From an optimization exercise on the open Yosys and OpenROAD flow, aimed at small area; shortcuts taken in it are not production practice.
Where RTL was checked, it was by simulation tests only, not by an equivalence proof against the original.
Not every run is shown, and edits may drop behaviour that the tests do not exercise.
For run 2, only the layout was checked, not whether the RTL still works.
No driver is modelled on the clock port, so clocking that relies on it looks cheaper here than on a real chip.
Power and IR drop assume default switching activity.

## config.mk

```make
export PLATFORM = sky130hd
export DESIGN_NAME = Parking
export DESIGN_NICKNAME = Parking
export VERILOG_FILES = /design/flow/design.v
export SDC_FILE = /design/flow/constraint.sdc
export NUM_CORES = 4
export LEC_CHECK = 0
export CAP_MARGIN = 20
export CORE_MARGIN = 2
export CORE_UTILIZATION = 40
export SLEW_MARGIN = 20
```

## constraint.sdc

```tcl
create_clock -name core_clock -period 25.0 [get_ports {CLK}]
set_input_delay 5.0000 -clock core_clock [delete_from_list [all_inputs] [get_ports {CLK}]]
set_output_delay 5.0000 -clock core_clock [all_outputs]
set_load 0.01 [all_outputs]
```

## design.v

```verilog
module TimeHandler (input CLK, Start, output reg [4:0] hour, output first);
    reg [9:0] s;
    wire wrap = s == 10'b1100011010;
    assign first = s == 10'b0;
    wire clr = Start | wrap;
    wire fb = s[0] ^ s[9];
    wire [9:0] nxt = {s[8:0], fb} ^ 10'b1010101010;
    wire h23 = hour[4] & hour[2] & hour[1] & hour[0];
    always @(posedge CLK) begin
        s <= clr ? 10'd0 : nxt;
        if (Start | (wrap & h23))
            hour <= 5'd0;
        else if (wrap)
            hour <= hour + 5'd1;
    end
endmodule
module Parking(input CLK, Start, car_entered, is_uni_car_entered, car_exited, is_uni_car_exited,
        output reg [9:0] uni_parked_car, output reg [9:0] parked_car, output [9:0] uni_vacated_space, output [9:0] vacated_space,
        output uni_is_vacated_space, is_vacated_space, output reg overflow_uni, overflow, rejected_uni, rejected, output [4:0] hour);
    wire first;
    TimeHandler th(CLK, Start, hour, first);
    wire h8_12 = hour >= 5'd8 && hour <= 5'd12;
    wire h9_13 = hour >= 5'd9 && hour <= 5'd13;
    wire h8 = hour == 5'd8, h13 = hour == 5'd13, h14 = hour == 5'd14, h15 = hour == 5'd15, h16 = hour == 5'd16;
    wire c200 = first ? h9_13 : h8_12;
    wire c250 = first ? h14 : h13;
    wire c300 = first ? h15 : h14;
    wire c350 = first ? h16 : h15;
    wire [9:0] cap  = c200 ? 10'd200 : c250 ? 10'd250 : c300 ? 10'd300 : c350 ? 10'd350 : 10'd500;
    wire [9:0] ucap = c200 ? 10'd500 : c250 ? 10'd450 : c300 ? 10'd400 : c350 ? 10'd350 : 10'd200;
    wire [10:0] bp, bu;
    assign bp[0] = 1'b0;
    assign bu[0] = 1'b0;
    genvar i;
    generate for (i = 0; i < 10; i = i + 1) begin : sub
        assign vacated_space[i] = cap[i] ^ parked_car[i] ^ bp[i];
        assign bp[i+1] = (~cap[i] & parked_car[i]) | (~(cap[i] ^ parked_car[i]) & bp[i]);
        assign uni_vacated_space[i] = ucap[i] ^ uni_parked_car[i] ^ bu[i];
        assign bu[i+1] = (~ucap[i] & uni_parked_car[i]) | (~(ucap[i] ^ uni_parked_car[i]) & bu[i]);
    end endgenerate
    assign is_vacated_space = |vacated_space;
    assign uni_is_vacated_space = |uni_vacated_space;
    wire ev8 = first & h8;
    wire ev13_15 = first & (h13 | h14 | h15);
    wire ev16 = first & h16;
    wire [9:0] ucap_new = h13 ? 10'd450 : h14 ? 10'd400 : h15 ? 10'd350 : 10'd200;
    wire [9:0] uv = uni_vacated_space;
    wire ovf = ev8 & (parked_car > 10'd200);
    wire ovf_u = (ev13_15 & (uv < 10'd50)) | (ev16 & (uv < 10'd150));
    wire free = ev8 ? (parked_car < 10'd200) : (ev13_15 | ev16) ? 1'b1 : is_vacated_space;
    wire ufree = ev8 ? 1'b1 : ev13_15 ? (uv > 10'd50) : ev16 ? (uv > 10'd150) : uni_is_vacated_space;
    wire p_nz = |parked_car;
    wire u_nz = |uni_parked_car;
    wire req_p_in = car_entered & ~is_uni_car_entered;
    wire req_u_in = car_entered & is_uni_car_entered;
    wire req_p_out = ~car_entered & car_exited & ~is_uni_car_exited;
    wire req_u_out = ~car_entered & car_exited & is_uni_car_exited;
    wire p_up = req_p_in & free, p_dn = req_p_out & p_nz;
    wire u_up = req_u_in & ufree, u_dn = req_u_out & u_nz;
    wire [10:0] tp, tu;
    assign tp[0] = p_up | p_dn;
    assign tu[0] = u_up | u_dn;
    wire [9:0] p_nxt, u_nxt;
    generate for (i = 0; i < 10; i = i + 1) begin : cnt
        assign p_nxt[i] = parked_car[i] ^ tp[i];
        assign tp[i+1] = tp[i] & (parked_car[i] ^ p_dn);
        assign u_nxt[i] = uni_parked_car[i] ^ tu[i];
        assign tu[i+1] = tu[i] & (uni_parked_car[i] ^ u_dn);
    end endgenerate
    always @(posedge CLK) begin
        if (Start) begin
            parked_car <= 10'd0;
            uni_parked_car <= 10'd0;
            overflow <= 1'b0;
            overflow_uni <= 1'b0;
            rejected <= 1'b0;
            rejected_uni <= 1'b0;
        end else begin
            overflow <= ovf;
            overflow_uni <= ovf_u;
            parked_car <= ovf ? (req_p_out ? 10'd199 : 10'd200) : p_nxt;
            uni_parked_car <= ovf_u ? (req_u_out ? ucap_new - 10'd1 : ucap_new) : u_nxt;
            if (req_p_in | req_p_out) rejected <= req_p_in ? ~free : ~p_nz;
            if (req_u_in | req_u_out) rejected_uni <= req_u_in ? ~ufree : ~u_nz;
        end
    end
endmodule
```

## run.sh

```bash
#!/bin/bash
# synth_recipe.tcl (not shown) runs the flow's synth.tcl, then flattens the netlist and writes it again
# the make line also repeats each setting of config.mk as NAME=value (left out here)
make -C /OpenROAD-flow-scripts/flow DESIGN_CONFIG=/design/flow/config.mk WORK_HOME=/design/flow/orfs CLKGATE_MAP_FILE= SYNTH_SCRIPT=/design/flow/synth_recipe.tcl finish
```

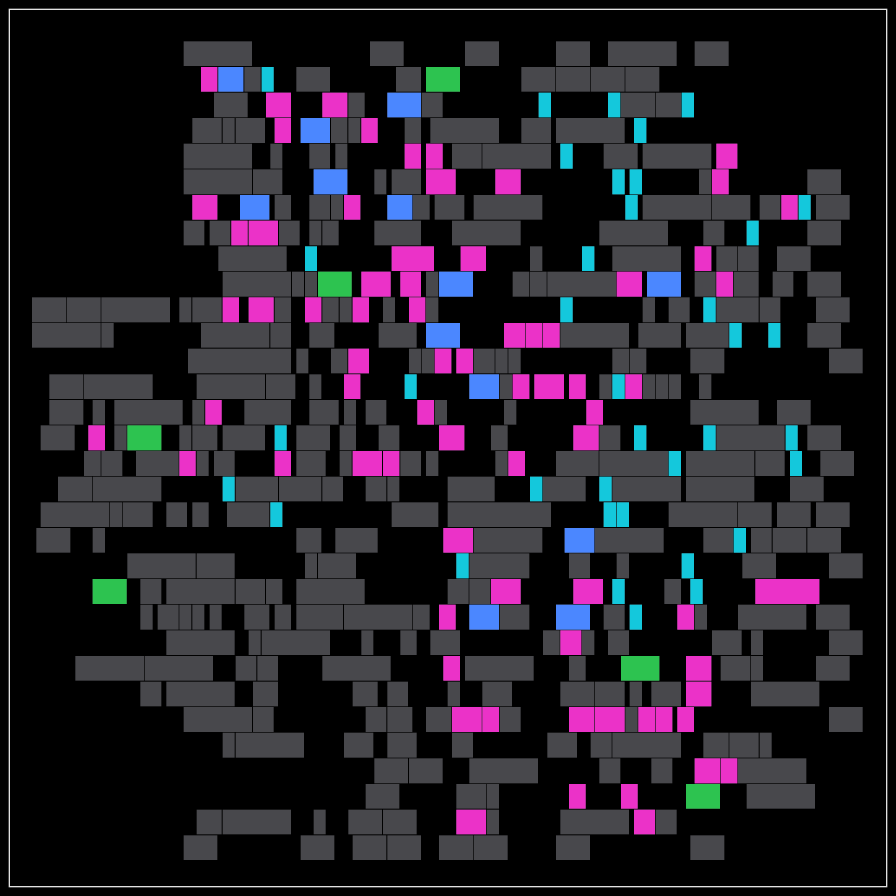
Figure 1: run 1, gate families picked out.
aoi and oai cells -> magenta  # cells 73
mux cells -> green  # cells 6, where spread over the die
inv cells -> cyan  # cells 37
non-inverting ao/oa cells -> blue  # cells 13
commonest non-fill, non-tap cell in the layout: clkdlybuf4s50_1
multi-input combinational area share: 54.68%

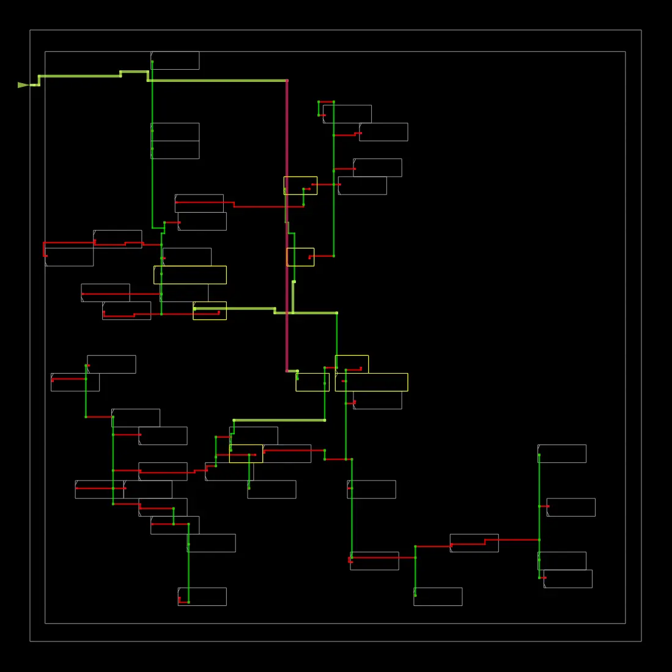
Figure 2: run 1, clock nets.
seq_cells: 39
clock buffers: 5
cts bufs inserted: 5
CTS sink count: 39

==> summary.txt, run 1 <==
status no timing/DRC/antenna violations; Post-Synthesis Cells 397; grt met2 use 30.56%; worst setup path startpoint th.s[0]; hold buffer count at CTS 0; PwrDens 39.96 nW/µm²; placed instance area 3766 µm²; DPL Wire Length 6.286 mm; Sw Share 25.29%; CTS tree built; initial core utilization 41.26%; WP buf/inv 6; initial antenna violation count 0; fin crit share 48.29%; Ports 57; r2r endpoint uni_parked_car[2]; syn avg cell area 7.989 µm²; fin cells 541; met3 wire len 368 µm; Critical Path Source Type register; slowest stage delay, CP 0.66 ns; CP arrival 7.07 ns; layout cells sized above 1 6.606%; largest net degree at the start of global routing 35; comb pwr 0.0000239 W; FP Rows 32; routed len/inst 15.18 µm; Synth Flop Type dfxtp_1; Final Hold Fails 0; Peak VDD IR 25.20 µV; DRT iter0 DRCs 163; routed via count 2972; DIE WIDTH 93.05 µm; first-pass GRT wire length 13.53 mm; CP max FO 9; Final Power 0.0001561 W; Placeable Area 7687 µm²; switching pwr 0.00003948 W; GPL Wtd Cong 0.8552; CTS Buffer Depth 2; Tot GR Track Use 19.45%; Root Driver clkbuf_8; top cells by area in the synthesized netlist dfxtp_1 (25%), fa_1 (10%), xnor2_1 (5.2%); Yosys top cell by area dfxtp_1; Pleak 1.425 nW; Ys Warns 2; Place WS 13.26 ns; share of the synthesized area in the top cell type 24.62%; post-CTS resize count 0; post-route setup TNS 0 ns; DRT antenna net count 0; flops & latches, synth 39; Antenna Cells 0; worst-path cell chain or4_4, nor4_2, a21oi_1, or3_1, o311ai_0, inv_1, fa_1, inv_1, fa_1, inv_1, fa_1, inv_1, fa_1, fa_1, inv_1, fa_1, fa_1, fa_1, or4b_2, or3_1, clkdlybuf4s50_1; Worst Setup Slack, final 12.93 ns; final setup vio count 0; hold crit path type reg2reg; actual slew at the worst max-slew pin 0.9954 ns; cell count of the worst reg-to-reg path 25; post-synthesis cell type count 64; f_max 82.84 MHz; DP Cell Count 533; clk latency of the worst-skew pair 0.29 ns; GR Util met3 2.820%; r2r startpoint th.s[0]; sequential area share after synthesis 24.62%; number of global-route vias before repair 2761; Sequential Power 0.0000670 W; Clock Power Share 41.8%; met2 routed WL 3.654 mm; wl on met1 4.126 mm; stages on the worst setup path 21; post-layout min period 12.07 ns; Clock Skew 0.006126 ns; Internal 0.0001166 W; Area Overhead vs Synth 23.16%; Pwr top registers; busiest layer in global routing met2; post-CTS setup buffer count 0; Reg power frac 42.9%; top cells by count, synth dfxtp_1 (39), nor2_1 (39), inv_1 (37), a21oi_1 (25), nand2_1 (25); RSZ-0062 raised after global routing no; Worst-path clk slew 0.09 ns; Synth async-reset ratio 0%; top routing layer in use met4; Port-buffer cells 56; maxcap violations 0; drt drc 0; Logic pwr share 15.3%; post-layout net count 470
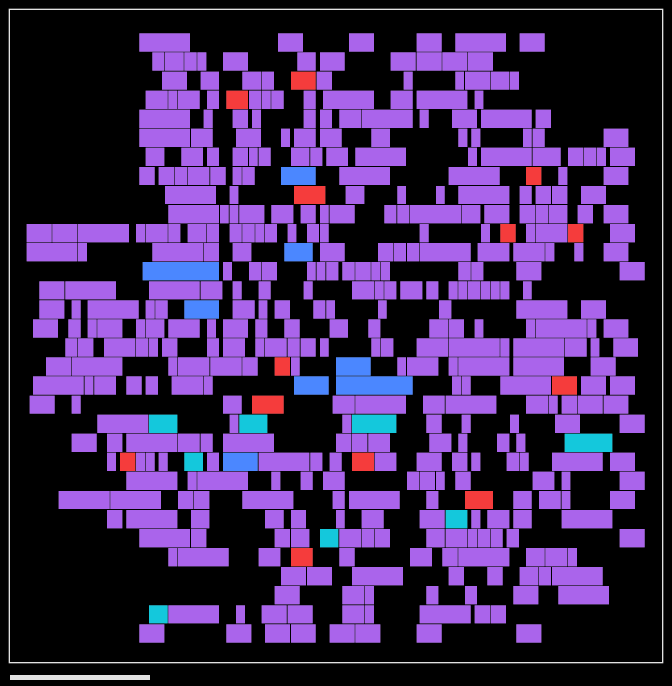
Figure 3: run 1, drive-strength map.
The bar under the picture is 20 µm long.
x1 and smaller -> purple  # cells 410
x3 and x4 -> cyan  # cells 8
x2 -> red  # cells 13
x6 and larger -> blue  # cells 8
Signal buffers: 59
fin area: 3906 µm²

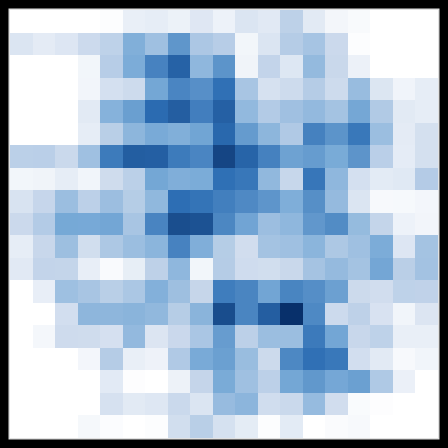
Figure 4: run 1, signal metal coverage by tile.
19 x 19 tiles, from white (low) to dark blue (high), scaled to the fullest tile. Values are wire area over tile area, all layers added.
fullest tile = 0.50
nearly empty tiles = 16%
mean over tiles = 0.15
densest ninth of the die = center
tiles over half the peak = 21%

run 1: worst min path at each step:
stage | startpoint | endpoint | slack, ns | cells after the start
5_1_grt | th.s[8] | th.s[9] | 0.44 | 1
2_1_floorplan | th.s[2] | th.s[3] | 0.39 | 1
3_3_place_gp | th.s[2] | th.s[3] | 0.41 | 1
6_report | th.s[8] | th.s[9] | 0.43 | 1
4_1_cts | th.s[8] | th.s[9] | 0.43 | 1
3_5_place_dp | th.s[8] | th.s[9] | 0.42 | 1
run 1: cells by family after synthesis:
logic type,count (synthesis),share of synthesized area [%]
multiplexers,6,1.933
AND/OR/NAND/NOR,157,27.06
flip-flops,39,24.62
buffers and inverters,62,8.047
XOR/XNOR,21,5.799
adder cells (fa/ha/maj),26,14.04
AO/OA/AOI/OAI,86,18.50
run 1: final cells by class:
type,instances,area (µm²)
fill,771,3781
multi-input combinational,296,2136
sequential,39,780.7
timing repair buffer,59,583.1
inverter,37,138.9
tap,102,127.6
clock inverter,3,71.32
clock buffer,5,68.82
run 1: registers in the layout (all words and copies together), names as in the netlist:
name            count
parked_car         10
th.s               10
th.hour             5
overflow_uni        1
uni_parked_car     10
rejected            1
overflow            1
rejected_uni        1
Figure 5. Local utilization (run 1).
9 x 9 tiles, from white (low) to dark blue (high), 0 to 100% covered.
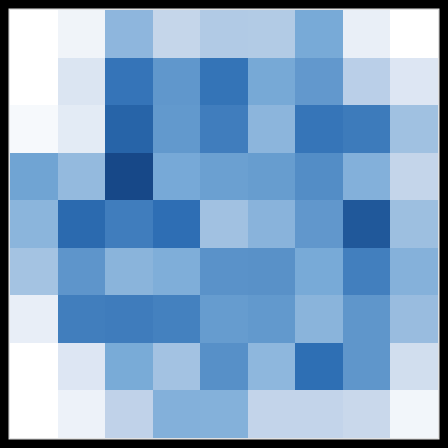

==> run 1 -> run 2 <==
==> design.v (replaced) <==
module TimeHandler #(parameter n = 700) (input CLK, Start, output reg [4:0]hour);
    reg [31:0] counter;
    reg [31:0] next_count;
    always @(posedge CLK) begin
        if (Start) begin
            hour <= 5'd0;
            counter <= 32'd0;
        end else begin
            next_count = counter + 1;
            if (next_count % n == 0) begin
                counter <= 32'd0;
                if (hour == 5'd23)
                    hour <= 5'd0;
                else
                    hour <= hour + 5'd1;
            end else begin
                counter <= next_count;
            end
        end
    end
endmodule
module Parking(input CLK, Start, car_entered, is_uni_car_entered, car_exited, is_uni_car_exited,
        output reg [9:0]uni_parked_car, output reg [9:0]parked_car, output reg[9:0]uni_vacated_space, output reg[9:0]vacated_space,
        output reg uni_is_vacated_space, is_vacated_space, overflow_uni, overflow, rejected_uni, rejected, output wire [4:0] hour);
        reg [9:0]uni_space;
        reg [9:0]space;
        reg [4:0]last_hour;
        TimeHandler #(700) th(CLK, Start, hour);
        always @(posedge CLK) begin
            overflow = 0;
            overflow_uni = 0;
            if (hour == 8 && last_hour != hour) begin
                space = 10'd200;
                uni_space = 10'd500;
                if (space < parked_car) begin
                    overflow = 1;
                    parked_car = space;
                    vacated_space = 0;
                    uni_vacated_space = uni_space - uni_parked_car;
                end else begin
                    vacated_space = space - parked_car;
                    uni_vacated_space = uni_space - uni_parked_car;
                end
            end else if (hour >= 13 && hour < 16 && last_hour != hour) begin
                space = space + 50;
                uni_space = uni_space - 50;
                if (uni_space < uni_parked_car) begin
                    overflow_uni = 1;
                    uni_parked_car = uni_space;
                    vacated_space = space - parked_car;
                    uni_vacated_space = 0;
                end else begin
                    vacated_space = space - parked_car;
                    uni_vacated_space = uni_space - uni_parked_car;
                end
            end else if (hour == 16 && last_hour != hour) begin
                space = 500;
                uni_space = 200;
                if (uni_space < uni_parked_car) begin
                    overflow_uni = 1;
                    uni_parked_car = uni_space;
                    vacated_space = space - parked_car;
                    uni_vacated_space = 0;
                end else begin
                    vacated_space = space - parked_car;
                    uni_vacated_space = uni_space - uni_parked_car;
                end
            end
            last_hour = hour;
            if (Start) begin
                last_hour = 0;
                uni_parked_car = 0;
                parked_car = 0;
                uni_vacated_space = 10'd200;
                vacated_space = 10'd500;
                space = 10'd500;
                uni_space = 10'd200;
                rejected = 0;
                overflow = 0;
                rejected_uni = 0;
                overflow_uni = 0;
            end else if (car_entered == 1) begin
                if (is_uni_car_entered) begin
                    if (uni_vacated_space == 0) begin
                        rejected_uni = 1;
                    end else begin
                        rejected_uni = 0;
                        uni_vacated_space = uni_vacated_space - 1;
                        uni_parked_car = uni_parked_car + 1;
                    end
                end else begin
                    if (vacated_space == 0) begin
                        rejected = 1;
                    end else begin
                        rejected = 0;
                        vacated_space = vacated_space - 1;
                        parked_car = parked_car + 1;
                    end
                end
            end else if (car_exited == 1) begin
                if (is_uni_car_exited) begin
                    if (uni_parked_car == 0) begin
                        rejected_uni = 1;
                    end else begin
                        rejected_uni = 0;
                        uni_vacated_space = uni_vacated_space + 1;
                        uni_parked_car = uni_parked_car - 1;
                    end
                end else begin
                    if (parked_car == 0) begin
                        rejected = 1;
                    end else begin
                        rejected = 0;
                        vacated_space = vacated_space + 1;
                        parked_car = parked_car - 1;
                    end
                end
            end
            uni_is_vacated_space = (uni_vacated_space != 0);
            is_vacated_space = (vacated_space != 0);
        end
endmodule
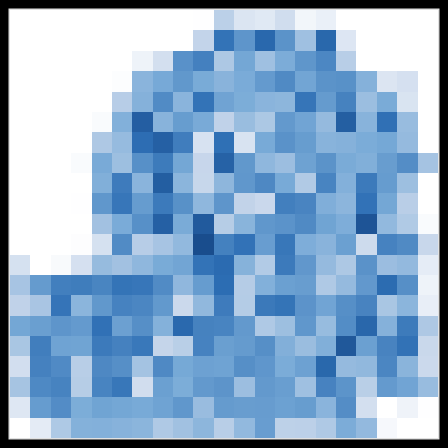
Figure 6: run 2, local utilization.
21 x 21 tiles, from white (low) to dark blue (high), 0 to 100% covered.
nearly empty tiles = 20%
mean over tiles = 39%
emptiest ninth of the die = north-west
tiles over 75% full = 4.3%
fullest tile = 88%
share of the core filled with cells: 43.25%
initial core utilization: 40.63%

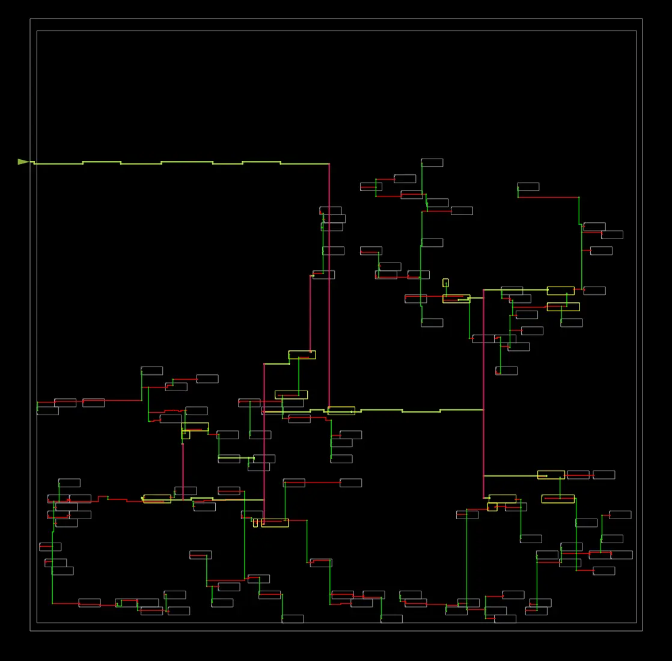
Figure 7: run 2, clock nets.
seq_cells: 108
clock buffers: 10

==> run 2 against run 1 <==
Effect of this change:
- largest cell class unchanged
- critical endpoint is now th.hour[4]
- clock skew is 0.014 ns higher
- sequential power grew to 2.8 times the previous value
- routed wire length grew to 6.1 times the previous value
- global-route usage is 2.8 points higher
- still clean on timing, DRC and antenna
- via count grew to 6.0 times the previous value
- highest routed layer unchanged
- synthesized cell count grew to 5.8 times the previous value
- power grew to 3.0 times the previous value
- critical path depth is 49 higher
- final cell count grew to 5.2 times the previous value
==> summary.txt, run 2 <==
number of global-route vias before repair 16060; CTS Buffer Depth 2; hold buffer count at CTS 0; number of flip-flops in the largest register 32; largest cell class by area multi-input gates; commonest non-fill, non-tap cell in the layout nor2_1; routed via count 17700; multi-input combinational area share 76.77%; post-CTS setup buffer count 0; Port-buffer cells 56; Yosys top cell by area dfxtp_1; post-route setup TNS 0 ns; Placeable Area 41020 µm²; status no timing/DRC/antenna violations; Post-Synth XOR/XNOR Area 11.25%; Final Hold Fails 0; Ports 57; drt drc 0; actual slew at the worst max-slew pin 1.071 ns; DIE WIDTH 208.1 µm; Root Driver clkbuf_16; CTS tree built; clk tree area frac 1.918%; GPL Wtd Cong 0.9290; Antenna Cells 0; Clock Skew 0.01966 ns; met3 wire len 2.841 mm; Post-Synthesis Cells 2315; post-CTS resize count 0; switching pwr 0.0001490 W; Worst-path clk slew 0.09 ns; Area Overhead vs Synth 6.457%; Post-synth EDFFs 0; Tot GR Track Use 22.29%; PwrDens 26.55 nW/µm²; fin crit share 92.05%; Taps Inserted 532; Place WS 2.168 ns; fin area 17740 µm²; post-layout min period 23.01 ns; Reg power frac 40.0%; DPL Wire Length 38.85 mm; #MultiIn Comb 2029; Non-clk invs 78; initial antenna violation count 0; routed len/inst 17.77 µm; Synth async-reset ratio 0%; mux share of post-synthesis cell area 2.147%; Peak VDD IR 29.80 µV; Sw Share 31.64%; top cells by area in the synthesized netlist dfxtp_1 (13%), xnor2_1 (7.4%), nor2_1 (5.8%); top routing layer in use met4; Worst Setup Slack, final 1.986 ns; f_max 43.45 MHz; placed instance area 17380 µm²; FP Rows 74; Internal 0.0003220 W; CTS sink count 108; CP max FO 15; CP arrival 23.31 ns; share of the synthesized area in the top cell type 12.97%; syn avg cell area 7.199 µm²; largest family of logic cells by synthesized area compound AO/OA/AOI/OAI gates; Clock Power Share 36.5%; wl on met1 24.59 mm; final setup vio count 0; sequential area share after synthesis 12.97%; non-clk buf share 3.724%; post-layout net count 2340; maxcap violations 0; largest net degree at the start of global routing 67; RSZ-0062 raised after global routing no; Sequential Power 0.000188 W; cts bufs inserted 9; Critical Path Source Type register; Pwr top registers; DRT antenna net count 0; busiest layer in global routing met2; Ys Warns 2; hold crit path type reg2reg; top cells by count, synth nor2_1 (256), nand2_1 (224), a21oi_1 (152), xnor2_1 (141), o21ai_0 (113); Signal buffers 70; adder-cell share of the synthesized area 3.491%; Pleak 6.175 nW; grt met2 use 35.43%; clk latency of the worst-skew pair 0.38 ns; register fraction of the total cell area 12.19%
[run 2: cell count changes in the layout (fill, tap and decap cells not counted), sizes merged, moves of 79 or more]
cell | before | now
xnor2 | 19 | 148
o21ai | 16 | 144
nand2 | 25 | 229
a21oi | 25 | 165
nor3 | 13 | 92
nor2 | 39 | 260
[run 2: final timing paths]
kind	from	to	slack [ns]	cells past startpoint
setup / recovery	th.counter[6]	th.hour[4]	1.99	70
hold / removal	space[0]	space[0]	0.46	2
setup reg to reg	th.counter[6]	th.hour[4]	1.99	70
hold reg to reg	space[0]	space[0]	0.46	2
[run 2: cells by family (layout without fill, tap and decap cells)]
kind of cell	count (synthesis)	count (layout)
AND/OR/NAND/NOR	973	973
AO/OA/AOI/OAI	771	771
XOR/XNOR	205	205
buffers and inverters	178	164
flip-flops	108	108
adder cells (fa/ha/maj)	47	47
multiplexers	33	33
[run 2: stage by stage]
stage / util, % / std cells / power (W)
floorplan: - / 2315 / 0.0002646
global placement: 42.37 / 2817 / 0.0002990
detailed placement: 42.37 / 2817 / 0.0002999
CTS: 43.20 / 2833 / 0.0004727
global route: 43.25 / 2833 / 0.0004924
finish: 43.25 / 2833 / 0.0004711
Figure 8. Drive-strength map (run 2).
The bar under the picture is 50 µm long.
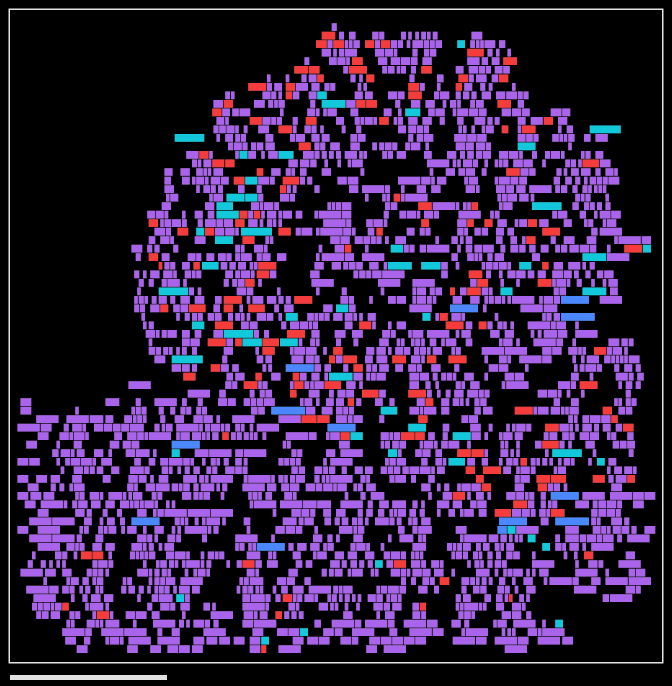

==> run 3: a larger rewrite; changed files in full <==
removed: run.sh
==> design.v <==
module TimeHandler (input CLK, Start, output reg [4:0] hour, output first);
    reg [9:0] s;
    wire wrap = s == 10'b1100011010;
    assign first = s == 10'b0;
    wire clr = Start | wrap;
    wire fb = s[0] ^ s[9];
    wire [9:0] nxt = {s[8:0], fb} ^ 10'b1010101010;
    wire h23 = hour[4] & hour[2] & hour[1] & hour[0];
    always @(posedge CLK) begin
        s <= clr ? 10'd0 : nxt;
        if (Start | (wrap & h23))
            hour <= 5'd0;
        else if (wrap)
            hour <= hour + 5'd1;
    end
endmodule
module Parking(input CLK, Start, car_entered, is_uni_car_entered, car_exited, is_uni_car_exited,
        output reg [9:0] uni_parked_car, output reg [9:0] parked_car, output [9:0] uni_vacated_space, output [9:0] vacated_space,
        output uni_is_vacated_space, is_vacated_space, output reg overflow_uni, overflow, rejected_uni, rejected, output [4:0] hour);
    wire first;
    TimeHandler th(CLK, Start, hour, first);
    wire h8    = hour[3] & ~hour[2] & ~hour[1] & ~hour[0];
    wire h13   = hour[3] &  hour[2] & ~hour[1] &  hour[0];
    wire h14   = hour[3] &  hour[2] &  hour[1] & ~hour[0];
    wire h15   = hour[3] &  hour[2] &  hour[1] &  hour[0];
    wire h16   = hour[4] & ~hour[2] & ~hour[1] & ~hour[0];
    wire h8_12 = hour[3] & ~(hour[2] & (hour[1] | hour[0]));
    wire h9_13 = hour[3] & (hour[2] ? ~hour[1] : (hour[1] | hour[0]));
    wire c200 = first ? h9_13 : h8_12;
    wire c250 = first ? h14 : h13;
    wire c300 = first ? h15 : h14;
    wire c350 = first ? h16 : h15;
    reg [9:0] cap, ucap;
    always @* begin
        cap = 10'd500; ucap = 10'd200;
        if (c200) begin cap = 10'd200; ucap = 10'd500; end
        if (c250) begin cap = 10'd250; ucap = 10'd450; end
        if (c300) begin cap = 10'd300; ucap = 10'd400; end
        if (c350) begin cap = 10'd350; ucap = 10'd350; end
    end
    wire [10:0] kp, ku;
    assign kp[0] = 1'b1;
    assign ku[0] = 1'b1;
    genvar i;
    generate for (i = 0; i < 10; i = i + 1) begin : sub
        assign vacated_space[i] = cap[i] ^ ~parked_car[i] ^ kp[i];
        assign kp[i+1] = (cap[i] & ~parked_car[i]) | (cap[i] & kp[i]) | (~parked_car[i] & kp[i]);
        assign uni_vacated_space[i] = ucap[i] ^ ~uni_parked_car[i] ^ ku[i];
        assign ku[i+1] = (ucap[i] & ~uni_parked_car[i]) | (ucap[i] & ku[i]) | (~uni_parked_car[i] & ku[i]);
    end endgenerate
    assign is_vacated_space = |vacated_space;
    assign uni_is_vacated_space = |uni_vacated_space;
    wire ev8 = first & h8;
    wire ev13_15 = first & hour[3] & hour[2] & (hour[1] | hour[0]);
    wire ev16 = first & h16;
    reg [9:0] ucap_new;
    always @* begin
        ucap_new = 10'd200;
        if (h13) ucap_new = 10'd450;
        if (h14) ucap_new = 10'd400;
        if (h15) ucap_new = 10'd350;
    end
    wire [9:0] p = parked_car, uv = uni_vacated_space;
    wire p_gt200 = p[9] | p[8] | (p[7] & p[6] & (p[5] | p[4] | (p[3] & (p[2] | p[1] | p[0]))));
    wire p_ge200 = p[9] | p[8] | (p[7] & p[6] & (p[5] | p[4] | p[3]));
    wire uv_hi = uv[9] | uv[8] | uv[7] | uv[6];
    wire uv_ge50 = uv_hi | (uv[5] & uv[4] & (uv[3] | uv[2] | uv[1]));
    wire uv_gt50 = uv_hi | (uv[5] & uv[4] & (uv[3] | uv[2] | (uv[1] & uv[0])));
    wire uv_ge150 = uv[9] | uv[8] | (uv[7] & (uv[6] | uv[5] | (uv[4] & (uv[3] | (uv[2] & uv[1])))));
    wire uv_gt150 = uv[9] | uv[8] | (uv[7] & (uv[6] | uv[5] | (uv[4] & (uv[3] | (uv[2] & uv[1] & uv[0])))));
    wire ovf = ev8 & p_gt200;
    wire ovf_u = (ev13_15 & ~uv_ge50) | (ev16 & ~uv_ge150);
    wire free = ev8 ? ~p_ge200 : (ev13_15 | ev16) ? 1'b1 : is_vacated_space;
    wire ufree = ev8 ? 1'b1 : ev13_15 ? uv_gt50 : ev16 ? uv_gt150 : uni_is_vacated_space;
    wire p_nz = |parked_car;
    wire u_nz = |uni_parked_car;
    wire req_p_in = car_entered & ~is_uni_car_entered;
    wire req_u_in = car_entered & is_uni_car_entered;
    wire req_p_out = ~car_entered & car_exited & ~is_uni_car_exited;
    wire req_u_out = ~car_entered & car_exited & is_uni_car_exited;
    wire p_up = req_p_in & free, p_dn = req_p_out & p_nz;
    wire u_up = req_u_in & ufree, u_dn = req_u_out & u_nz;
    wire [9:0] pc = ovf ? 10'd200 : parked_car;
    wire [9:0] uc = ovf_u ? ucap_new : uni_parked_car;
    wire [10:0] cp, cu;
    wire [9:0] p_nxt, u_nxt;
    assign p_nxt[0] = pc[0] ^ (p_up | p_dn);
    assign cp[1] = pc[0] & (p_up | p_dn);
    assign u_nxt[0] = uc[0] ^ (u_up | u_dn);
    assign cu[1] = uc[0] & (u_up | u_dn);
    generate for (i = 1; i < 10; i = i + 1) begin : cnt
        assign p_nxt[i] = pc[i] ^ p_dn ^ cp[i];
        assign cp[i+1] = (pc[i] & p_dn) | (pc[i] & cp[i]) | (p_dn & cp[i]);
        assign u_nxt[i] = uc[i] ^ u_dn ^ cu[i];
        assign cu[i+1] = (uc[i] & u_dn) | (uc[i] & cu[i]) | (u_dn & cu[i]);
    end endgenerate
    always @(posedge CLK) begin
        if (Start) begin
            parked_car <= 10'd0;
            uni_parked_car <= 10'd0;
            overflow <= 1'b0;
            overflow_uni <= 1'b0;
            rejected <= 1'b0;
            rejected_uni <= 1'b0;
        end else begin
            overflow <= ovf;
            overflow_uni <= ovf_u;
            parked_car <= p_nxt;
            uni_parked_car <= u_nxt;
            if (req_p_in | req_p_out) rejected <= ~(p_up | p_dn);
            if (req_u_in | req_u_out) rejected_uni <= ~(u_up | u_dn);
        end
    end
endmodule
==> flow/run.sh <==
#!/bin/bash
# Own layout flow: the standard flow, with three changes in how the layout is
# made:
#  - the combinational logic of the standard synthesis is re-mapped by ABC for
#    area (flip-flops, their names and cells unchanged; see resynth.tcl);
#  - port buffers use the smallest buffer cell;
#  - clock tree built from small clock buffers, without dummy loads.
# Each tool's output goes to a log file of its own in the work folder.
set -euo pipefail
W=$(pwd)
F=$W/flow
R=$W/orfs/results/$FLOW_PLATFORM/Parking/base
export BUFFER_PORTS_ARGS="-buffer_cell sky130_fd_sc_hd__buf_1"
if [[ -f $F/cts_args ]]; then export CTS_ARGS="$(cat $F/cts_args)"; fi

bash standard.sh synth > $W/log_1_synth.txt 2>&1
cp $R/1_2_yosys.v $W/synth_standard.v

export RS_LIB=$FLOW_HOME/platforms/$FLOW_PLATFORM/lib/sky130_fd_sc_hd__tt_025C_1v80.lib
export RS_IN=$W/synth_standard.v RS_OUT=$W/synth_resynth.v RS_ABC=$F/resynth.abc
if yosys -c $F/resynth.tcl > $W/log_2_resynth.txt 2>&1 \
   && [[ "$(grep -o 'dfxtp_1 [^ ]*' $W/synth_standard.v | sort)" == "$(grep -o 'dfxtp_1 [^ ]*' $W/synth_resynth.v | sort)" ]]; then
  cp $W/synth_resynth.v $R/1_2_yosys.v
  rm -f $R/1_synth.odb $R/1_synth.sdc
  echo "using the re-mapped netlist" >> $W/log_2_resynth.txt
else
  echo "re-mapping failed; using the standard netlist" >> $W/log_2_resynth.txt
fi

bash standard.sh > $W/log_3_layout.txt 2>&1
==> flow/resynth.abc <==
strash
&get -n
&deepsyn -T 30
&put
dch -f
map -a
topo
==> flow/resynth.tcl <==
# Re-map the combinational logic of the standard synthesis for area. The
# flip-flops are kept as they are (same instances, names and cells); only the
# gates between them are rebuilt by ABC.
yosys -import
set lib $::env(RS_LIB)
read_liberty -ignore_miss_func $lib
blackbox sky130_fd_sc_hd__dfxtp_1
read_verilog $::env(RS_IN)
hierarchy -top $::env(FLOW_TOP)
flatten
opt_clean
opt -fast
abc -liberty $lib -dont_use sky130_fd_sc_hd__probe_p_8 -dont_use sky130_fd_sc_hd__probec_p_8 -dont_use sky130_fd_sc_hd__lpflow_bleeder_1 -dont_use sky130_fd_sc_hd__lpflow_clkbufkapwr_1 -dont_use sky130_fd_sc_hd__lpflow_clkbufkapwr_16 -dont_use sky130_fd_sc_hd__lpflow_clkbufkapwr_2 -dont_use sky130_fd_sc_hd__lpflow_clkbufkapwr_4 -dont_use sky130_fd_sc_hd__lpflow_clkbufkapwr_8 -dont_use sky130_fd_sc_hd__lpflow_clkinvkapwr_1 -dont_use sky130_fd_sc_hd__lpflow_clkinvkapwr_16 -dont_use sky130_fd_sc_hd__lpflow_clkinvkapwr_2 -dont_use sky130_fd_sc_hd__lpflow_clkinvkapwr_4 -dont_use sky130_fd_sc_hd__lpflow_clkinvkapwr_8 -dont_use sky130_fd_sc_hd__lpflow_decapkapwr_12 -dont_use sky130_fd_sc_hd__lpflow_decapkapwr_3 -dont_use sky130_fd_sc_hd__lpflow_decapkapwr_4 -dont_use sky130_fd_sc_hd__lpflow_decapkapwr_6 -dont_use sky130_fd_sc_hd__lpflow_decapkapwr_8 -dont_use sky130_fd_sc_hd__lpflow_inputiso0n_1 -dont_use sky130_fd_sc_hd__lpflow_inputiso0p_1 -dont_use sky130_fd_sc_hd__lpflow_inputiso1n_1 -dont_use sky130_fd_sc_hd__lpflow_inputiso1p_1 -dont_use sky130_fd_sc_hd__lpflow_inputisolatch_1 -dont_use sky130_fd_sc_hd__lpflow_isobufsrc_1 -dont_use sky130_fd_sc_hd__lpflow_isobufsrc_16 -dont_use sky130_fd_sc_hd__lpflow_isobufsrc_2 -dont_use sky130_fd_sc_hd__lpflow_isobufsrc_4 -dont_use sky130_fd_sc_hd__lpflow_isobufsrc_8 -dont_use sky130_fd_sc_hd__lpflow_isobufsrckapwr_16 -dont_use sky130_fd_sc_hd__lpflow_lsbuf_lh_hl_isowell_tap_1 -dont_use sky130_fd_sc_hd__lpflow_lsbuf_lh_hl_isowell_tap_2 -dont_use sky130_fd_sc_hd__lpflow_lsbuf_lh_hl_isowell_tap_4 -dont_use sky130_fd_sc_hd__lpflow_lsbuf_lh_isowell_4 -dont_use sky130_fd_sc_hd__lpflow_lsbuf_lh_isowell_tap_1 -dont_use sky130_fd_sc_hd__lpflow_lsbuf_lh_isowell_tap_2 -dont_use sky130_fd_sc_hd__lpflow_lsbuf_lh_isowell_tap_4 -dont_use sky130_fd_sc_hd__fill_1 -dont_use sky130_fd_sc_hd__fill_2 -dont_use sky130_fd_sc_hd__fill_4 -dont_use sky130_fd_sc_hd__fill_8  -script $::env(RS_ABC)
opt_clean
hilomap -singleton -hicell sky130_fd_sc_hd__conb_1 HI -locell sky130_fd_sc_hd__conb_1 LO
splitnets
opt_clean -purge
write_verilog -noattr -noexpr -nohex -nodec $::env(RS_OUT)
read_liberty -lib $lib
stat -liberty $lib
==> standard.sh <==
#!/bin/bash
# synth_recipe.tcl (not shown) runs the flow's synth.tcl, then flattens the netlist and writes it again
# the make line also repeats each setting of config.mk as NAME=value (left out here)
make -C /OpenROAD-flow-scripts/flow DESIGN_CONFIG=/design/flow/config.mk WORK_HOME=/design/flow/orfs CLKGATE_MAP_FILE= SYNTH_SCRIPT=/design/flow/synth_recipe.tcl "${@:-finish}"
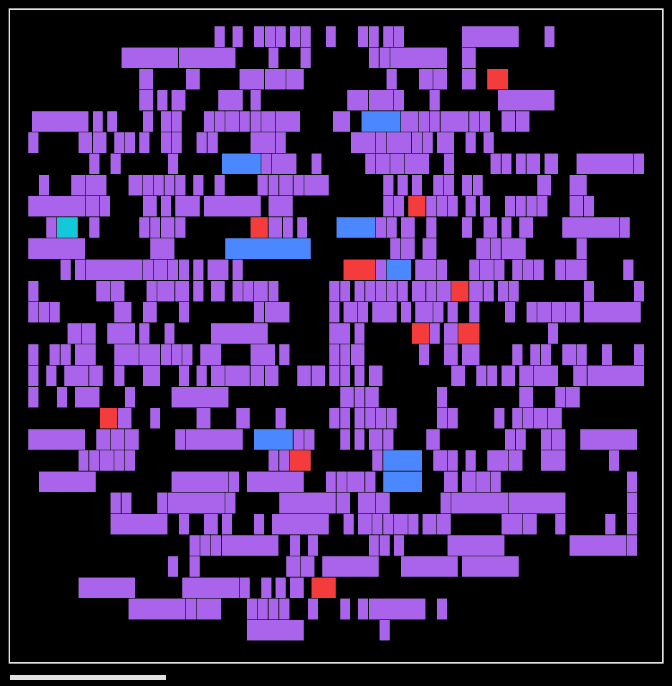
Figure 9: run 3, drive-strength map.
The bar under the picture is 20 µm long.
x1 and smaller -> purple  # cells 456
x6 and larger -> blue  # cells 8
x3 and x4 -> cyan  # cells 1
x2 -> red  # cells 10
Area Overhead vs Synth: 17.15%
fin area: 2974 µm²
Signal buffers: 57

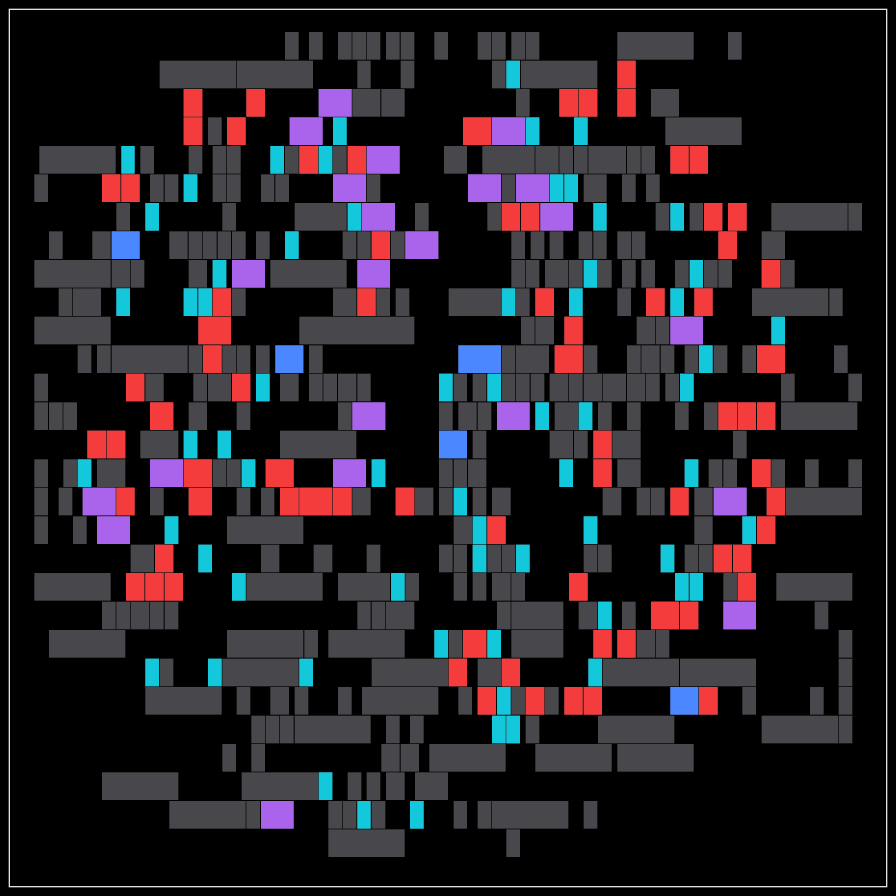
Figure 10: run 3, gate families picked out.
xor and xnor cells -> purple  # cells 22
aoi and oai cells -> red  # cells 75
inv cells -> cyan  # cells 65
non-inverting ao/oa cells -> blue  # cells 5

==> run 3 against run 2 <==
Effect of this change:
- largest power group unchanged
- highest routed layer unchanged
- register-to-register slack better by 15 ns
- sequential share of layout area up 14 points
- synthesized cell count down 82%
- clock power down 66%
- global-route usage down 1.8 points
- still clean on timing, DRC and antenna
- worst setup slack better by 13 ns
- critical endpoint is now uni_is_vacated_space
- count of clock-buffer cells in the layout down 4
- sequential cell count down 69
==> summary.txt, run 3 <==
DIE WIDTH 83.67 µm; drt drc 0; PwrDens 63.70 nW/µm²; Ports 57; filler cell count 688; Critical Path Source Type register; CP max FO 6; wl on met1 3.323 mm; Clock Power Share 30.4%; initial core utilization 40.68%; Tot GR Track Use 20.45%; busiest layer in global routing met2; CTS Buffer Depth 2; post-layout net count 480; post-route setup TNS 0 ns; comb pwr 0.0000572 W; layout cells sized above 1 4.000%; hold crit path type reg2reg; Logic pwr share 30.2%; DRT antenna net count 0; Peak VDD IR 26.76 µV; FP Rows 29; Root Driver clkbuf_8; hold buffer count at CTS 0; Sequential Power 0.0000746 W; largest net degree at the start of global routing 20; Post-Synthesis Cells 410; Reg power frac 39.4%; register area 780.7 µm²; Port-buffer cells 56; grt met2 use 34.04%; status no timing/DRC/antenna violations; GPL Wtd Cong 0.9051; post-CTS resize count 0; cts bufs inserted 5; Non-clk invs 65; routed len/inst 12.70 µm; actual slew at the worst max-slew pin 0.7093 ns; switching pwr 0.00006864 W; clock buffers 6; register fraction of the total cell area 26.25%
==> run 3: through the flow <==
| stage | setup WS (ns) | power, W | cells | util [%] | cell area, µm² |
|---|---|---|---|---|---|
| 5_1_grt | 14.00 | 0.0002028 | 552 | 47.65 | 2974 |
| 2_1_floorplan | 16.04 | 0.0001156 | 410 | - | 2539 |
| 3_5_place_dp | 15.07 | 0.0001330 | 544 | 45.71 | 2853 |
| 6_report | 14.74 | 0.0001894 | 552 | 47.65 | 2974 |
| 3_3_place_gp | 15.18 | 0.0001330 | 544 | 45.71 | 2853 |
| 4_1_cts | 14.72 | 0.0001914 | 552 | 47.65 | 2974 |
==> run 3: path summary, 6_finish.rpt <==
check / from / to / slack (ns) / cells after the start
worst max-delay path: th.s[3] / uni_is_vacated_space / 14.74 / 32
worst min-delay path: th.s[7] / th.s[8] / 0.42 / 2
worst max register to register: th.s[3] / uni_parked_car[9] / 17.32 / 48
worst min register to register: th.s[7] / th.s[8] / 0.42 / 2
==> run 3: critical path, delay by kind of cell, from the launching register on <==
kind / cells / cell delay, ns
xor gates and xnor gates: 1 / 0.18
and+or+nand+nor: 20 / 2.95
AOI/OAI and AO/OA: 4 / 0.60
buffers and inverters: 7 / 0.89
DFF: 1 / 0.33
Figure 11. Local utilization (run 3).
8 x 8 tiles, from white (low) to dark blue (high), 0 to 100% covered.
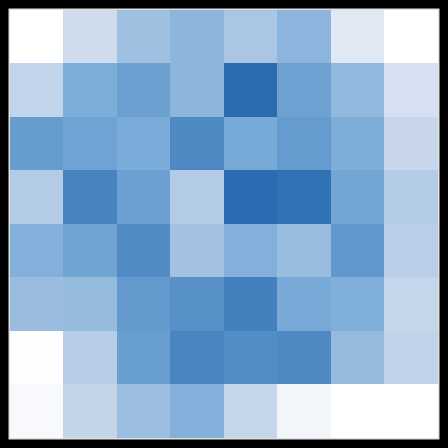

==> run 3 -> run 4 <==
--- a/design.v
+++ b/design.v
@@ -17,5 +17,5 @@
 module Parking(input CLK, Start, car_entered, is_uni_car_entered, car_exited, is_uni_car_exited,
         output reg [9:0] uni_parked_car, output reg [9:0] parked_car, output [9:0] uni_vacated_space, output [9:0] vacated_space,
-        output uni_is_vacated_space, is_vacated_space, output reg overflow_uni, overflow, rejected_uni, rejected, output [4:0] hour);
+        output uni_is_vacated_space, is_vacated_space, output overflow_uni, overflow, output reg rejected_uni, rejected, output [4:0] hour);
     wire first;
     TimeHandler th(CLK, Start, hour, first);
@@ -73,12 +73,10 @@
     wire free = ev8 ? ~p_ge200 : (ev13_15 | ev16) ? 1'b1 : is_vacated_space;
     wire ufree = ev8 ? 1'b1 : ev13_15 ? uv_gt50 : ev16 ? uv_gt150 : uni_is_vacated_space;
-    wire p_nz = |parked_car;
-    wire u_nz = |uni_parked_car;
     wire req_p_in = car_entered & ~is_uni_car_entered;
     wire req_u_in = car_entered & is_uni_car_entered;
     wire req_p_out = ~car_entered & car_exited & ~is_uni_car_exited;
     wire req_u_out = ~car_entered & car_exited & is_uni_car_exited;
-    wire p_up = req_p_in & free, p_dn = req_p_out & p_nz;
-    wire u_up = req_u_in & ufree, u_dn = req_u_out & u_nz;
+    wire p_up = req_p_in & free, p_dn = req_p_out;
+    wire u_up = req_u_in & ufree, u_dn = req_u_out;
     wire [9:0] pc = ovf ? 10'd200 : parked_car;
     wire [9:0] uc = ovf_u ? ucap_new : uni_parked_car;
@@ -95,19 +93,22 @@
         assign cu[i+1] = (uc[i] & u_dn) | (uc[i] & cu[i]) | (u_dn & cu[i]);
     end endgenerate
+    wire p_nz = cp[10], u_nz = cu[10];
+    reg ovf_any;
+    wire hour_is_8 = hour[3] & ~hour[2];
+    assign overflow = ovf_any & hour_is_8;
+    assign overflow_uni = ovf_any & ~hour_is_8;
     always @(posedge CLK) begin
         if (Start) begin
             parked_car <= 10'd0;
             uni_parked_car <= 10'd0;
-            overflow <= 1'b0;
-            overflow_uni <= 1'b0;
+            ovf_any <= 1'b0;
             rejected <= 1'b0;
             rejected_uni <= 1'b0;
         end else begin
-            overflow <= ovf;
-            overflow_uni <= ovf_u;
-            parked_car <= p_nxt;
-            uni_parked_car <= u_nxt;
-            if (req_p_in | req_p_out) rejected <= ~(p_up | p_dn);
-            if (req_u_in | req_u_out) rejected_uni <= ~(u_up | u_dn);
+            ovf_any <= ovf | ovf_u;
+            parked_car <= (p_dn & ~p_nz) ? 10'd0 : p_nxt;
+            uni_parked_car <= (u_dn & ~u_nz) ? 10'd0 : u_nxt;
+            if (req_p_in | req_p_out) rejected <= req_p_in ? ~free : ~p_nz;
+            if (req_u_in | req_u_out) rejected_uni <= req_u_in ? ~ufree : ~u_nz;
         end
     end
--- a/flow/run.sh
+++ b/flow/run.sh
@@ -5,5 +5,5 @@
 #    area (flip-flops, their names and cells unchanged; see resynth.tcl);
 #  - port buffers use the smallest buffer cell;
-#  - clock tree built from small clock buffers, without dummy loads.
+#  - clock tree built from small clock buffers (cts_args), without dummy loads.
 # Each tool's output goes to a log file of its own in the work folder.
 set -euo pipefail
==> flow/cts_args (new file) <==
-sink_clustering_enable -repair_clock_nets -dont_use_dummy_load -buf_list sky130_fd_sc_hd__clkbuf_4 -root_buf sky130_fd_sc_hd__clkbuf_4
==> flow/resynth.abc (replaced) <==
strash
&get -n
&deepsyn -T 30
&put
dch -f
amap
--- a/config.mk
+++ b/config.mk
@@ -8,4 +8,4 @@
 export CAP_MARGIN = 20
 export CORE_MARGIN = 2
-export CORE_UTILIZATION = 40
+export CORE_UTILIZATION = 70
 export SLEW_MARGIN = 20
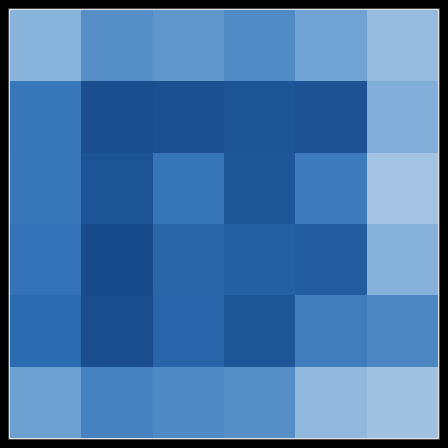
Figure 12: run 4, local utilization.
6 x 6 tiles, from white (low) to dark blue (high), 0 to 100% covered.
tiles over 75% full = 39%
mean over tiles = 68%
fullest tile = 89%
Placeable Area: 3311 µm²
share of the core filled with cells: 81.90%
initial core utilization: 72.52%

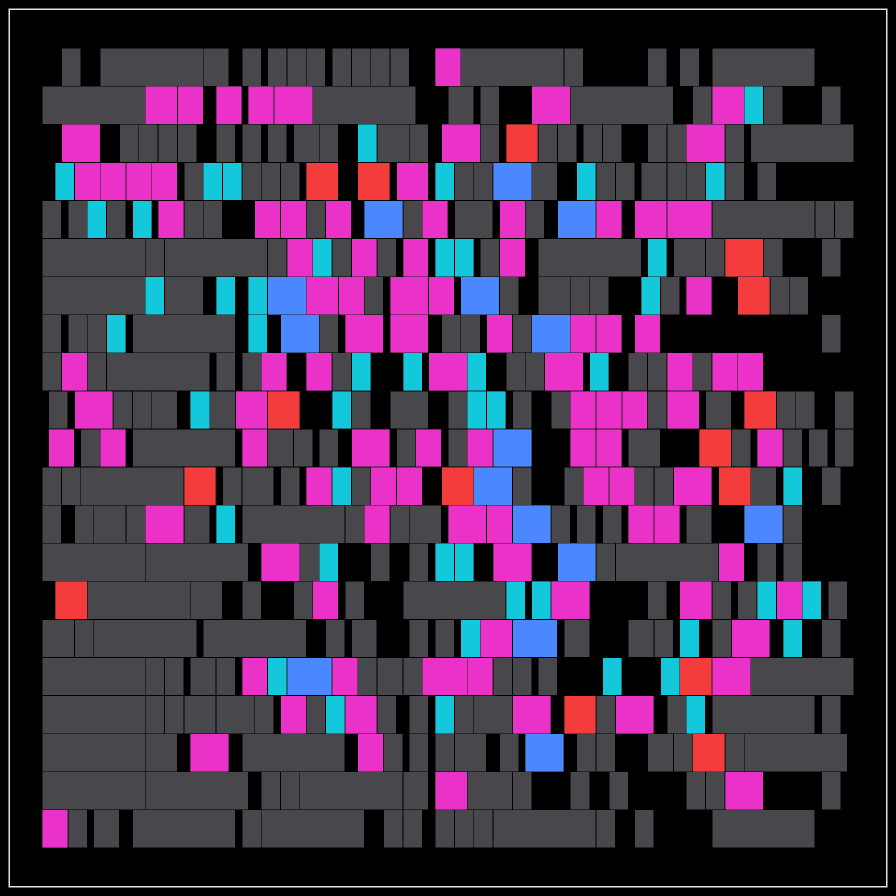
Figure 13: run 4, gate families picked out.
multi-input combinational area share: 53.99%
fin cells: 487

==> run 4 against run 3 <==
Effect of this change:
- still clean on timing, DRC and antenna
- clock skew up 0.015 ns
- via count up 4.9%
- critical path depth down 3
- worst setup slack worse by 0.54 ns
- sequential power down 9.1%
- power down 32%
- hold slack better by 0.0099 ns
- register-to-register slack worse by 0.49 ns
- die area down 44%
- largest cell class unchanged
==> summary.txt, run 4 <==
status no timing/DRC/antenna violations; Non-clk invs 47; cts bufs inserted 5; layout cells sized above 1 1.361%; PwrDens 47.49 nW/µm²; switching pwr 0.00004432 W; post-layout net count 449; first-pass GRT wire length 11.59 mm; Area Overhead vs Synth 12.92%; WP buf/inv 4; grt met2 use 60.22%; Reg power frac 52.7%; register fraction of the total cell area 28.06%; CP max FO 6; Worst-path clk slew 0.11 ns; Place WS 14.75 ns; filler cell count 253; hold crit path type reg2reg; top routing layer in use met4; routed len/inst 14.41 µm; CP arrival 5.79 ns; f_max 92.67 MHz; initial antenna violation count 0; DRT iter0 DRCs 456; busiest layer in global routing met2; placed instance area 2669 µm²; Pleak 0.9459 nW; maxcap violations 0; number of global-route vias before repair 2514; Root Driver clkbuf_4; Critical Path Source Type register; CP top delay family simple AND/OR/NAND/NOR gates; #MultiIn Comb 294; slowest stage delay, CP 0.57 ns; largest registers parked_car (10), th.s (10), uni_parked_car (10); Internal 0.00008444 W; met3 wire len 832 µm; Logic pwr share 25.4%; DIE WIDTH 62.57 µm; DRT antenna net count 0; wl on met1 2.813 mm; actual slew at the worst max-slew pin 1.046 ns
[run 4: cell count changes in the layout (fill, tap and decap cells not counted), sizes merged, moves of 5 or more]
| cell | delta |
|---|---|
| clkinv | -18 |
| xor2 | -17 |
| a22oi | +11 |
| a211oi | +10 |
| nand2 | -10 |
| nand3 | -10 |
| a21oi | -9 |
| o21a | +9 |
| or3 | +7 |
| o21ai | +6 |
| a31oi | +5 |
| nor2 | -5 |
| nor2b | +5 |
[run 4: power by group through the flow]
stage,Combinational [W],Clock [W],Sequential [W]
2_1_floorplan,0.0000214,0,0.0000693
6_report,0.0000327,0.0000282,0.0000678
4_1_cts,0.0000319,0.0000284,0.0000676
3_5_place_dp,0.0000316,0,0.0000690
3_3_place_gp,0.0000313,0,0.0000689
5_1_grt,0.0000364,0.0000301,0.0000683
[run 4: path summary, 6_finish.rpt]
path	depth (start not counted)	slack [ns]	start	to
max	29	14.21	th.s[1]	uni_is_vacated_space
min	1	0.43	th.s[2]	th.s[3]
min reg2reg	1	0.43	th.s[2]	th.s[3]
max reg2reg	42	16.83	th.s[1]	uni_parked_car[3]
Figure 14. Drive-strength map (run 4).
The bar under the picture is 20 µm long.
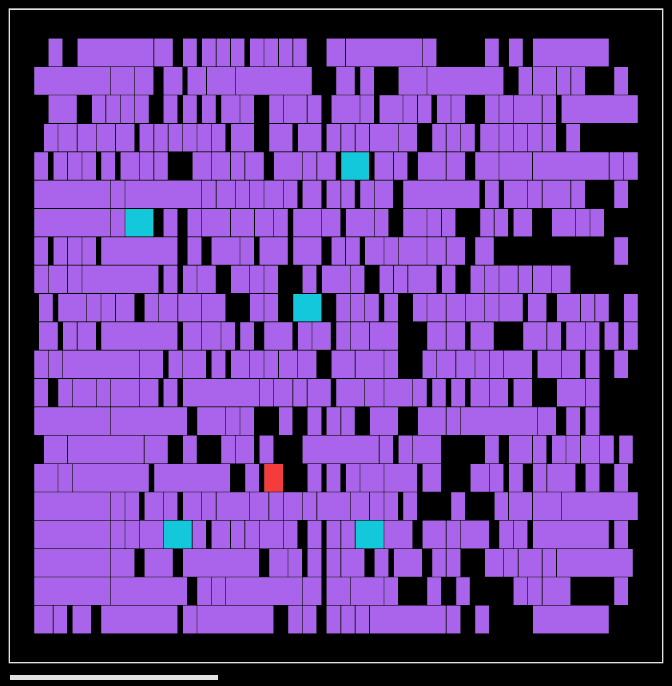

==> run 4 -> run 5 <==
--- a/design.v
+++ b/design.v
@@ -1,12 +1,11 @@
 module TimeHandler (input CLK, Start, output reg [4:0] hour, output first);
     reg [9:0] s;
-    wire wrap = s == 10'b1100011010;
-    assign first = s == 10'b0;
+    wire wrap = s[9] & ~s[8] & s[6] & s[4] & s[3] & s[2] & s[1] & s[0];
+    assign first = ~|s[7:0];
     wire clr = Start | wrap;
     wire fb = s[0] ^ s[9];
-    wire [9:0] nxt = {s[8:0], fb} ^ 10'b1010101010;
     wire h23 = hour[4] & hour[2] & hour[1] & hour[0];
     always @(posedge CLK) begin
-        s <= clr ? 10'd0 : nxt;
+        s <= clr ? 10'd0 : {~s[8:0], fb};
         if (Start | (wrap & h23))
             hour <= 5'd0;
@@ -79,5 +78,5 @@
     wire p_up = req_p_in & free, p_dn = req_p_out;
     wire u_up = req_u_in & ufree, u_dn = req_u_out;
-    wire [9:0] pc = ovf ? 10'd200 : parked_car;
+    wire [9:0] pc = parked_car;
     wire [9:0] uc = ovf_u ? ucap_new : uni_parked_car;
     wire [10:0] cp, cu;
@@ -107,5 +106,5 @@
         end else begin
             ovf_any <= ovf | ovf_u;
-            parked_car <= (p_dn & ~p_nz) ? 10'd0 : p_nxt;
+            parked_car <= ovf ? (req_p_out ? 10'd199 : 10'd200) : (p_dn & ~p_nz) ? 10'd0 : p_nxt;
             uni_parked_car <= (u_dn & ~u_nz) ? 10'd0 : u_nxt;
             if (req_p_in | req_p_out) rejected <= req_p_in ? ~free : ~p_nz;
==> flow/run.sh (replaced) <==
#!/bin/bash
# Own layout flow: the standard flow, with three changes in how the layout is
# made:
#  - the combinational logic of the standard synthesis is re-mapped by ABC for
#    area (flip-flops, their names and cells unchanged; see resynth.tcl). ABC's
#    deepsyn is run with several seeds and the smallest netlist is kept;
#  - port buffers use the smallest buffer cell;
#  - clock tree built from small clock buffers (cts_args), without dummy loads.
# Each tool's output goes to a log file of its own in the work folder.
set -euo pipefail
W=$(pwd)
F=$W/flow
R=$W/orfs/results/$FLOW_PLATFORM/Parking/base
export BUFFER_PORTS_ARGS="-buffer_cell sky130_fd_sc_hd__buf_1"
if [[ -f $F/cts_args ]]; then export CTS_ARGS="$(cat $F/cts_args)"; fi

bash standard.sh synth > $W/log_1_synth.txt 2>&1
cp $R/1_2_yosys.v $W/synth_standard.v

export RS_LIB=$FLOW_HOME/platforms/$FLOW_PLATFORM/lib/sky130_fd_sc_hd__tt_025C_1v80.lib
export RS_IN=$W/synth_standard.v
regs() { grep -o 'dfxtp_1 [^ ]*' "$1" | sort; }
resynth() {
  local s=$1
  printf 'strash\n&get -n\n&deepsyn -T 60 -S %s\n&put\ndch -f\namap\n' $s > $W/resynth_s$s.abc
  RS_OUT=$W/synth_resynth_s$s.v RS_ABC=$W/resynth_s$s.abc \
    yosys -c $F/resynth.tcl > $W/log_2_resynth_s$s.txt 2>&1 || return 0
}
SEEDS="0 1 2 3 4 5 6 7"
for batch in "0 1 2 3" "4 5 6 7"; do
  for s in $batch; do resynth $s & done
  wait
done
best=""; best_area=""
for s in $SEEDS; do
  f=$W/synth_resynth_s$s.v
  [[ -f $f ]] || continue
  [[ "$(regs $f)" == "$(regs $W/synth_standard.v)" ]] || continue
  a=$(grep "Chip area" $W/log_2_resynth_s$s.txt | tail -1 | awk '{print $NF}')
  [[ -n "$a" ]] || continue
  if [[ -z "$best" ]] || awk "BEGIN{exit !($a < $best_area)}"; then best=$s; best_area=$a; fi
done
if [[ -n "$best" ]]; then
  cp $W/synth_resynth_s$best.v $R/1_2_yosys.v
  rm -f $R/1_synth.odb $R/1_synth.sdc
  echo "using the re-mapped netlist of seed $best, area $best_area" > $W/log_2_resynth.txt
else
  echo "re-mapping failed; using the standard netlist" > $W/log_2_resynth.txt
fi

bash standard.sh > $W/log_3_layout.txt 2>&1
removed: flow/resynth.abc
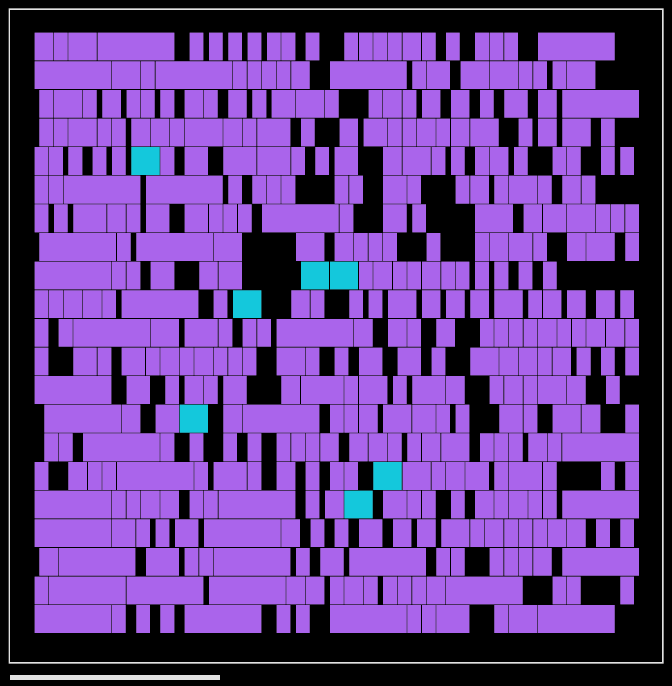
Figure 15: run 5, drive-strength map.
The bar under the picture is 20 µm long.
x1 and smaller -> purple  # cells 423
x3 and x4 -> cyan  # cells 7

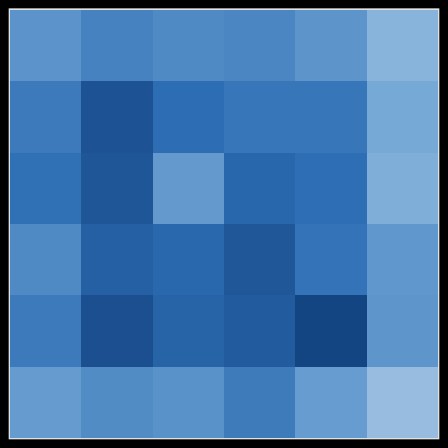
Figure 16: run 5, local utilization.
6 x 6 tiles, from white (low) to dark blue (high), 0 to 100% covered.
tiles over 75% full = 33%
fullest tile = 92%
mean over tiles = 68%

==> run 5 against run 4 <==
Effect of this change:
- still clean on timing, DRC and antenna
- global-route usage down 0.17 points
- non-clock buffer count up 1
- synthesized area down 2.1%
- sequential share of layout area up 0.42 points
- routed wire length down 2.2%
- critical path depth up 4
- count of clock-buffer cells in the layout unchanged
==> summary.txt, run 5 <==
status no timing/DRC/antenna violations; clk latency of the worst-skew pair 0.34 ns; Crit path top cell by count nor2_1; Worst-path clk slew 0.12 ns; largest net degree at the start of global routing 14; fin crit share 41.66%; f_max 96.02 MHz; layout cells sized above 1 1.628%; WP buf/inv 5; placed instance area 2634 µm²; fin cells 476; GPL Wtd Cong 0.9087; post-layout min period 10.41 ns; first-pass GRT wire length 10.43 mm; post-route setup TNS 0 ns; number of global-route vias before repair 2298; share of the core filled with cells 81.33%; Pre-Repair DR Iteration Count 6; commonest non-fill, non-tap cells in the layout nor2_1 (87), buf_1 (56), clkinv_1 (49); DPL Wire Length 5.417 mm; Place WS 15.10 ns; Post-Synthesis Cells 367; Port-buffer cells 56; Slew Limit Fails 0; DIE WIDTH 61.96 µm; syn avg cell area 6.406 µm²; Ys Warns 2; Final Routed Wirelength 6.867 mm; PwrDens 57.54 nW/µm²; Critical Path Source Type register; hold buffer count at CTS 0; CP top delay family simple AND/OR/NAND/NOR gates; Root Driver clkbuf_4; CTS Buffer Depth 2; worst reg2reg setup slack 16.23 ns; DRT iter0 DRCs 360; CP max FO 10; hold crit path type reg2reg; maxcap violations 0; RSZ-0062 raised after global routing no; post-CTS resize count 0; final setup vio count 0; Syn Std Cell Area 2351 µm²; actual slew at the worst max-slew pin 0.9521 ns; register area 760.7 µm²; routed via count 2892; Pleak 0.9155 nW; DRT antenna net count 0; Final Hold Fails 0; FP Rows 21; Ports 57; Worst Path Required 20.00 ns; largest registers parked_car (10), th.s (10), uni_parked_car (10); footprint of the multi-input gates 1406 µm²; GR Overflow Total 0; CTS sink count 38; Final Power 0.0001537 W; die area 3838 µm²; Placeable Area 3284 µm²; fin area 2671 µm²; DP Cell Count 471; initial antenna violation count 0; routed len/inst 14.43 µm; filler cell count 261; post-layout net count 438; Peak VDD IR 42.84 µV; commonest non-fill, non-tap cell in the layout nor2_1; post-CTS setup buffer count 0; die height 61.96 µm; CTS tree built; Worst Setup Slack, final 14.59 ns; Setup CP Type reg2out; CP max stage cell or3_1; H-tree depth 2; Min Hold Slack 0.4134 ns; drt drc 0; Tot GR Track Use 37.06%; CP arrival 5.41 ns; Clock Skew 0.01542 ns; initial core utilization 71.58%; Antenna Cells 0; crit end category output pin; slowest stage delay, CP 0.38 ns; cts bufs inserted 5; Area Overhead vs Synth 13.62%; Vias per Instance 6.076; slew margin rel. 35.86%
==> run 5: cell type report <==
type                            instances  share of cell area, %
Clock buffer                            5                  1.405
Multi-Input combinational cell        280                  52.65
Tap cell                               46                  2.155
Sequential cell                        38                  28.48
Timing Repair Buffer                   58                  8.431
Inverter                               49                  6.885
==> run 5: routing by layer <==
layer	GRT usage (%)	wire length [µm]	vias to the layer above	share of wire, %
met3	9.317	704	13	10
met4	8.207	100	0	1.5
li1	-	-	1416	-
met5	0	0	-	0
met2	58.63	3147	174	46
met1	51.15	2913	1289	42
==> run 5: final timing paths <==
| check | startpoint | endpoint | cells past startpoint |
|---|---|---|---|
| setup / recovery | th.s[4] | uni_is_vacated_space | 33 |
| hold / removal | th.s[5] | th.s[6] | 1 |
| setup reg to reg | th.s[4] | uni_parked_car[3] | 48 |
| hold reg to reg | th.s[5] | th.s[6] | 1 |
==> run 5: power breakdown <==
| group | total (W) | switching [W] | internal [W] |
|---|---|---|---|
| logic | 0.0000540 | 0.0000359 | 0.0000181 |
| registers | 0.0000712 | 0.00000572 | 0.0000654 |
| clock network | 0.0000286 | 0.0000191 | 0.00000942 |
| total | 0.000154 | 0.0000607 | 0.0000930 |
Figure 17. Clock nets (run 5).
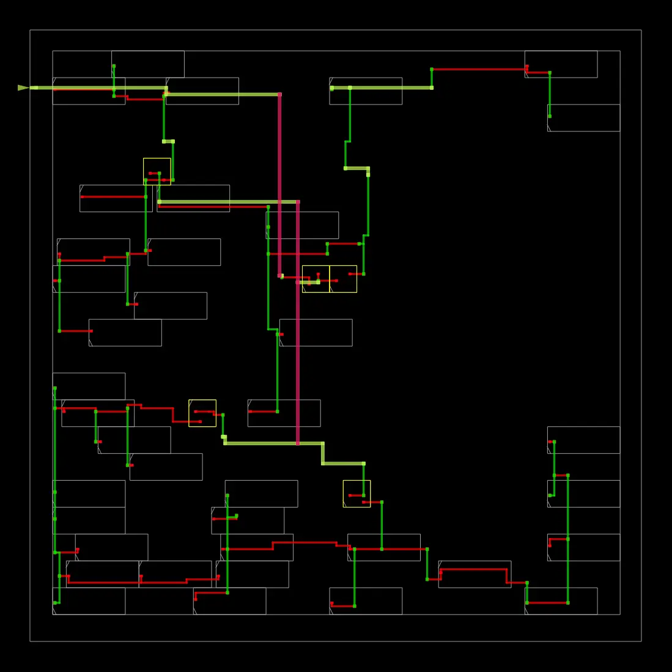

==> run 5 -> run 6 <==
--- a/flow/run.sh
+++ b/flow/run.sh
@@ -6,5 +6,7 @@
 #    deepsyn is run with several seeds and the smallest netlist is kept;
 #  - port buffers use the smallest buffer cell;
-#  - clock tree built from small clock buffers (cts_args), without dummy loads.
+#  - clock tree built from small clock buffers (cts_args), without dummy loads;
+#    a clock buffer whose flip-flops would see a slow clock edge is upsized
+#    after CTS (cts_post.tcl).
 # Each tool's output goes to a log file of its own in the work folder.
 set -euo pipefail
@@ -14,4 +16,5 @@
 export BUFFER_PORTS_ARGS="-buffer_cell sky130_fd_sc_hd__buf_1"
 if [[ -f $F/cts_args ]]; then export CTS_ARGS="$(cat $F/cts_args)"; fi
+export POST_CTS_TCL=$F/cts_post.tcl
 
 bash standard.sh synth > $W/log_1_synth.txt 2>&1
@@ -23,5 +26,5 @@
 resynth() {
   local s=$1
-  printf 'strash\n&get -n\n&deepsyn -T 60 -S %s\n&put\ndch -f\namap\n' $s > $W/resynth_s$s.abc
+  printf 'strash\n&get -n\n&deepsyn -T 90 -S %s\n&put\ndch -f\namap\n' $s > $W/resynth_s$s.abc
   RS_OUT=$W/synth_resynth_s$s.v RS_ABC=$W/resynth_s$s.abc \
     yosys -c $F/resynth.tcl > $W/log_2_resynth_s$s.txt 2>&1 || return 0
==> flow/cts_post.tcl (new file) <==
set target 0.112
set bigger [dict create sky130_fd_sc_hd__clkbuf_2 sky130_fd_sc_hd__clkbuf_4 \
                        sky130_fd_sc_hd__clkbuf_4 sky130_fd_sc_hd__clkbuf_8 \
                        sky130_fd_sc_hd__clkbuf_8 sky130_fd_sc_hd__clkbuf_16]
for {set pass 0} {$pass < 2} {incr pass} {
  estimate_parasitics -placement
  set slow {}
  foreach pin [get_pins -hierarchical */CLK] {
    if {[get_property $pin slew_max] <= $target} continue
    set net [get_nets -of_objects $pin]
    foreach drv [get_pins -of_objects $net -filter "direction == output"] {
      set inst [get_cells -of_objects $drv]
      set name [get_full_name $inst]
      if {[lsearch $slow $name] < 0} { lappend slow $name }
    }
  }
  if {[llength $slow] == 0} break
  foreach name $slow {
    set inst [get_cells $name]
    set ref [get_property $inst ref_name]
    if {![dict exists $bigger $ref]} continue
    set to [dict get $bigger $ref]
    puts "cts_post: $name $ref -> $to"
    replace_cell $inst $to
  }
  detailed_placement
  check_placement -verbose
}
estimate_parasitics -placement
set m 0
foreach pin [get_pins -hierarchical */CLK] { set s [get_property $pin slew_max]; if {$s > $m} {set m $s} }
puts "cts_post: largest flip-flop clock pin slew $m"
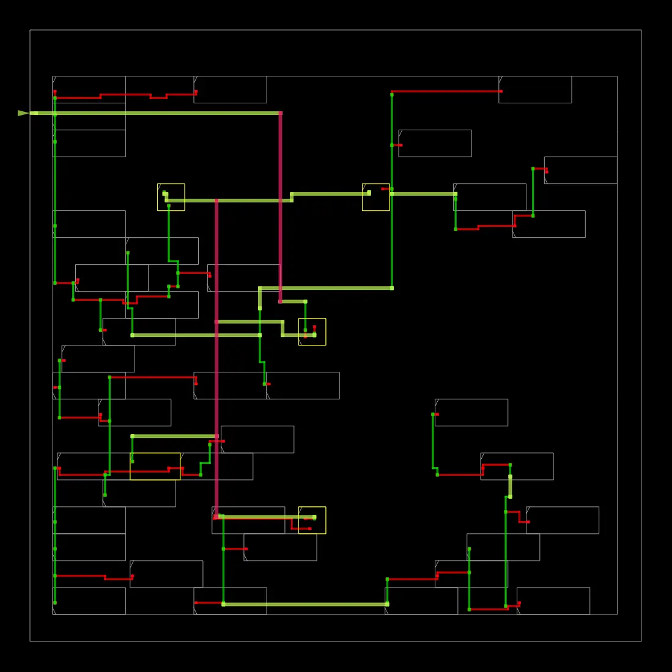
Figure 18: run 6, clock nets.
seq_cells: 38
Clock Skew: 0.03576 ns
clk latency of the worst-skew pair: 0.36 ns
Clock group: 0.0000314 W
CTS sink count: 38

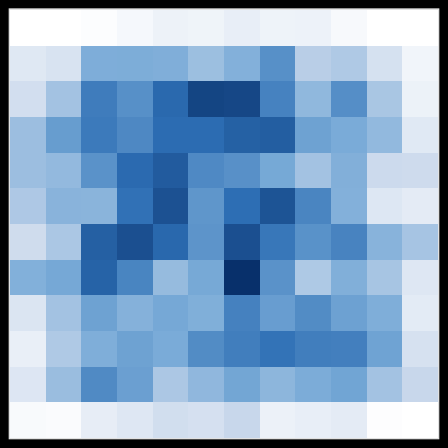
Figure 19: run 6, signal metal coverage by tile.
12 x 12 tiles, from white (low) to dark blue (high), scaled to the fullest tile. Values are wire area over tile area, all layers added.
Tot GR Track Use: 38.81%
routed len/inst: 15.40 µm
routed via count: 2960
Final Routed Wirelength: 7.175 mm

==> run 6 against run 5 <==
Effect of this change:
- still clean
- synthesized area down 0.59%
- final cell count fell by 2.1%
- synthesized cell count is 1.9% lower
- register-to-register slack improved by 1.8 ns
- first-iteration DRC count up 7.5%
==> summary.txt, run 6 <==
DRT iter0 DRCs 387; Ys Warns 2; Final Power 0.0001347 W; layout cells sized above 1 1.422%; maxcap violations 0; Peak VDD IR 54.86 µV; Crit path top cell by count nand2_1; slew margin rel. 60.62%; crit end category output pin; number of global-route vias before repair 2476; actual slew at the worst max-slew pin 0.5862 ns; CP max stage cell or3_1; PwrDens 50.76 nW/µm²; Antenna Cells 0; post-layout net count 430; fin area 2654 µm²; syn avg cell area 6.492 µm²; drt drc 0; largest registers parked_car (10), th.s (10), uni_parked_car (10); RSZ-0062 raised after global routing no; footprint of the multi-input gates 1381 µm²; Min Hold Slack 0.4010 ns; Final Hold Fails 0; Post-Synthesis Cells 360; f_max 96.96 MHz; initial core utilization 75.32%; die area 3817 µm²; DIE WIDTH 61.79 µm; initial antenna violation count 0; CP max FO 5; hold crit path type reg2reg; Area Overhead vs Synth 13.54%; Setup CP Type reg2out; CTS tree built; commonest non-fill, non-tap cells in the layout nor2_1 (74), buf_1 (56), clkinv_1 (52); Pre-Repair DR Iteration Count 6; GPL Wtd Cong 1.074; DRT antenna net count 0; Place WS 15.31 ns; CP arrival 5.31 ns; register area 760.7 µm²; slowest stage delay, CP 0.39 ns; Port-buffer cells 56; Vias per Instance 6.352; die height 61.79 µm; Pleak 0.8938 nW; largest net degree at the start of global routing 19; Ports 57; share of the core filled with cells 85.52%; DPL Wire Length 5.445 mm; status no timing/DRC/antenna violations; GR Overflow Total 0; DP Cell Count 461; filler cell count 223; post-route setup TNS 0 ns; Worst Path Required 20.00 ns; fin cells 466; Worst-path clk slew 0.11 ns; Slew Limit Fails 0; final setup vio count 0; commonest non-fill, non-tap cell in the layout nor2_1; Placeable Area 3103 µm²; placed instance area 2610 µm²; fin crit share 41.25%
## run 6: critical path: cells and delay by family, from the launching register on
kind	cells	cell delay [ns]
simple gates	17	2.90
flops	1	0.37
buf+inv	4	0.60
compound gates	8	1.07
## run 6: path summary, 6_finish.rpt
kind | slack, ns | depth (start not counted) | start | to
hold reg to reg | 0.40 | 1 | th.s[1] | th.s[2]
setup reg to reg | 18.03 | 39 | th.s[0] | uni_parked_car[8]
setup / recovery | 14.69 | 29 | th.s[0] | is_vacated_space
hold / removal | 0.40 | 1 | th.s[1] | th.s[2]
## run 6: layout make-up
type | instances | area share, %
repair buffers | 57 | 8.204
multi-input cells | 270 | 52.05
well taps | 44 | 2.074
clock buffers | 5 | 1.650
inverters | 52 | 7.355
flip-flops and latches | 38 | 28.67
## run 6: power breakdown
group          switching [W]  total [W]  internal (W)  leakage (nW)
registers         0.00000437  0.0000687     0.0000643         0.312
clock network      0.0000203  0.0000314     0.0000111        0.0256
logic              0.0000238  0.0000346     0.0000108         0.557
## run 6: metal layers
metal	global-route usage (%)	share of wire, %
met5	0	0
met2	66.32	46
met4	11.85	2.7
met1	49.62	40
met3	7.453	11
Figure 20. Local utilization (run 6).
6 x 6 tiles, from white (low) to dark blue (high), 0 to 100% covered.
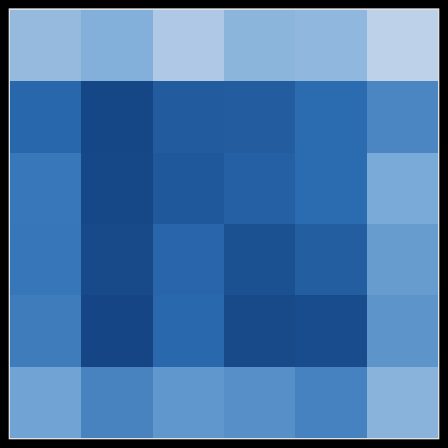

==> run 6 -> run 7 <==
--- a/design.v
+++ b/design.v
@@ -68,8 +68,11 @@
     wire uv_ge150 = uv[9] | uv[8] | (uv[7] & (uv[6] | uv[5] | (uv[4] & (uv[3] | (uv[2] & uv[1])))));
     wire uv_gt150 = uv[9] | uv[8] | (uv[7] & (uv[6] | uv[5] | (uv[4] & (uv[3] | (uv[2] & uv[1] & uv[0])))));
+    wire cut_p = ev8 & p_ge200;
     wire ovf = ev8 & p_gt200;
+    wire cut_u = (ev13_15 & ~uv_gt50) | (ev16 & ~uv_gt150);
     wire ovf_u = (ev13_15 & ~uv_ge50) | (ev16 & ~uv_ge150);
-    wire free = ev8 ? ~p_ge200 : (ev13_15 | ev16) ? 1'b1 : is_vacated_space;
-    wire ufree = ev8 ? 1'b1 : ev13_15 ? uv_gt50 : ev16 ? uv_gt150 : uni_is_vacated_space;
+    wire ev = ev8 | ev13_15 | ev16;
+    wire free = ev ? ~cut_p : is_vacated_space;
+    wire ufree = ev ? ~cut_u : uni_is_vacated_space;
     wire req_p_in = car_entered & ~is_uni_car_entered;
     wire req_u_in = car_entered & is_uni_car_entered;
@@ -79,5 +82,5 @@
     wire u_up = req_u_in & ufree, u_dn = req_u_out;
     wire [9:0] pc = parked_car;
-    wire [9:0] uc = ovf_u ? ucap_new : uni_parked_car;
+    wire [9:0] uc = cut_u ? ucap_new : uni_parked_car;
     wire [10:0] cp, cu;
     wire [9:0] p_nxt, u_nxt;
@@ -106,5 +109,5 @@
         end else begin
             ovf_any <= ovf | ovf_u;
-            parked_car <= ovf ? (req_p_out ? 10'd199 : 10'd200) : (p_dn & ~p_nz) ? 10'd0 : p_nxt;
+            parked_car <= cut_p ? (req_p_out ? 10'd199 : 10'd200) : (p_dn & ~p_nz) ? 10'd0 : p_nxt;
             uni_parked_car <= (u_dn & ~u_nz) ? 10'd0 : u_nxt;
             if (req_p_in | req_p_out) rejected <= req_p_in ? ~free : ~p_nz;
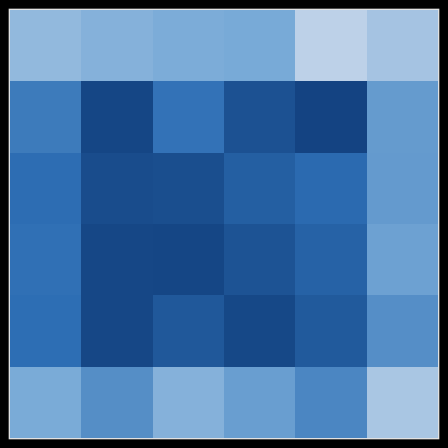
Figure 21: run 7, local utilization.
6 x 6 tiles, from white (low) to dark blue (high), 0 to 100% covered.
Placeable Area: 3128 µm²
share of the core filled with cells: 85.24%

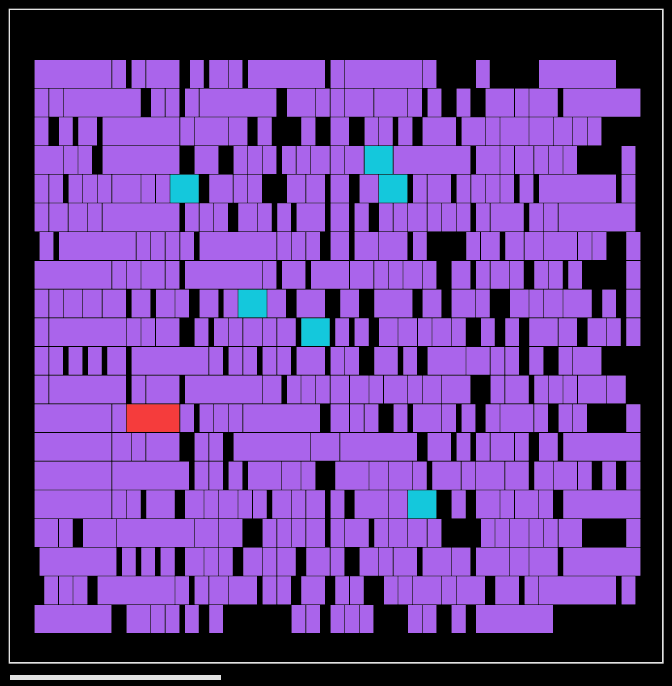
Figure 22: run 7, drive-strength map.
The bar under the picture is 20 µm long.
x6 and larger -> red  # cells 1
x3 and x4 -> cyan  # cells 6
x1 and smaller -> purple  # cells 420
Signal buffers: 58
fin area: 2666 µm²
Worst Setup Slack, final: 13.82 ns
Area Overhead vs Synth: 13.90%

==> run 7 against run 6 <==
Effect of this change:
- sequential power increased by 0.7%
- register-to-register slack got worse by 1.7 ns
- largest power group unchanged
- critical path type unchanged
- non-clock buffer count increased by 1
- largest cell class unchanged
==> summary.txt, run 7 <==
Ys Warns 2; Pwr top registers; f_max 89.41 MHz; Crit path top cell by count nor2_1; commonest non-fill, non-tap cells in the layout nor2_1 (89), buf_1 (56), clkinv_1 (50); CP max stage cell or4_1; commonest non-fill, non-tap cell in the layout nor2_1; GPL Wtd Cong 1.032; Clock Power Share 21.1%; comb pwr 0.0000403 W; slowest stage delay, CP 0.47 ns; DIE WIDTH 61.83 µm; first-pass GRT wire length 10.74 mm; filler cell count 206; RSZ-0062 raised after global routing no; Peak VDD IR 57.54 µV; slew margin rel. 40.01%; Sw Share 35.85%; crit end category output pin; Final Hold Fails 0; syn avg cell area 6.431 µm²; CTS tree built; Reg power frac 49.9%; DRT antenna net count 0; Slew Limit Fails 0; largest net degree at the start of global routing 17; Clock Skew 0.02967 ns; maxcap violations 0; Vias per Instance 6.251; number of global-route vias before repair 2417; PwrDens 52.05 nW/µm²; Antenna Cells 0; routed len/inst 14.63 µm; Port-buffer cells 56; Clock group 0.0000293 W; die area 3823 µm²; Pleak 0.8946 nW; Setup CP Type reg2out; worst setup path startpoint th.s[4]; cell count of the worst reg-to-reg path 45; initial core utilization 74.84%; Ports 57; DPL Wire Length 5.365 mm; Pre-Repair DR Iteration Count 7; post-route setup TNS 0 ns; clk latency of the worst-skew pair 0.35 ns; switching pwr 0.00004974 W; r2r endpoint uni_parked_car[5]; DRT iter0 DRCs 407; GR Overflow Total 0; Final Routed Wirelength 6.890 mm; Syn Std Cell Area 2341 µm²; hold crit path type reg2reg; Sequential Power 0.0000692 W; Worst Hold Endpoint th.s[9]; Critical Path Sink uni_is_vacated_space; status no timing/DRC/antenna violations; post-layout net count 435; worst reg2reg setup slack 16.34 ns; drt drc 0; routed via count 2944; largest registers parked_car (10), th.s (10), uni_parked_car (10); fin crit share 44.74%; hold_sp th.s[8]; CTS sink count 38; FP Rows 20; Worst Path Required 20.00 ns; Critical Path Source Type register; CP max FO 6; post-layout min period 11.18 ns; layout cells sized above 1 1.639%; hold depth 1; Internal 0.00008903 W; Logic pwr share 29.0%; Worst-path clk slew 0.08 ns; initial antenna violation count 0; Tot GR Track Use 37.66%; actual slew at the worst max-slew pin 0.8975 ns; final setup vio count 0; die height 61.83 µm; r2r startpoint th.s[4]; Post-Synthesis Cells 364; CP arrival 6.18 ns
run 7: per-stage QoR:
step	worst slack, ns	std cells	instance area, µm²	total power [W]	hold slack (ns)
5_1_grt	13.14	471	2666	0.0001449	0.4579
2_1_floorplan	15.00	364	2341	0.00009690	0.3933
6_report	13.82	471	2666	0.0001388	0.4257
3_3_place_gp	14.73	466	2621	0.0001080	0.4074
3_5_place_dp	14.39	466	2621	0.0001093	0.4149
run 7: layout make-up:
cell class	instances	area [µm²]	share of cell area, %
multi-input combinational	276	1394	52.28
sequential	38	760.7	28.53
timing repair buffer	58	225.2	8.447
inverter	50	187.7	7.039
tap	44	55.05	2.065
clock buffer	5	43.79	1.642
run 7: worst max-delay path: cells and delay by family (launching register included):
kind / cells / cell delay [ns]
buffers and inverters: 4 / 0.60
AO/OA/AOI/OAI: 10 / 1.59
flip-flops: 1 / 0.34
AND/OR/NAND/NOR: 17 / 3.33
run 7: metal layers:
metal	vias up	GRT usage [%]	wire length, µm
met5	-	0	0
met4	0	16.72	264
met3	38	9.110	776
met2	207	58.80	3099
met1	1270	49.49	2750
li1	1429	-	-
==> run 7 -> run 8 <==
--- a/flow/run.sh
+++ b/flow/run.sh
@@ -30,6 +30,6 @@
     yosys -c $F/resynth.tcl > $W/log_2_resynth_s$s.txt 2>&1 || return 0
 }
-SEEDS="0 1 2 3 4 5 6 7"
-for batch in "0 1 2 3" "4 5 6 7"; do
+SEEDS="$(seq 0 15)"
+for batch in "0 1 2 3" "4 5 6 7" "8 9 10 11" "12 13 14 15"; do
   for s in $batch; do resynth $s & done
   wait
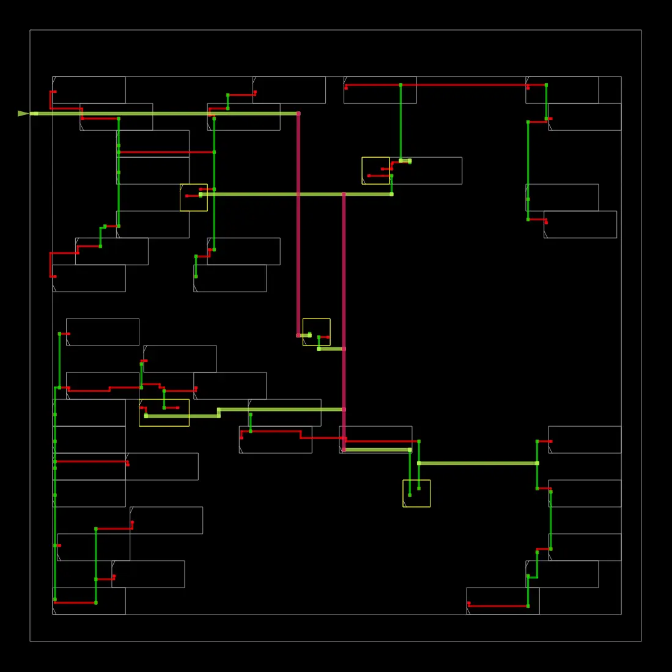
Figure 23: run 8, clock nets.
clock buffers: 5
Clock group: 0.0000293 W
clk latency of the worst-skew pair: 0.35 ns
Clock Skew: 0.02967 ns

==> run 8 against run 7 <==
Effect of this change:
- hold slack unchanged
- sequential share of layout area unchanged
- first-iteration DRC count unchanged
- maximum frequency unchanged
- critical path depth unchanged
- count of clock-buffer cells in the layout unchanged
- via count unchanged
- sequential cell count unchanged
- die area unchanged
- non-clock buffer count unchanged
- critical path type unchanged
- largest cell class unchanged
- highest routed layer unchanged
==> summary.txt, run 8 <==
status no timing/DRC/antenna violations; seq_cells 38; commonest non-fill, non-tap cells in the layout nor2_1 (89), buf_1 (56), clkinv_1 (50); Peak VDD IR 57.54 µV; Signal buffers 58; largest registers parked_car (10), th.s (10), uni_parked_car (10); Final Power 0.0001388 W; Post-Synthesis Cells 364; placed instance area 2621 µm²; clk tree area frac 1.642%; GPL Wtd Cong 1.032; routed via count 2944; Final Routed Wirelength 6.890 mm; r2r endpoint uni_parked_car[5]; syn avg cell area 6.431 µm²; Critical Path Source Type register; CP max stage cell or4_1; post-layout min period 11.18 ns; initial core utilization 74.84%; Final Hold Fails 0; Worst-path clk slew 0.08 ns; share of the core filled with cells 85.24%; post-route setup TNS 0 ns; post-layout net count 435; maxcap violations 0; fin crit share 44.74%; die area 3823 µm²; Vias per Instance 6.251; largest cell class by area multi-input gates; die height 61.83 µm; CTS tree built; Taps Inserted 44; first-pass GRT wire length 10.74 mm; DRT iter0 DRCs 407; Crit path top cell by count nor2_1; PwrDens 52.05 nW/µm²; Placeable Area 3128 µm²; Ys Warns 2; cell count of the worst reg-to-reg path 45; slew margin rel. 40.01%; filler cell count 206; initial antenna violation count 0; Ports 57; register fraction of the total cell area 28.53%; FP Rows 20; Non-clk invs 50; Antenna Cells 0; actual slew at the worst max-slew pin 0.8975 ns; slowest stage delay, CP 0.47 ns; r2r startpoint th.s[4]; Worst Setup Slack, final 13.82 ns; Area Overhead vs Synth 13.90%; commonest non-fill, non-tap cell in the layout nor2_1; f_max 89.41 MHz; final setup vio count 0; DP Cell Count 466; GR Overflow Total 0; drt drc 0; #MultiIn Comb 276; fin area 2666 µm²; worst setup path startpoint th.s[4]; CTS sink count 38; non-clk buf share 8.447%; register area 760.7 µm²; Slew Limit Fails 0; worst reg2reg setup slack 16.34 ns; layout cells sized above 1 1.639%; Port-buffer cells 56; CP arrival 6.18 ns; DIE WIDTH 61.83 µm; largest net degree at the start of global routing 17; multi-input combinational area share 52.28%; Pre-Repair DR Iteration Count 7; footprint of the multi-input gates 1394 µm²; Syn Std Cell Area 2341 µm²; DRT antenna net count 0; Pleak 0.8946 nW; Worst Path Required 20.00 ns; number of global-route vias before repair 2417; Place WS 14.39 ns; routed len/inst 14.63 µm; hold crit path type reg2reg; DPL Wire Length 5.365 mm; Critical Path Sink uni_is_vacated_space; CP max FO 6; crit end category output pin; Min Hold Slack 0.4257 ns; Setup CP Type reg2out; fin cells 471; Tot GR Track Use 37.66%; RSZ-0062 raised after global routing no
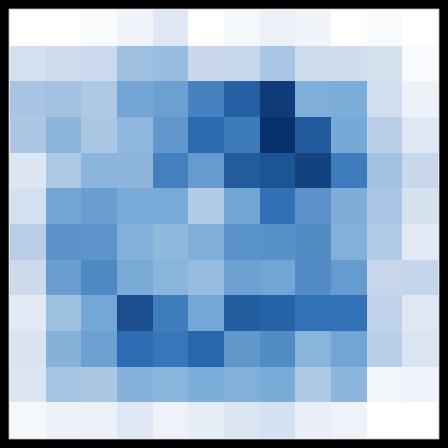
Figure 24: run 8, signal metal coverage by tile.
12 x 12 tiles, from white (low) to dark blue (high), scaled to the fullest tile. Values are wire area over tile area, all layers added.
densest ninth of the die = center
nearly empty tiles = 4.9%
mean over tiles = 0.32
fullest tile = 0.80

-- run 8: where the power goes --
part           switching (W)  internal (W)  leakage, nW  total [W]
logic              0.0000268     0.0000135        0.557  0.0000403
clock network      0.0000182     0.0000111       0.0256  0.0000293
registers         0.00000480     0.0000644        0.312  0.0000692
total              0.0000497     0.0000890        0.895   0.000139
-- run 8: worst min-delay path by stage --
stage,from,to,slack [ns],cells after the start
floorplan,th.s[6],th.s[7],0.39,1
global placement,th.s[4],th.s[5],0.41,1
detailed placement,th.s[8],th.s[9],0.41,1
global route,th.s[6],th.s[7],0.46,1
finish,th.s[8],th.s[9],0.43,1
-- run 8: metal layers --
layer  GRT usage (%)  part of all wire, %  vias up
li1                -                    -     1429
met1           49.49                   40     1270
met2           58.80                   45      207
met3           9.110                   11       38
met4           16.72                  3.8        0
met5               0                    0        -
-- run 8: critical path, delay by kind of cell (launching register included) --
family                 cells  cell delay (ns)
buffers and inverters      4             0.60
AND/OR/NAND/NOR           17             3.33
AO/OA/AOI/OAI             10             1.59
flip-flops                 1             0.34
Figure 25. Gate families picked out (run 8).
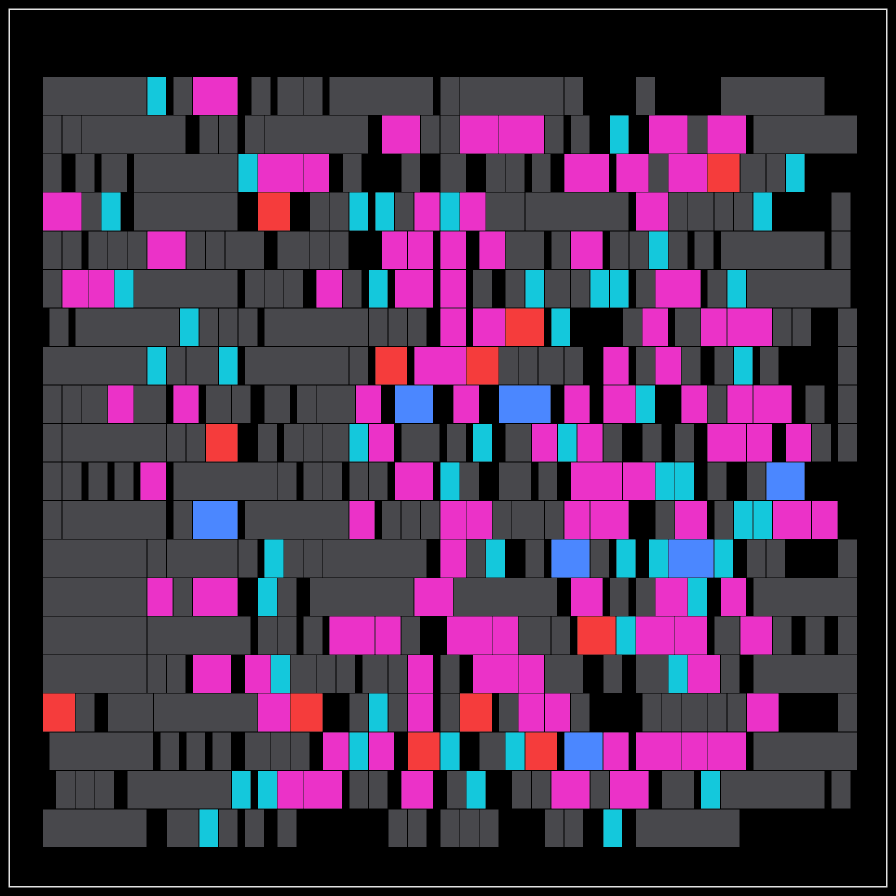

==> run 8 -> run 9 <==
==> design.v (replaced) <==
module TimeHandler (input CLK, Start, output reg [4:0] hour, output first);
    reg [9:0] s;
    wire wrap = s[9] & ~s[8] & s[6] & s[4] & s[3] & s[2] & s[1] & s[0];
    assign first = ~|s[7:0];
    wire clr = Start | wrap;
    wire fb = s[0] ^ s[9];
    wire h23 = hour[4] & hour[2] & hour[1] & hour[0];
    always @(posedge CLK) begin
        s <= clr ? 10'd0 : {~s[8:0], fb};
        if (Start | (wrap & h23))
            hour <= 5'd0;
        else if (wrap)
            hour <= hour + 5'd1;
    end
endmodule
module Parking(input CLK, Start, car_entered, is_uni_car_entered, car_exited, is_uni_car_exited,
        output [9:0] uni_parked_car, output [9:0] parked_car, output [9:0] uni_vacated_space, output [9:0] vacated_space,
        output uni_is_vacated_space, is_vacated_space, output overflow_uni, overflow, output reg rejected_uni, rejected, output [4:0] hour);
    wire first;
    TimeHandler th(CLK, Start, hour, first);
    reg [8:0] p, u;
    wire [8:0] v, uv;
    assign parked_car = {1'b0, p};
    assign uni_parked_car = {1'b0, u};
    assign vacated_space = {1'b0, v};
    assign uni_vacated_space = {1'b0, uv};
    wire h8    = hour[3] & ~hour[2] & ~hour[1] & ~hour[0];
    wire h13   = hour[3] &  hour[2] & ~hour[1] &  hour[0];
    wire h14   = hour[3] &  hour[2] &  hour[1] & ~hour[0];
    wire h15   = hour[3] &  hour[2] &  hour[1] &  hour[0];
    wire h16   = hour[4] & ~hour[2] & ~hour[1] & ~hour[0];
    wire h8_12 = hour[3] & ~(hour[2] & (hour[1] | hour[0]));
    wire h9_13 = hour[3] & (hour[2] ? ~hour[1] : (hour[1] | hour[0]));
    wire c200 = first ? h9_13 : h8_12;
    wire c250 = first ? h14 : h13;
    wire c300 = first ? h15 : h14;
    wire c350 = first ? h16 : h15;
    reg [8:0] cap, ucap;
    always @* begin
        cap = 9'd500; ucap = 9'd200;
        if (c200) begin cap = 9'd200; ucap = 9'd500; end
        if (c250) begin cap = 9'd250; ucap = 9'd450; end
        if (c300) begin cap = 9'd300; ucap = 9'd400; end
        if (c350) begin cap = 9'd350; ucap = 9'd350; end
    end
    wire [9:0] kp, ku;
    assign kp[0] = 1'b1;
    assign ku[0] = 1'b1;
    genvar i;
    generate for (i = 0; i < 9; i = i + 1) begin : sub
        assign v[i] = cap[i] ^ ~p[i] ^ kp[i];
        assign kp[i+1] = (cap[i] & ~p[i]) | (cap[i] & kp[i]) | (~p[i] & kp[i]);
        assign uv[i] = ucap[i] ^ ~u[i] ^ ku[i];
        assign ku[i+1] = (ucap[i] & ~u[i]) | (ucap[i] & ku[i]) | (~u[i] & ku[i]);
    end endgenerate
    assign is_vacated_space = |v;
    assign uni_is_vacated_space = |uv;
    wire ev8 = first & h8;
    wire ev13_15 = first & hour[3] & hour[2] & (hour[1] | hour[0]);
    wire ev16 = first & h16;
    wire ev = ev8 | ev13_15 | ev16;
    reg [8:0] ucap_new;
    always @* begin
        ucap_new = 9'd200;
        if (h13) ucap_new = 9'd450;
        if (h14) ucap_new = 9'd400;
        if (h15) ucap_new = 9'd350;
    end
    wire p_gt200 = p[8] | (p[7] & p[6] & (p[5] | p[4] | (p[3] & (p[2] | p[1] | p[0]))));
    wire p_ge200 = p[8] | (p[7] & p[6] & (p[5] | p[4] | p[3]));
    wire uv_hi = uv[8] | uv[7] | uv[6];
    wire uv_ge50 = uv_hi | (uv[5] & uv[4] & (uv[3] | uv[2] | uv[1]));
    wire uv_gt50 = uv_hi | (uv[5] & uv[4] & (uv[3] | uv[2] | (uv[1] & uv[0])));
    wire uv_ge150 = uv[8] | (uv[7] & (uv[6] | uv[5] | (uv[4] & (uv[3] | (uv[2] & uv[1])))));
    wire uv_gt150 = uv[8] | (uv[7] & (uv[6] | uv[5] | (uv[4] & (uv[3] | (uv[2] & uv[1] & uv[0])))));
    wire cut_p = ev8 & p_ge200;
    wire ovf = ev8 & p_gt200;
    wire cut_u = (ev13_15 & ~uv_gt50) | (ev16 & ~uv_gt150);
    wire ovf_u = (ev13_15 & ~uv_ge50) | (ev16 & ~uv_ge150);
    wire free = ev ? ~cut_p : is_vacated_space;
    wire ufree = ev ? ~cut_u : uni_is_vacated_space;
    wire req_p_in = car_entered & ~is_uni_car_entered;
    wire req_u_in = car_entered & is_uni_car_entered;
    wire req_p_out = ~car_entered & car_exited & ~is_uni_car_exited;
    wire req_u_out = ~car_entered & car_exited & is_uni_car_exited;
    wire p_up = req_p_in & free, p_dn = req_p_out;
    wire u_up = req_u_in & ufree, u_dn = req_u_out;
    wire [8:0] uc = cut_u ? ucap_new : u;
    wire [9:0] cp, cu;
    wire [8:0] p_nxt, u_nxt;
    assign p_nxt[0] = p[0] ^ (p_up | p_dn);
    assign cp[1] = p[0] & (p_up | p_dn);
    assign u_nxt[0] = uc[0] ^ (u_up | u_dn);
    assign cu[1] = uc[0] & (u_up | u_dn);
    generate for (i = 1; i < 9; i = i + 1) begin : cnt
        assign p_nxt[i] = p[i] ^ p_dn ^ cp[i];
        assign cp[i+1] = (p[i] & p_dn) | (p[i] & cp[i]) | (p_dn & cp[i]);
        assign u_nxt[i] = uc[i] ^ u_dn ^ cu[i];
        assign cu[i+1] = (uc[i] & u_dn) | (uc[i] & cu[i]) | (u_dn & cu[i]);
    end endgenerate
    wire p_nz = cp[9], u_nz = cu[9];
    reg ovf_any;
    wire hour_is_8 = hour[3] & ~hour[2];
    assign overflow = ovf_any & hour_is_8;
    assign overflow_uni = ovf_any & ~hour_is_8;
    always @(posedge CLK) begin
        if (Start) begin
            p <= 9'd0;
            u <= 9'd0;
            ovf_any <= 1'b0;
            rejected <= 1'b0;
            rejected_uni <= 1'b0;
        end else begin
            ovf_any <= ovf | ovf_u;
            p <= cut_p ? (req_p_out ? 9'd199 : 9'd200) : (p_dn & ~p_nz) ? 9'd0 : p_nxt;
            u <= (u_dn & ~u_nz) ? 9'd0 : u_nxt;
            if (req_p_in | req_p_out) rejected <= req_p_in ? ~free : ~p_nz;
            if (req_u_in | req_u_out) rejected_uni <= req_u_in ? ~ufree : ~u_nz;
        end
    end
endmodule
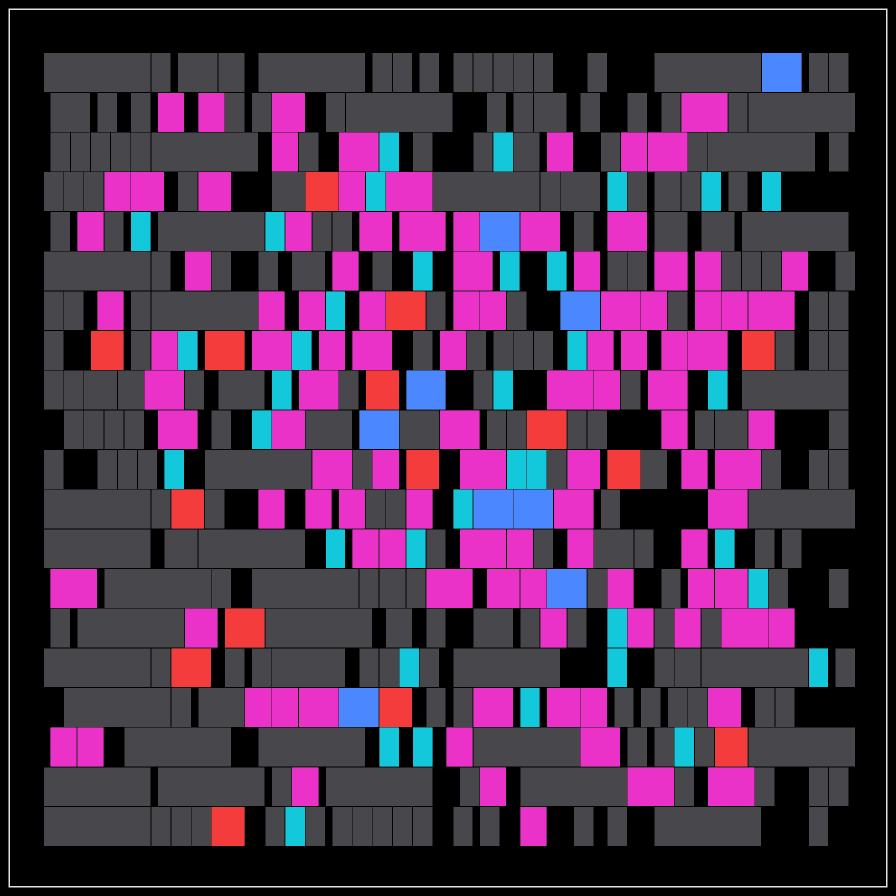
Figure 26: run 9, gate families picked out.
aoi and oai cells -> magenta  # cells 105
inv cells -> cyan  # cells 36
non-inverting ao/oa cells -> blue  # cells 9
and/or cells -> red  # cells 15
fin cells: 436
commonest non-fill, non-tap cell in the layout: nor2_1
multi-input combinational area share: 53.93%

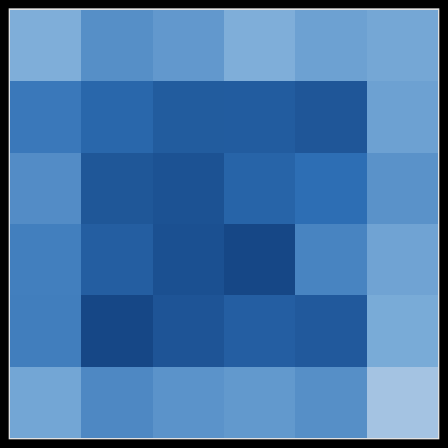
Figure 27: run 9, local utilization.
6 x 6 tiles, from white (low) to dark blue (high), 0 to 100% covered.
densest ninth of the die = center
mean over tiles = 68%
tiles over 75% full = 42%
fullest tile = 91%

==> run 9 against run 8 <==
Effect of this change:
- sequential share of layout area increased by 0.15 points
- cell area decreased by 5.8%
- count of clock-buffer cells in the layout unchanged
- clock skew decreased by 0.0043 ns
- global-route usage decreased by 1.8 points
- routed wire length decreased by 11%
- synthesized cell count decreased by 9.1%
- non-clock buffer count decreased by 5
- clock power increased by 2%
==> summary.txt, run 9 <==
GPL Wtd Cong 0.9428; PwrDens 48.57 nW/µm²; DRT antenna net count 0; die area 3607 µm²; hold_sp th.s[5]; Tot GR Track Use 35.90%; layout cells sized above 1 1.531%; cell count of the worst reg-to-reg path 39; Place WS 14.62 ns; Port-buffer cells 52; initial antenna violation count 0; DPL Wire Length 4.753 mm; Final Power 0.0001220 W; worst reg2reg setup slack 16.48 ns; actual slew at the worst max-slew pin 0.9030 ns; CP top delay family simple AND/OR/NAND/NOR gates; Final Routed Wirelength 6.125 mm; Placeable Area 3028 µm²; largest registers th.s (10), p (9), u (9); post-layout net count 400; most flop-heavy register th.s; number of flip-flops in the largest register 10; post-route setup TNS 0 ns; CTS tree built; final setup vio count 0; DIE WIDTH 60.06 µm; Worst Setup Slack, final 14.07 ns; drt drc 0; Vias per Instance 6.204; post-layout min period 10.93 ns; CP max FO 7; f_max 91.46 MHz; Min Hold Slack 0.3918 ns; Worst Hold Endpoint th.s[6]; initial core utilization 72.64%; Final Hold Fails 0; syn avg cell area 6.645 µm²; first-pass GRT wire length 9.798 mm; status no timing/DRC/antenna violations; Post-Synthesis Cells 331; die height 60.06 µm; CP arrival 5.93 ns; Pleak 0.8375 nW; WP buf/inv 4; crit end category output pin; Clock Skew 0.02538 ns; largest net degree at the start of global routing 22; Setup CP Type reg2out; routed len/inst 14.05 µm; Crit path top cell by count nand2_1; Area Overhead vs Synth 14.22%; filler cell count 231; RSZ-0062 raised after global routing no; slew margin rel. 39.80%; r2r startpoint th.s[6]; Ys Warns 2; Ports 57; hold crit path type reg2reg; r2r endpoint u[3]; clk latency of the worst-skew pair 0.35 ns; Syn Std Cell Area 2200 µm²; Peak VDD IR 49.52 µV; commonest non-fill, non-tap cells in the layout nor2_1 (71), buf_1 (52), o21ai_0 (45); maxcap violations 0; routed via count 2705; Worst-path clk slew 0.10 ns; share of the core filled with cells 82.98%; Pre-Repair DR Iteration Count 7; DP Cell Count 431; Slew Limit Fails 0; number of global-route vias before repair 2221; FP Rows 20; placed instance area 2469 µm²; hold depth 1; Critical Path Source Type register; fin crit share 43.73%; CTS sink count 36; GR Overflow Total 0; DRT iter0 DRCs 275; fin area 2512 µm²; CP max stage cell or4_1; Worst Path Required 20.00 ns; slowest stage delay, CP 0.51 ns; Antenna Cells 0
## run 9: layer usage
layer  share of wire (%)  wire [µm]  vias to the layer above  track usage [%]
met4                 2.1        127                        0            11.11
met5                   0          0                        -                0
met3                 8.2        503                       18            6.710
met2                  48       2915                      143            60.09
li1                    -          -                     1318                -
met1                  42       2579                     1226            46.53
## run 9: how the worst max path moves through the flow
| stage | startpoint | end | slack [ns] | cells past startpoint |
|---|---|---|---|---|
| floorplan | th.s[4] | uni_is_vacated_space | 15.36 | 29 |
| global placement | th.s[4] | uni_is_vacated_space | 14.97 | 30 |
| detailed placement | th.s[4] | uni_is_vacated_space | 14.62 | 30 |
| global route | th.s[6] | uni_is_vacated_space | 13.43 | 30 |
| finish | th.s[6] | uni_is_vacated_space | 14.07 | 30 |
## run 9: power breakdown
group | internal, W | switching (W)
logic | 0.00000918 | 0.0000186
clock network | 0.0000111 | 0.0000187
registers | 0.0000606 | 0.00000375
## run 9: final cells by class
cell class,count,area (µm²),area share [%]
inverter,36,135.1,5.379
sequential,36,720.7,28.69
timing repair buffer,53,202.7,8.068
multi-input combinational,262,1355,53.93
tap,44,55.05,2.191
clock buffer,5,43.79,1.743
Figure 28. Clock nets (run 9).
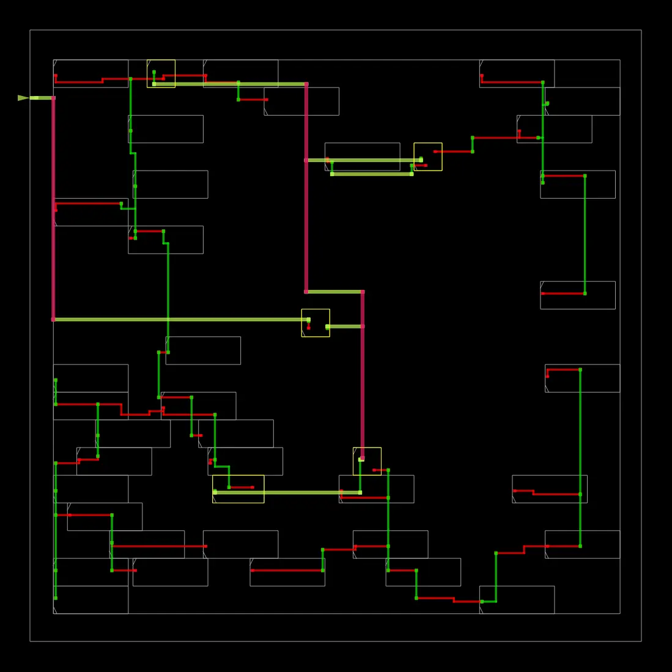

==> run 9 -> run 10 <==
--- a/design.v
+++ b/design.v
@@ -60,10 +60,10 @@
     wire ev16 = first & h16;
     wire ev = ev8 | ev13_15 | ev16;
-    reg [8:0] ucap_new;
+    reg [8:0] ucap_new, ucap_new_m1;
     always @* begin
-        ucap_new = 9'd200;
-        if (h13) ucap_new = 9'd450;
-        if (h14) ucap_new = 9'd400;
-        if (h15) ucap_new = 9'd350;
+        ucap_new = 9'd200; ucap_new_m1 = 9'd199;
+        if (h13) begin ucap_new = 9'd450; ucap_new_m1 = 9'd449; end
+        if (h14) begin ucap_new = 9'd400; ucap_new_m1 = 9'd399; end
+        if (h15) begin ucap_new = 9'd350; ucap_new_m1 = 9'd349; end
     end
     wire p_gt200 = p[8] | (p[7] & p[6] & (p[5] | p[4] | (p[3] & (p[2] | p[1] | p[0]))));
@@ -86,5 +86,5 @@
     wire p_up = req_p_in & free, p_dn = req_p_out;
     wire u_up = req_u_in & ufree, u_dn = req_u_out;
-    wire [8:0] uc = cut_u ? ucap_new : u;
+    wire [8:0] uc = u;
     wire [9:0] cp, cu;
     wire [8:0] p_nxt, u_nxt;
@@ -114,5 +114,5 @@
             ovf_any <= ovf | ovf_u;
             p <= cut_p ? (req_p_out ? 9'd199 : 9'd200) : (p_dn & ~p_nz) ? 9'd0 : p_nxt;
-            u <= (u_dn & ~u_nz) ? 9'd0 : u_nxt;
+            u <= cut_u ? (req_u_out ? ucap_new_m1 : ucap_new) : (u_dn & ~u_nz) ? 9'd0 : u_nxt;
             if (req_p_in | req_p_out) rejected <= req_p_in ? ~free : ~p_nz;
             if (req_u_in | req_u_out) rejected_uni <= req_u_in ? ~ufree : ~u_nz;
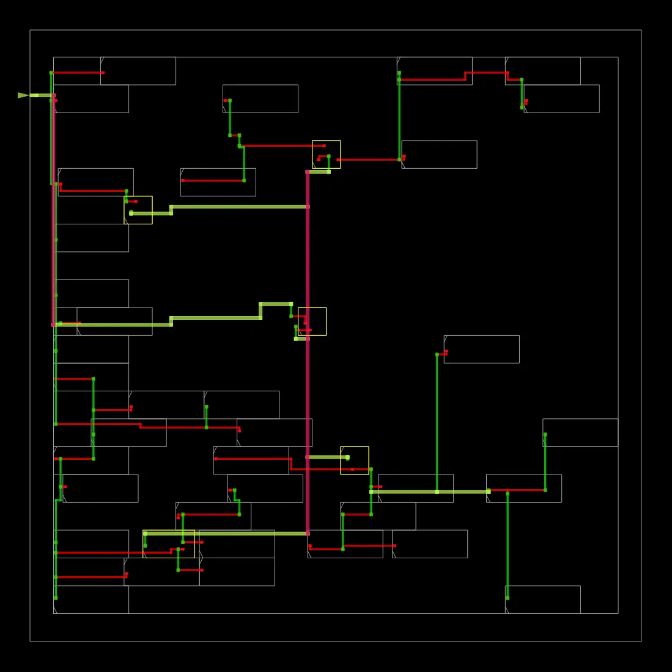
Figure 29: run 10, clock nets.
seq_cells: 36
CTS sink count: 36
Clock Skew: 0.03097 ns

==> run 10 against run 9 <==
Effect of this change:
- maximum frequency is 7.5% higher
- register-to-register slack better by 0.11 ns
- cell area is 1.7% lower
- critical path depth is 5 lower
- sequential share of layout area is 0.51 points higher
- synthesized area is 1.0% lower
- synthesized cell count is 1.2% higher
- core utilization is 0.77 points lower
- worst setup slack better by 0.76 ns
- non-clock buffer count is 1 lower
- via count is 0.55% lower
- hold slack better by 0.0079 ns
==> summary.txt, run 10 <==
status no timing/DRC/antenna violations; Peak VDD IR 52.48 µV; placed instance area 2425 µm²; largest cell class by area multi-input gates; slowest stage delay, CP 0.51 ns; Ys Warns 2; Pre-Repair DR Iteration Count 6; clk latency of the worst-skew pair 0.35 ns; PwrDens 52.11 nW/µm²; CTS tree built; drt drc 0; CP max FO 5; Final Power 0.0001287 W; f_max 98.28 MHz; actual slew at the worst max-slew pin 0.8472 ns; routed via count 2690; register fraction of the total cell area 29.19%; DRT iter0 DRCs 286; clock buffers 5; Critical Path Source Type register; footprint of the multi-input gates 1299 µm²; maxcap violations 0; Antenna Cells 0; Pleak 0.8828 nW; initial core utilization 72.50%; die area 3572 µm²; die height 59.77 µm; GPL Wtd Cong 1.057; Post-Synthesis Cells 335; grt met2 use 63.51%; Area Overhead vs Synth 13.39%; GR Util met3 8.225%; Final Hold Fails 0; Worst Path Required 20.00 ns; syn avg cell area 6.499 µm²; busiest layer in global routing met2; multi-input combinational area share 52.61%; post-route setup TNS 0 ns; Syn Std Cell Area 2177 µm²; DPL Wire Length 5.051 mm; first-pass GRT wire length 9.991 mm; routed len/inst 15.06 µm; most flop-heavy register th.s; DP Cell Count 423; filler cell count 219; Port-buffer cells 52; Tot GR Track Use 37.39%; WP buf/inv 2; FP Rows 20; fin crit share 40.70%; fin area 2469 µm²; CP max stage cell or4_1; non-clk buf share 7.907%; met1 usage 45.43%
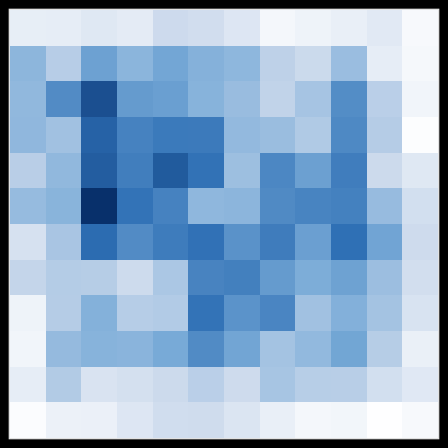
Figure 30: run 10, signal metal coverage by tile.
12 x 12 tiles, from white (low) to dark blue (high), scaled to the fullest tile. Values are wire area over tile area, all layers added.
nearly empty tiles = 2.1%
densest ninth of the die = center
tiles over half the peak = 31%
mean over tiles = 0.31
fullest tile = 0.81

-- run 10: worst paths after layout --
path                               from              endpoint  slack (ns)  cells after the start
worst max-delay path            th.s[2]  uni_is_vacated_space       14.82                     25
worst min-delay path            th.s[1]               th.s[2]        0.40                      1
worst max register to register  th.s[2]                  u[8]       16.59                     41
worst min register to register  th.s[1]               th.s[2]        0.40                      1
-- run 10: routing by layer --
layer / vias up / wire [µm]
li1: 1313 / -
met1: 1165 / 2475
met2: 180 / 3078
met3: 32 / 701
met4: 0 / 192
met5: - / 0
-- run 10: metrics by stage --
stage | util [%] | hold WS, ns | worst slack [ns]
after global placement | 80.75 | 0.4017 | 15.60
after detailed placement | 80.75 | 0.4144 | 15.33
after global routing | 82.21 | 0.4115 | 14.26
final | 82.21 | 0.3998 | 14.82
after floorplan | - | 0.3836 | 15.94
-- run 10: where the power goes --
part	internal, W	switching, W	leakage [nW]
clock network	0.0000111	0.0000182	0.0256
logic	0.0000112	0.0000227	0.562
registers	0.0000610	0.00000445	0.296

what the ideal ports hide:
In the flow no input, the clock included, has a driving cell. The finished layouts below were timed again as built, in two steps.
Step 1: set_driving_cell puts a clkbuf_16 on CLK and a buf_2 on each other input, an assumption about the parent block.
Step 2 adds t to the input delays and takes it off the output delays; t is the mean of the earliest and latest rising clock arrival at the registers after step 1. Input paths then give back, and output paths get back, about the clock's delay inside the block.
Slacks: no drivers / after step 1 / after step 2; pairs: no drivers / after step 1.
| run | t (ns) | slack for setup (ns) | worst data-port slew with drivers (ns) |
|---|---|---|---|
| run 1 | 0.325 | 12.928 / 12.896 / 13.220 | 0.03 |
| run 2 | 0.429 | 1.986 / 1.986 / 1.986 | 0.03 |
| run 3 | 0.322 | 14.745 / 14.718 / 15.040 | 0.03 |
| run 4 | 0.368 | 14.209 / 14.184 / 14.552 | 0.03 |
| run 5 | 0.360 | 14.585 / 14.562 / 14.922 | 0.04 |
| run 6 | 0.366 | 14.687 / 14.663 / 15.029 | 0.03 |
| run 7 | 0.360 | 13.816 / 13.792 / 14.152 | 0.04 |
| run 8 | 0.360 | 13.816 / 13.792 / 14.152 | 0.04 |
| run 9 | 0.361 | 14.066 / 14.042 / 14.403 | 0.05 |
| run 10 | 0.360 | 14.825 / 14.799 / 15.160 | 0.03 |
After both steps every run listed still meets setup and hold.
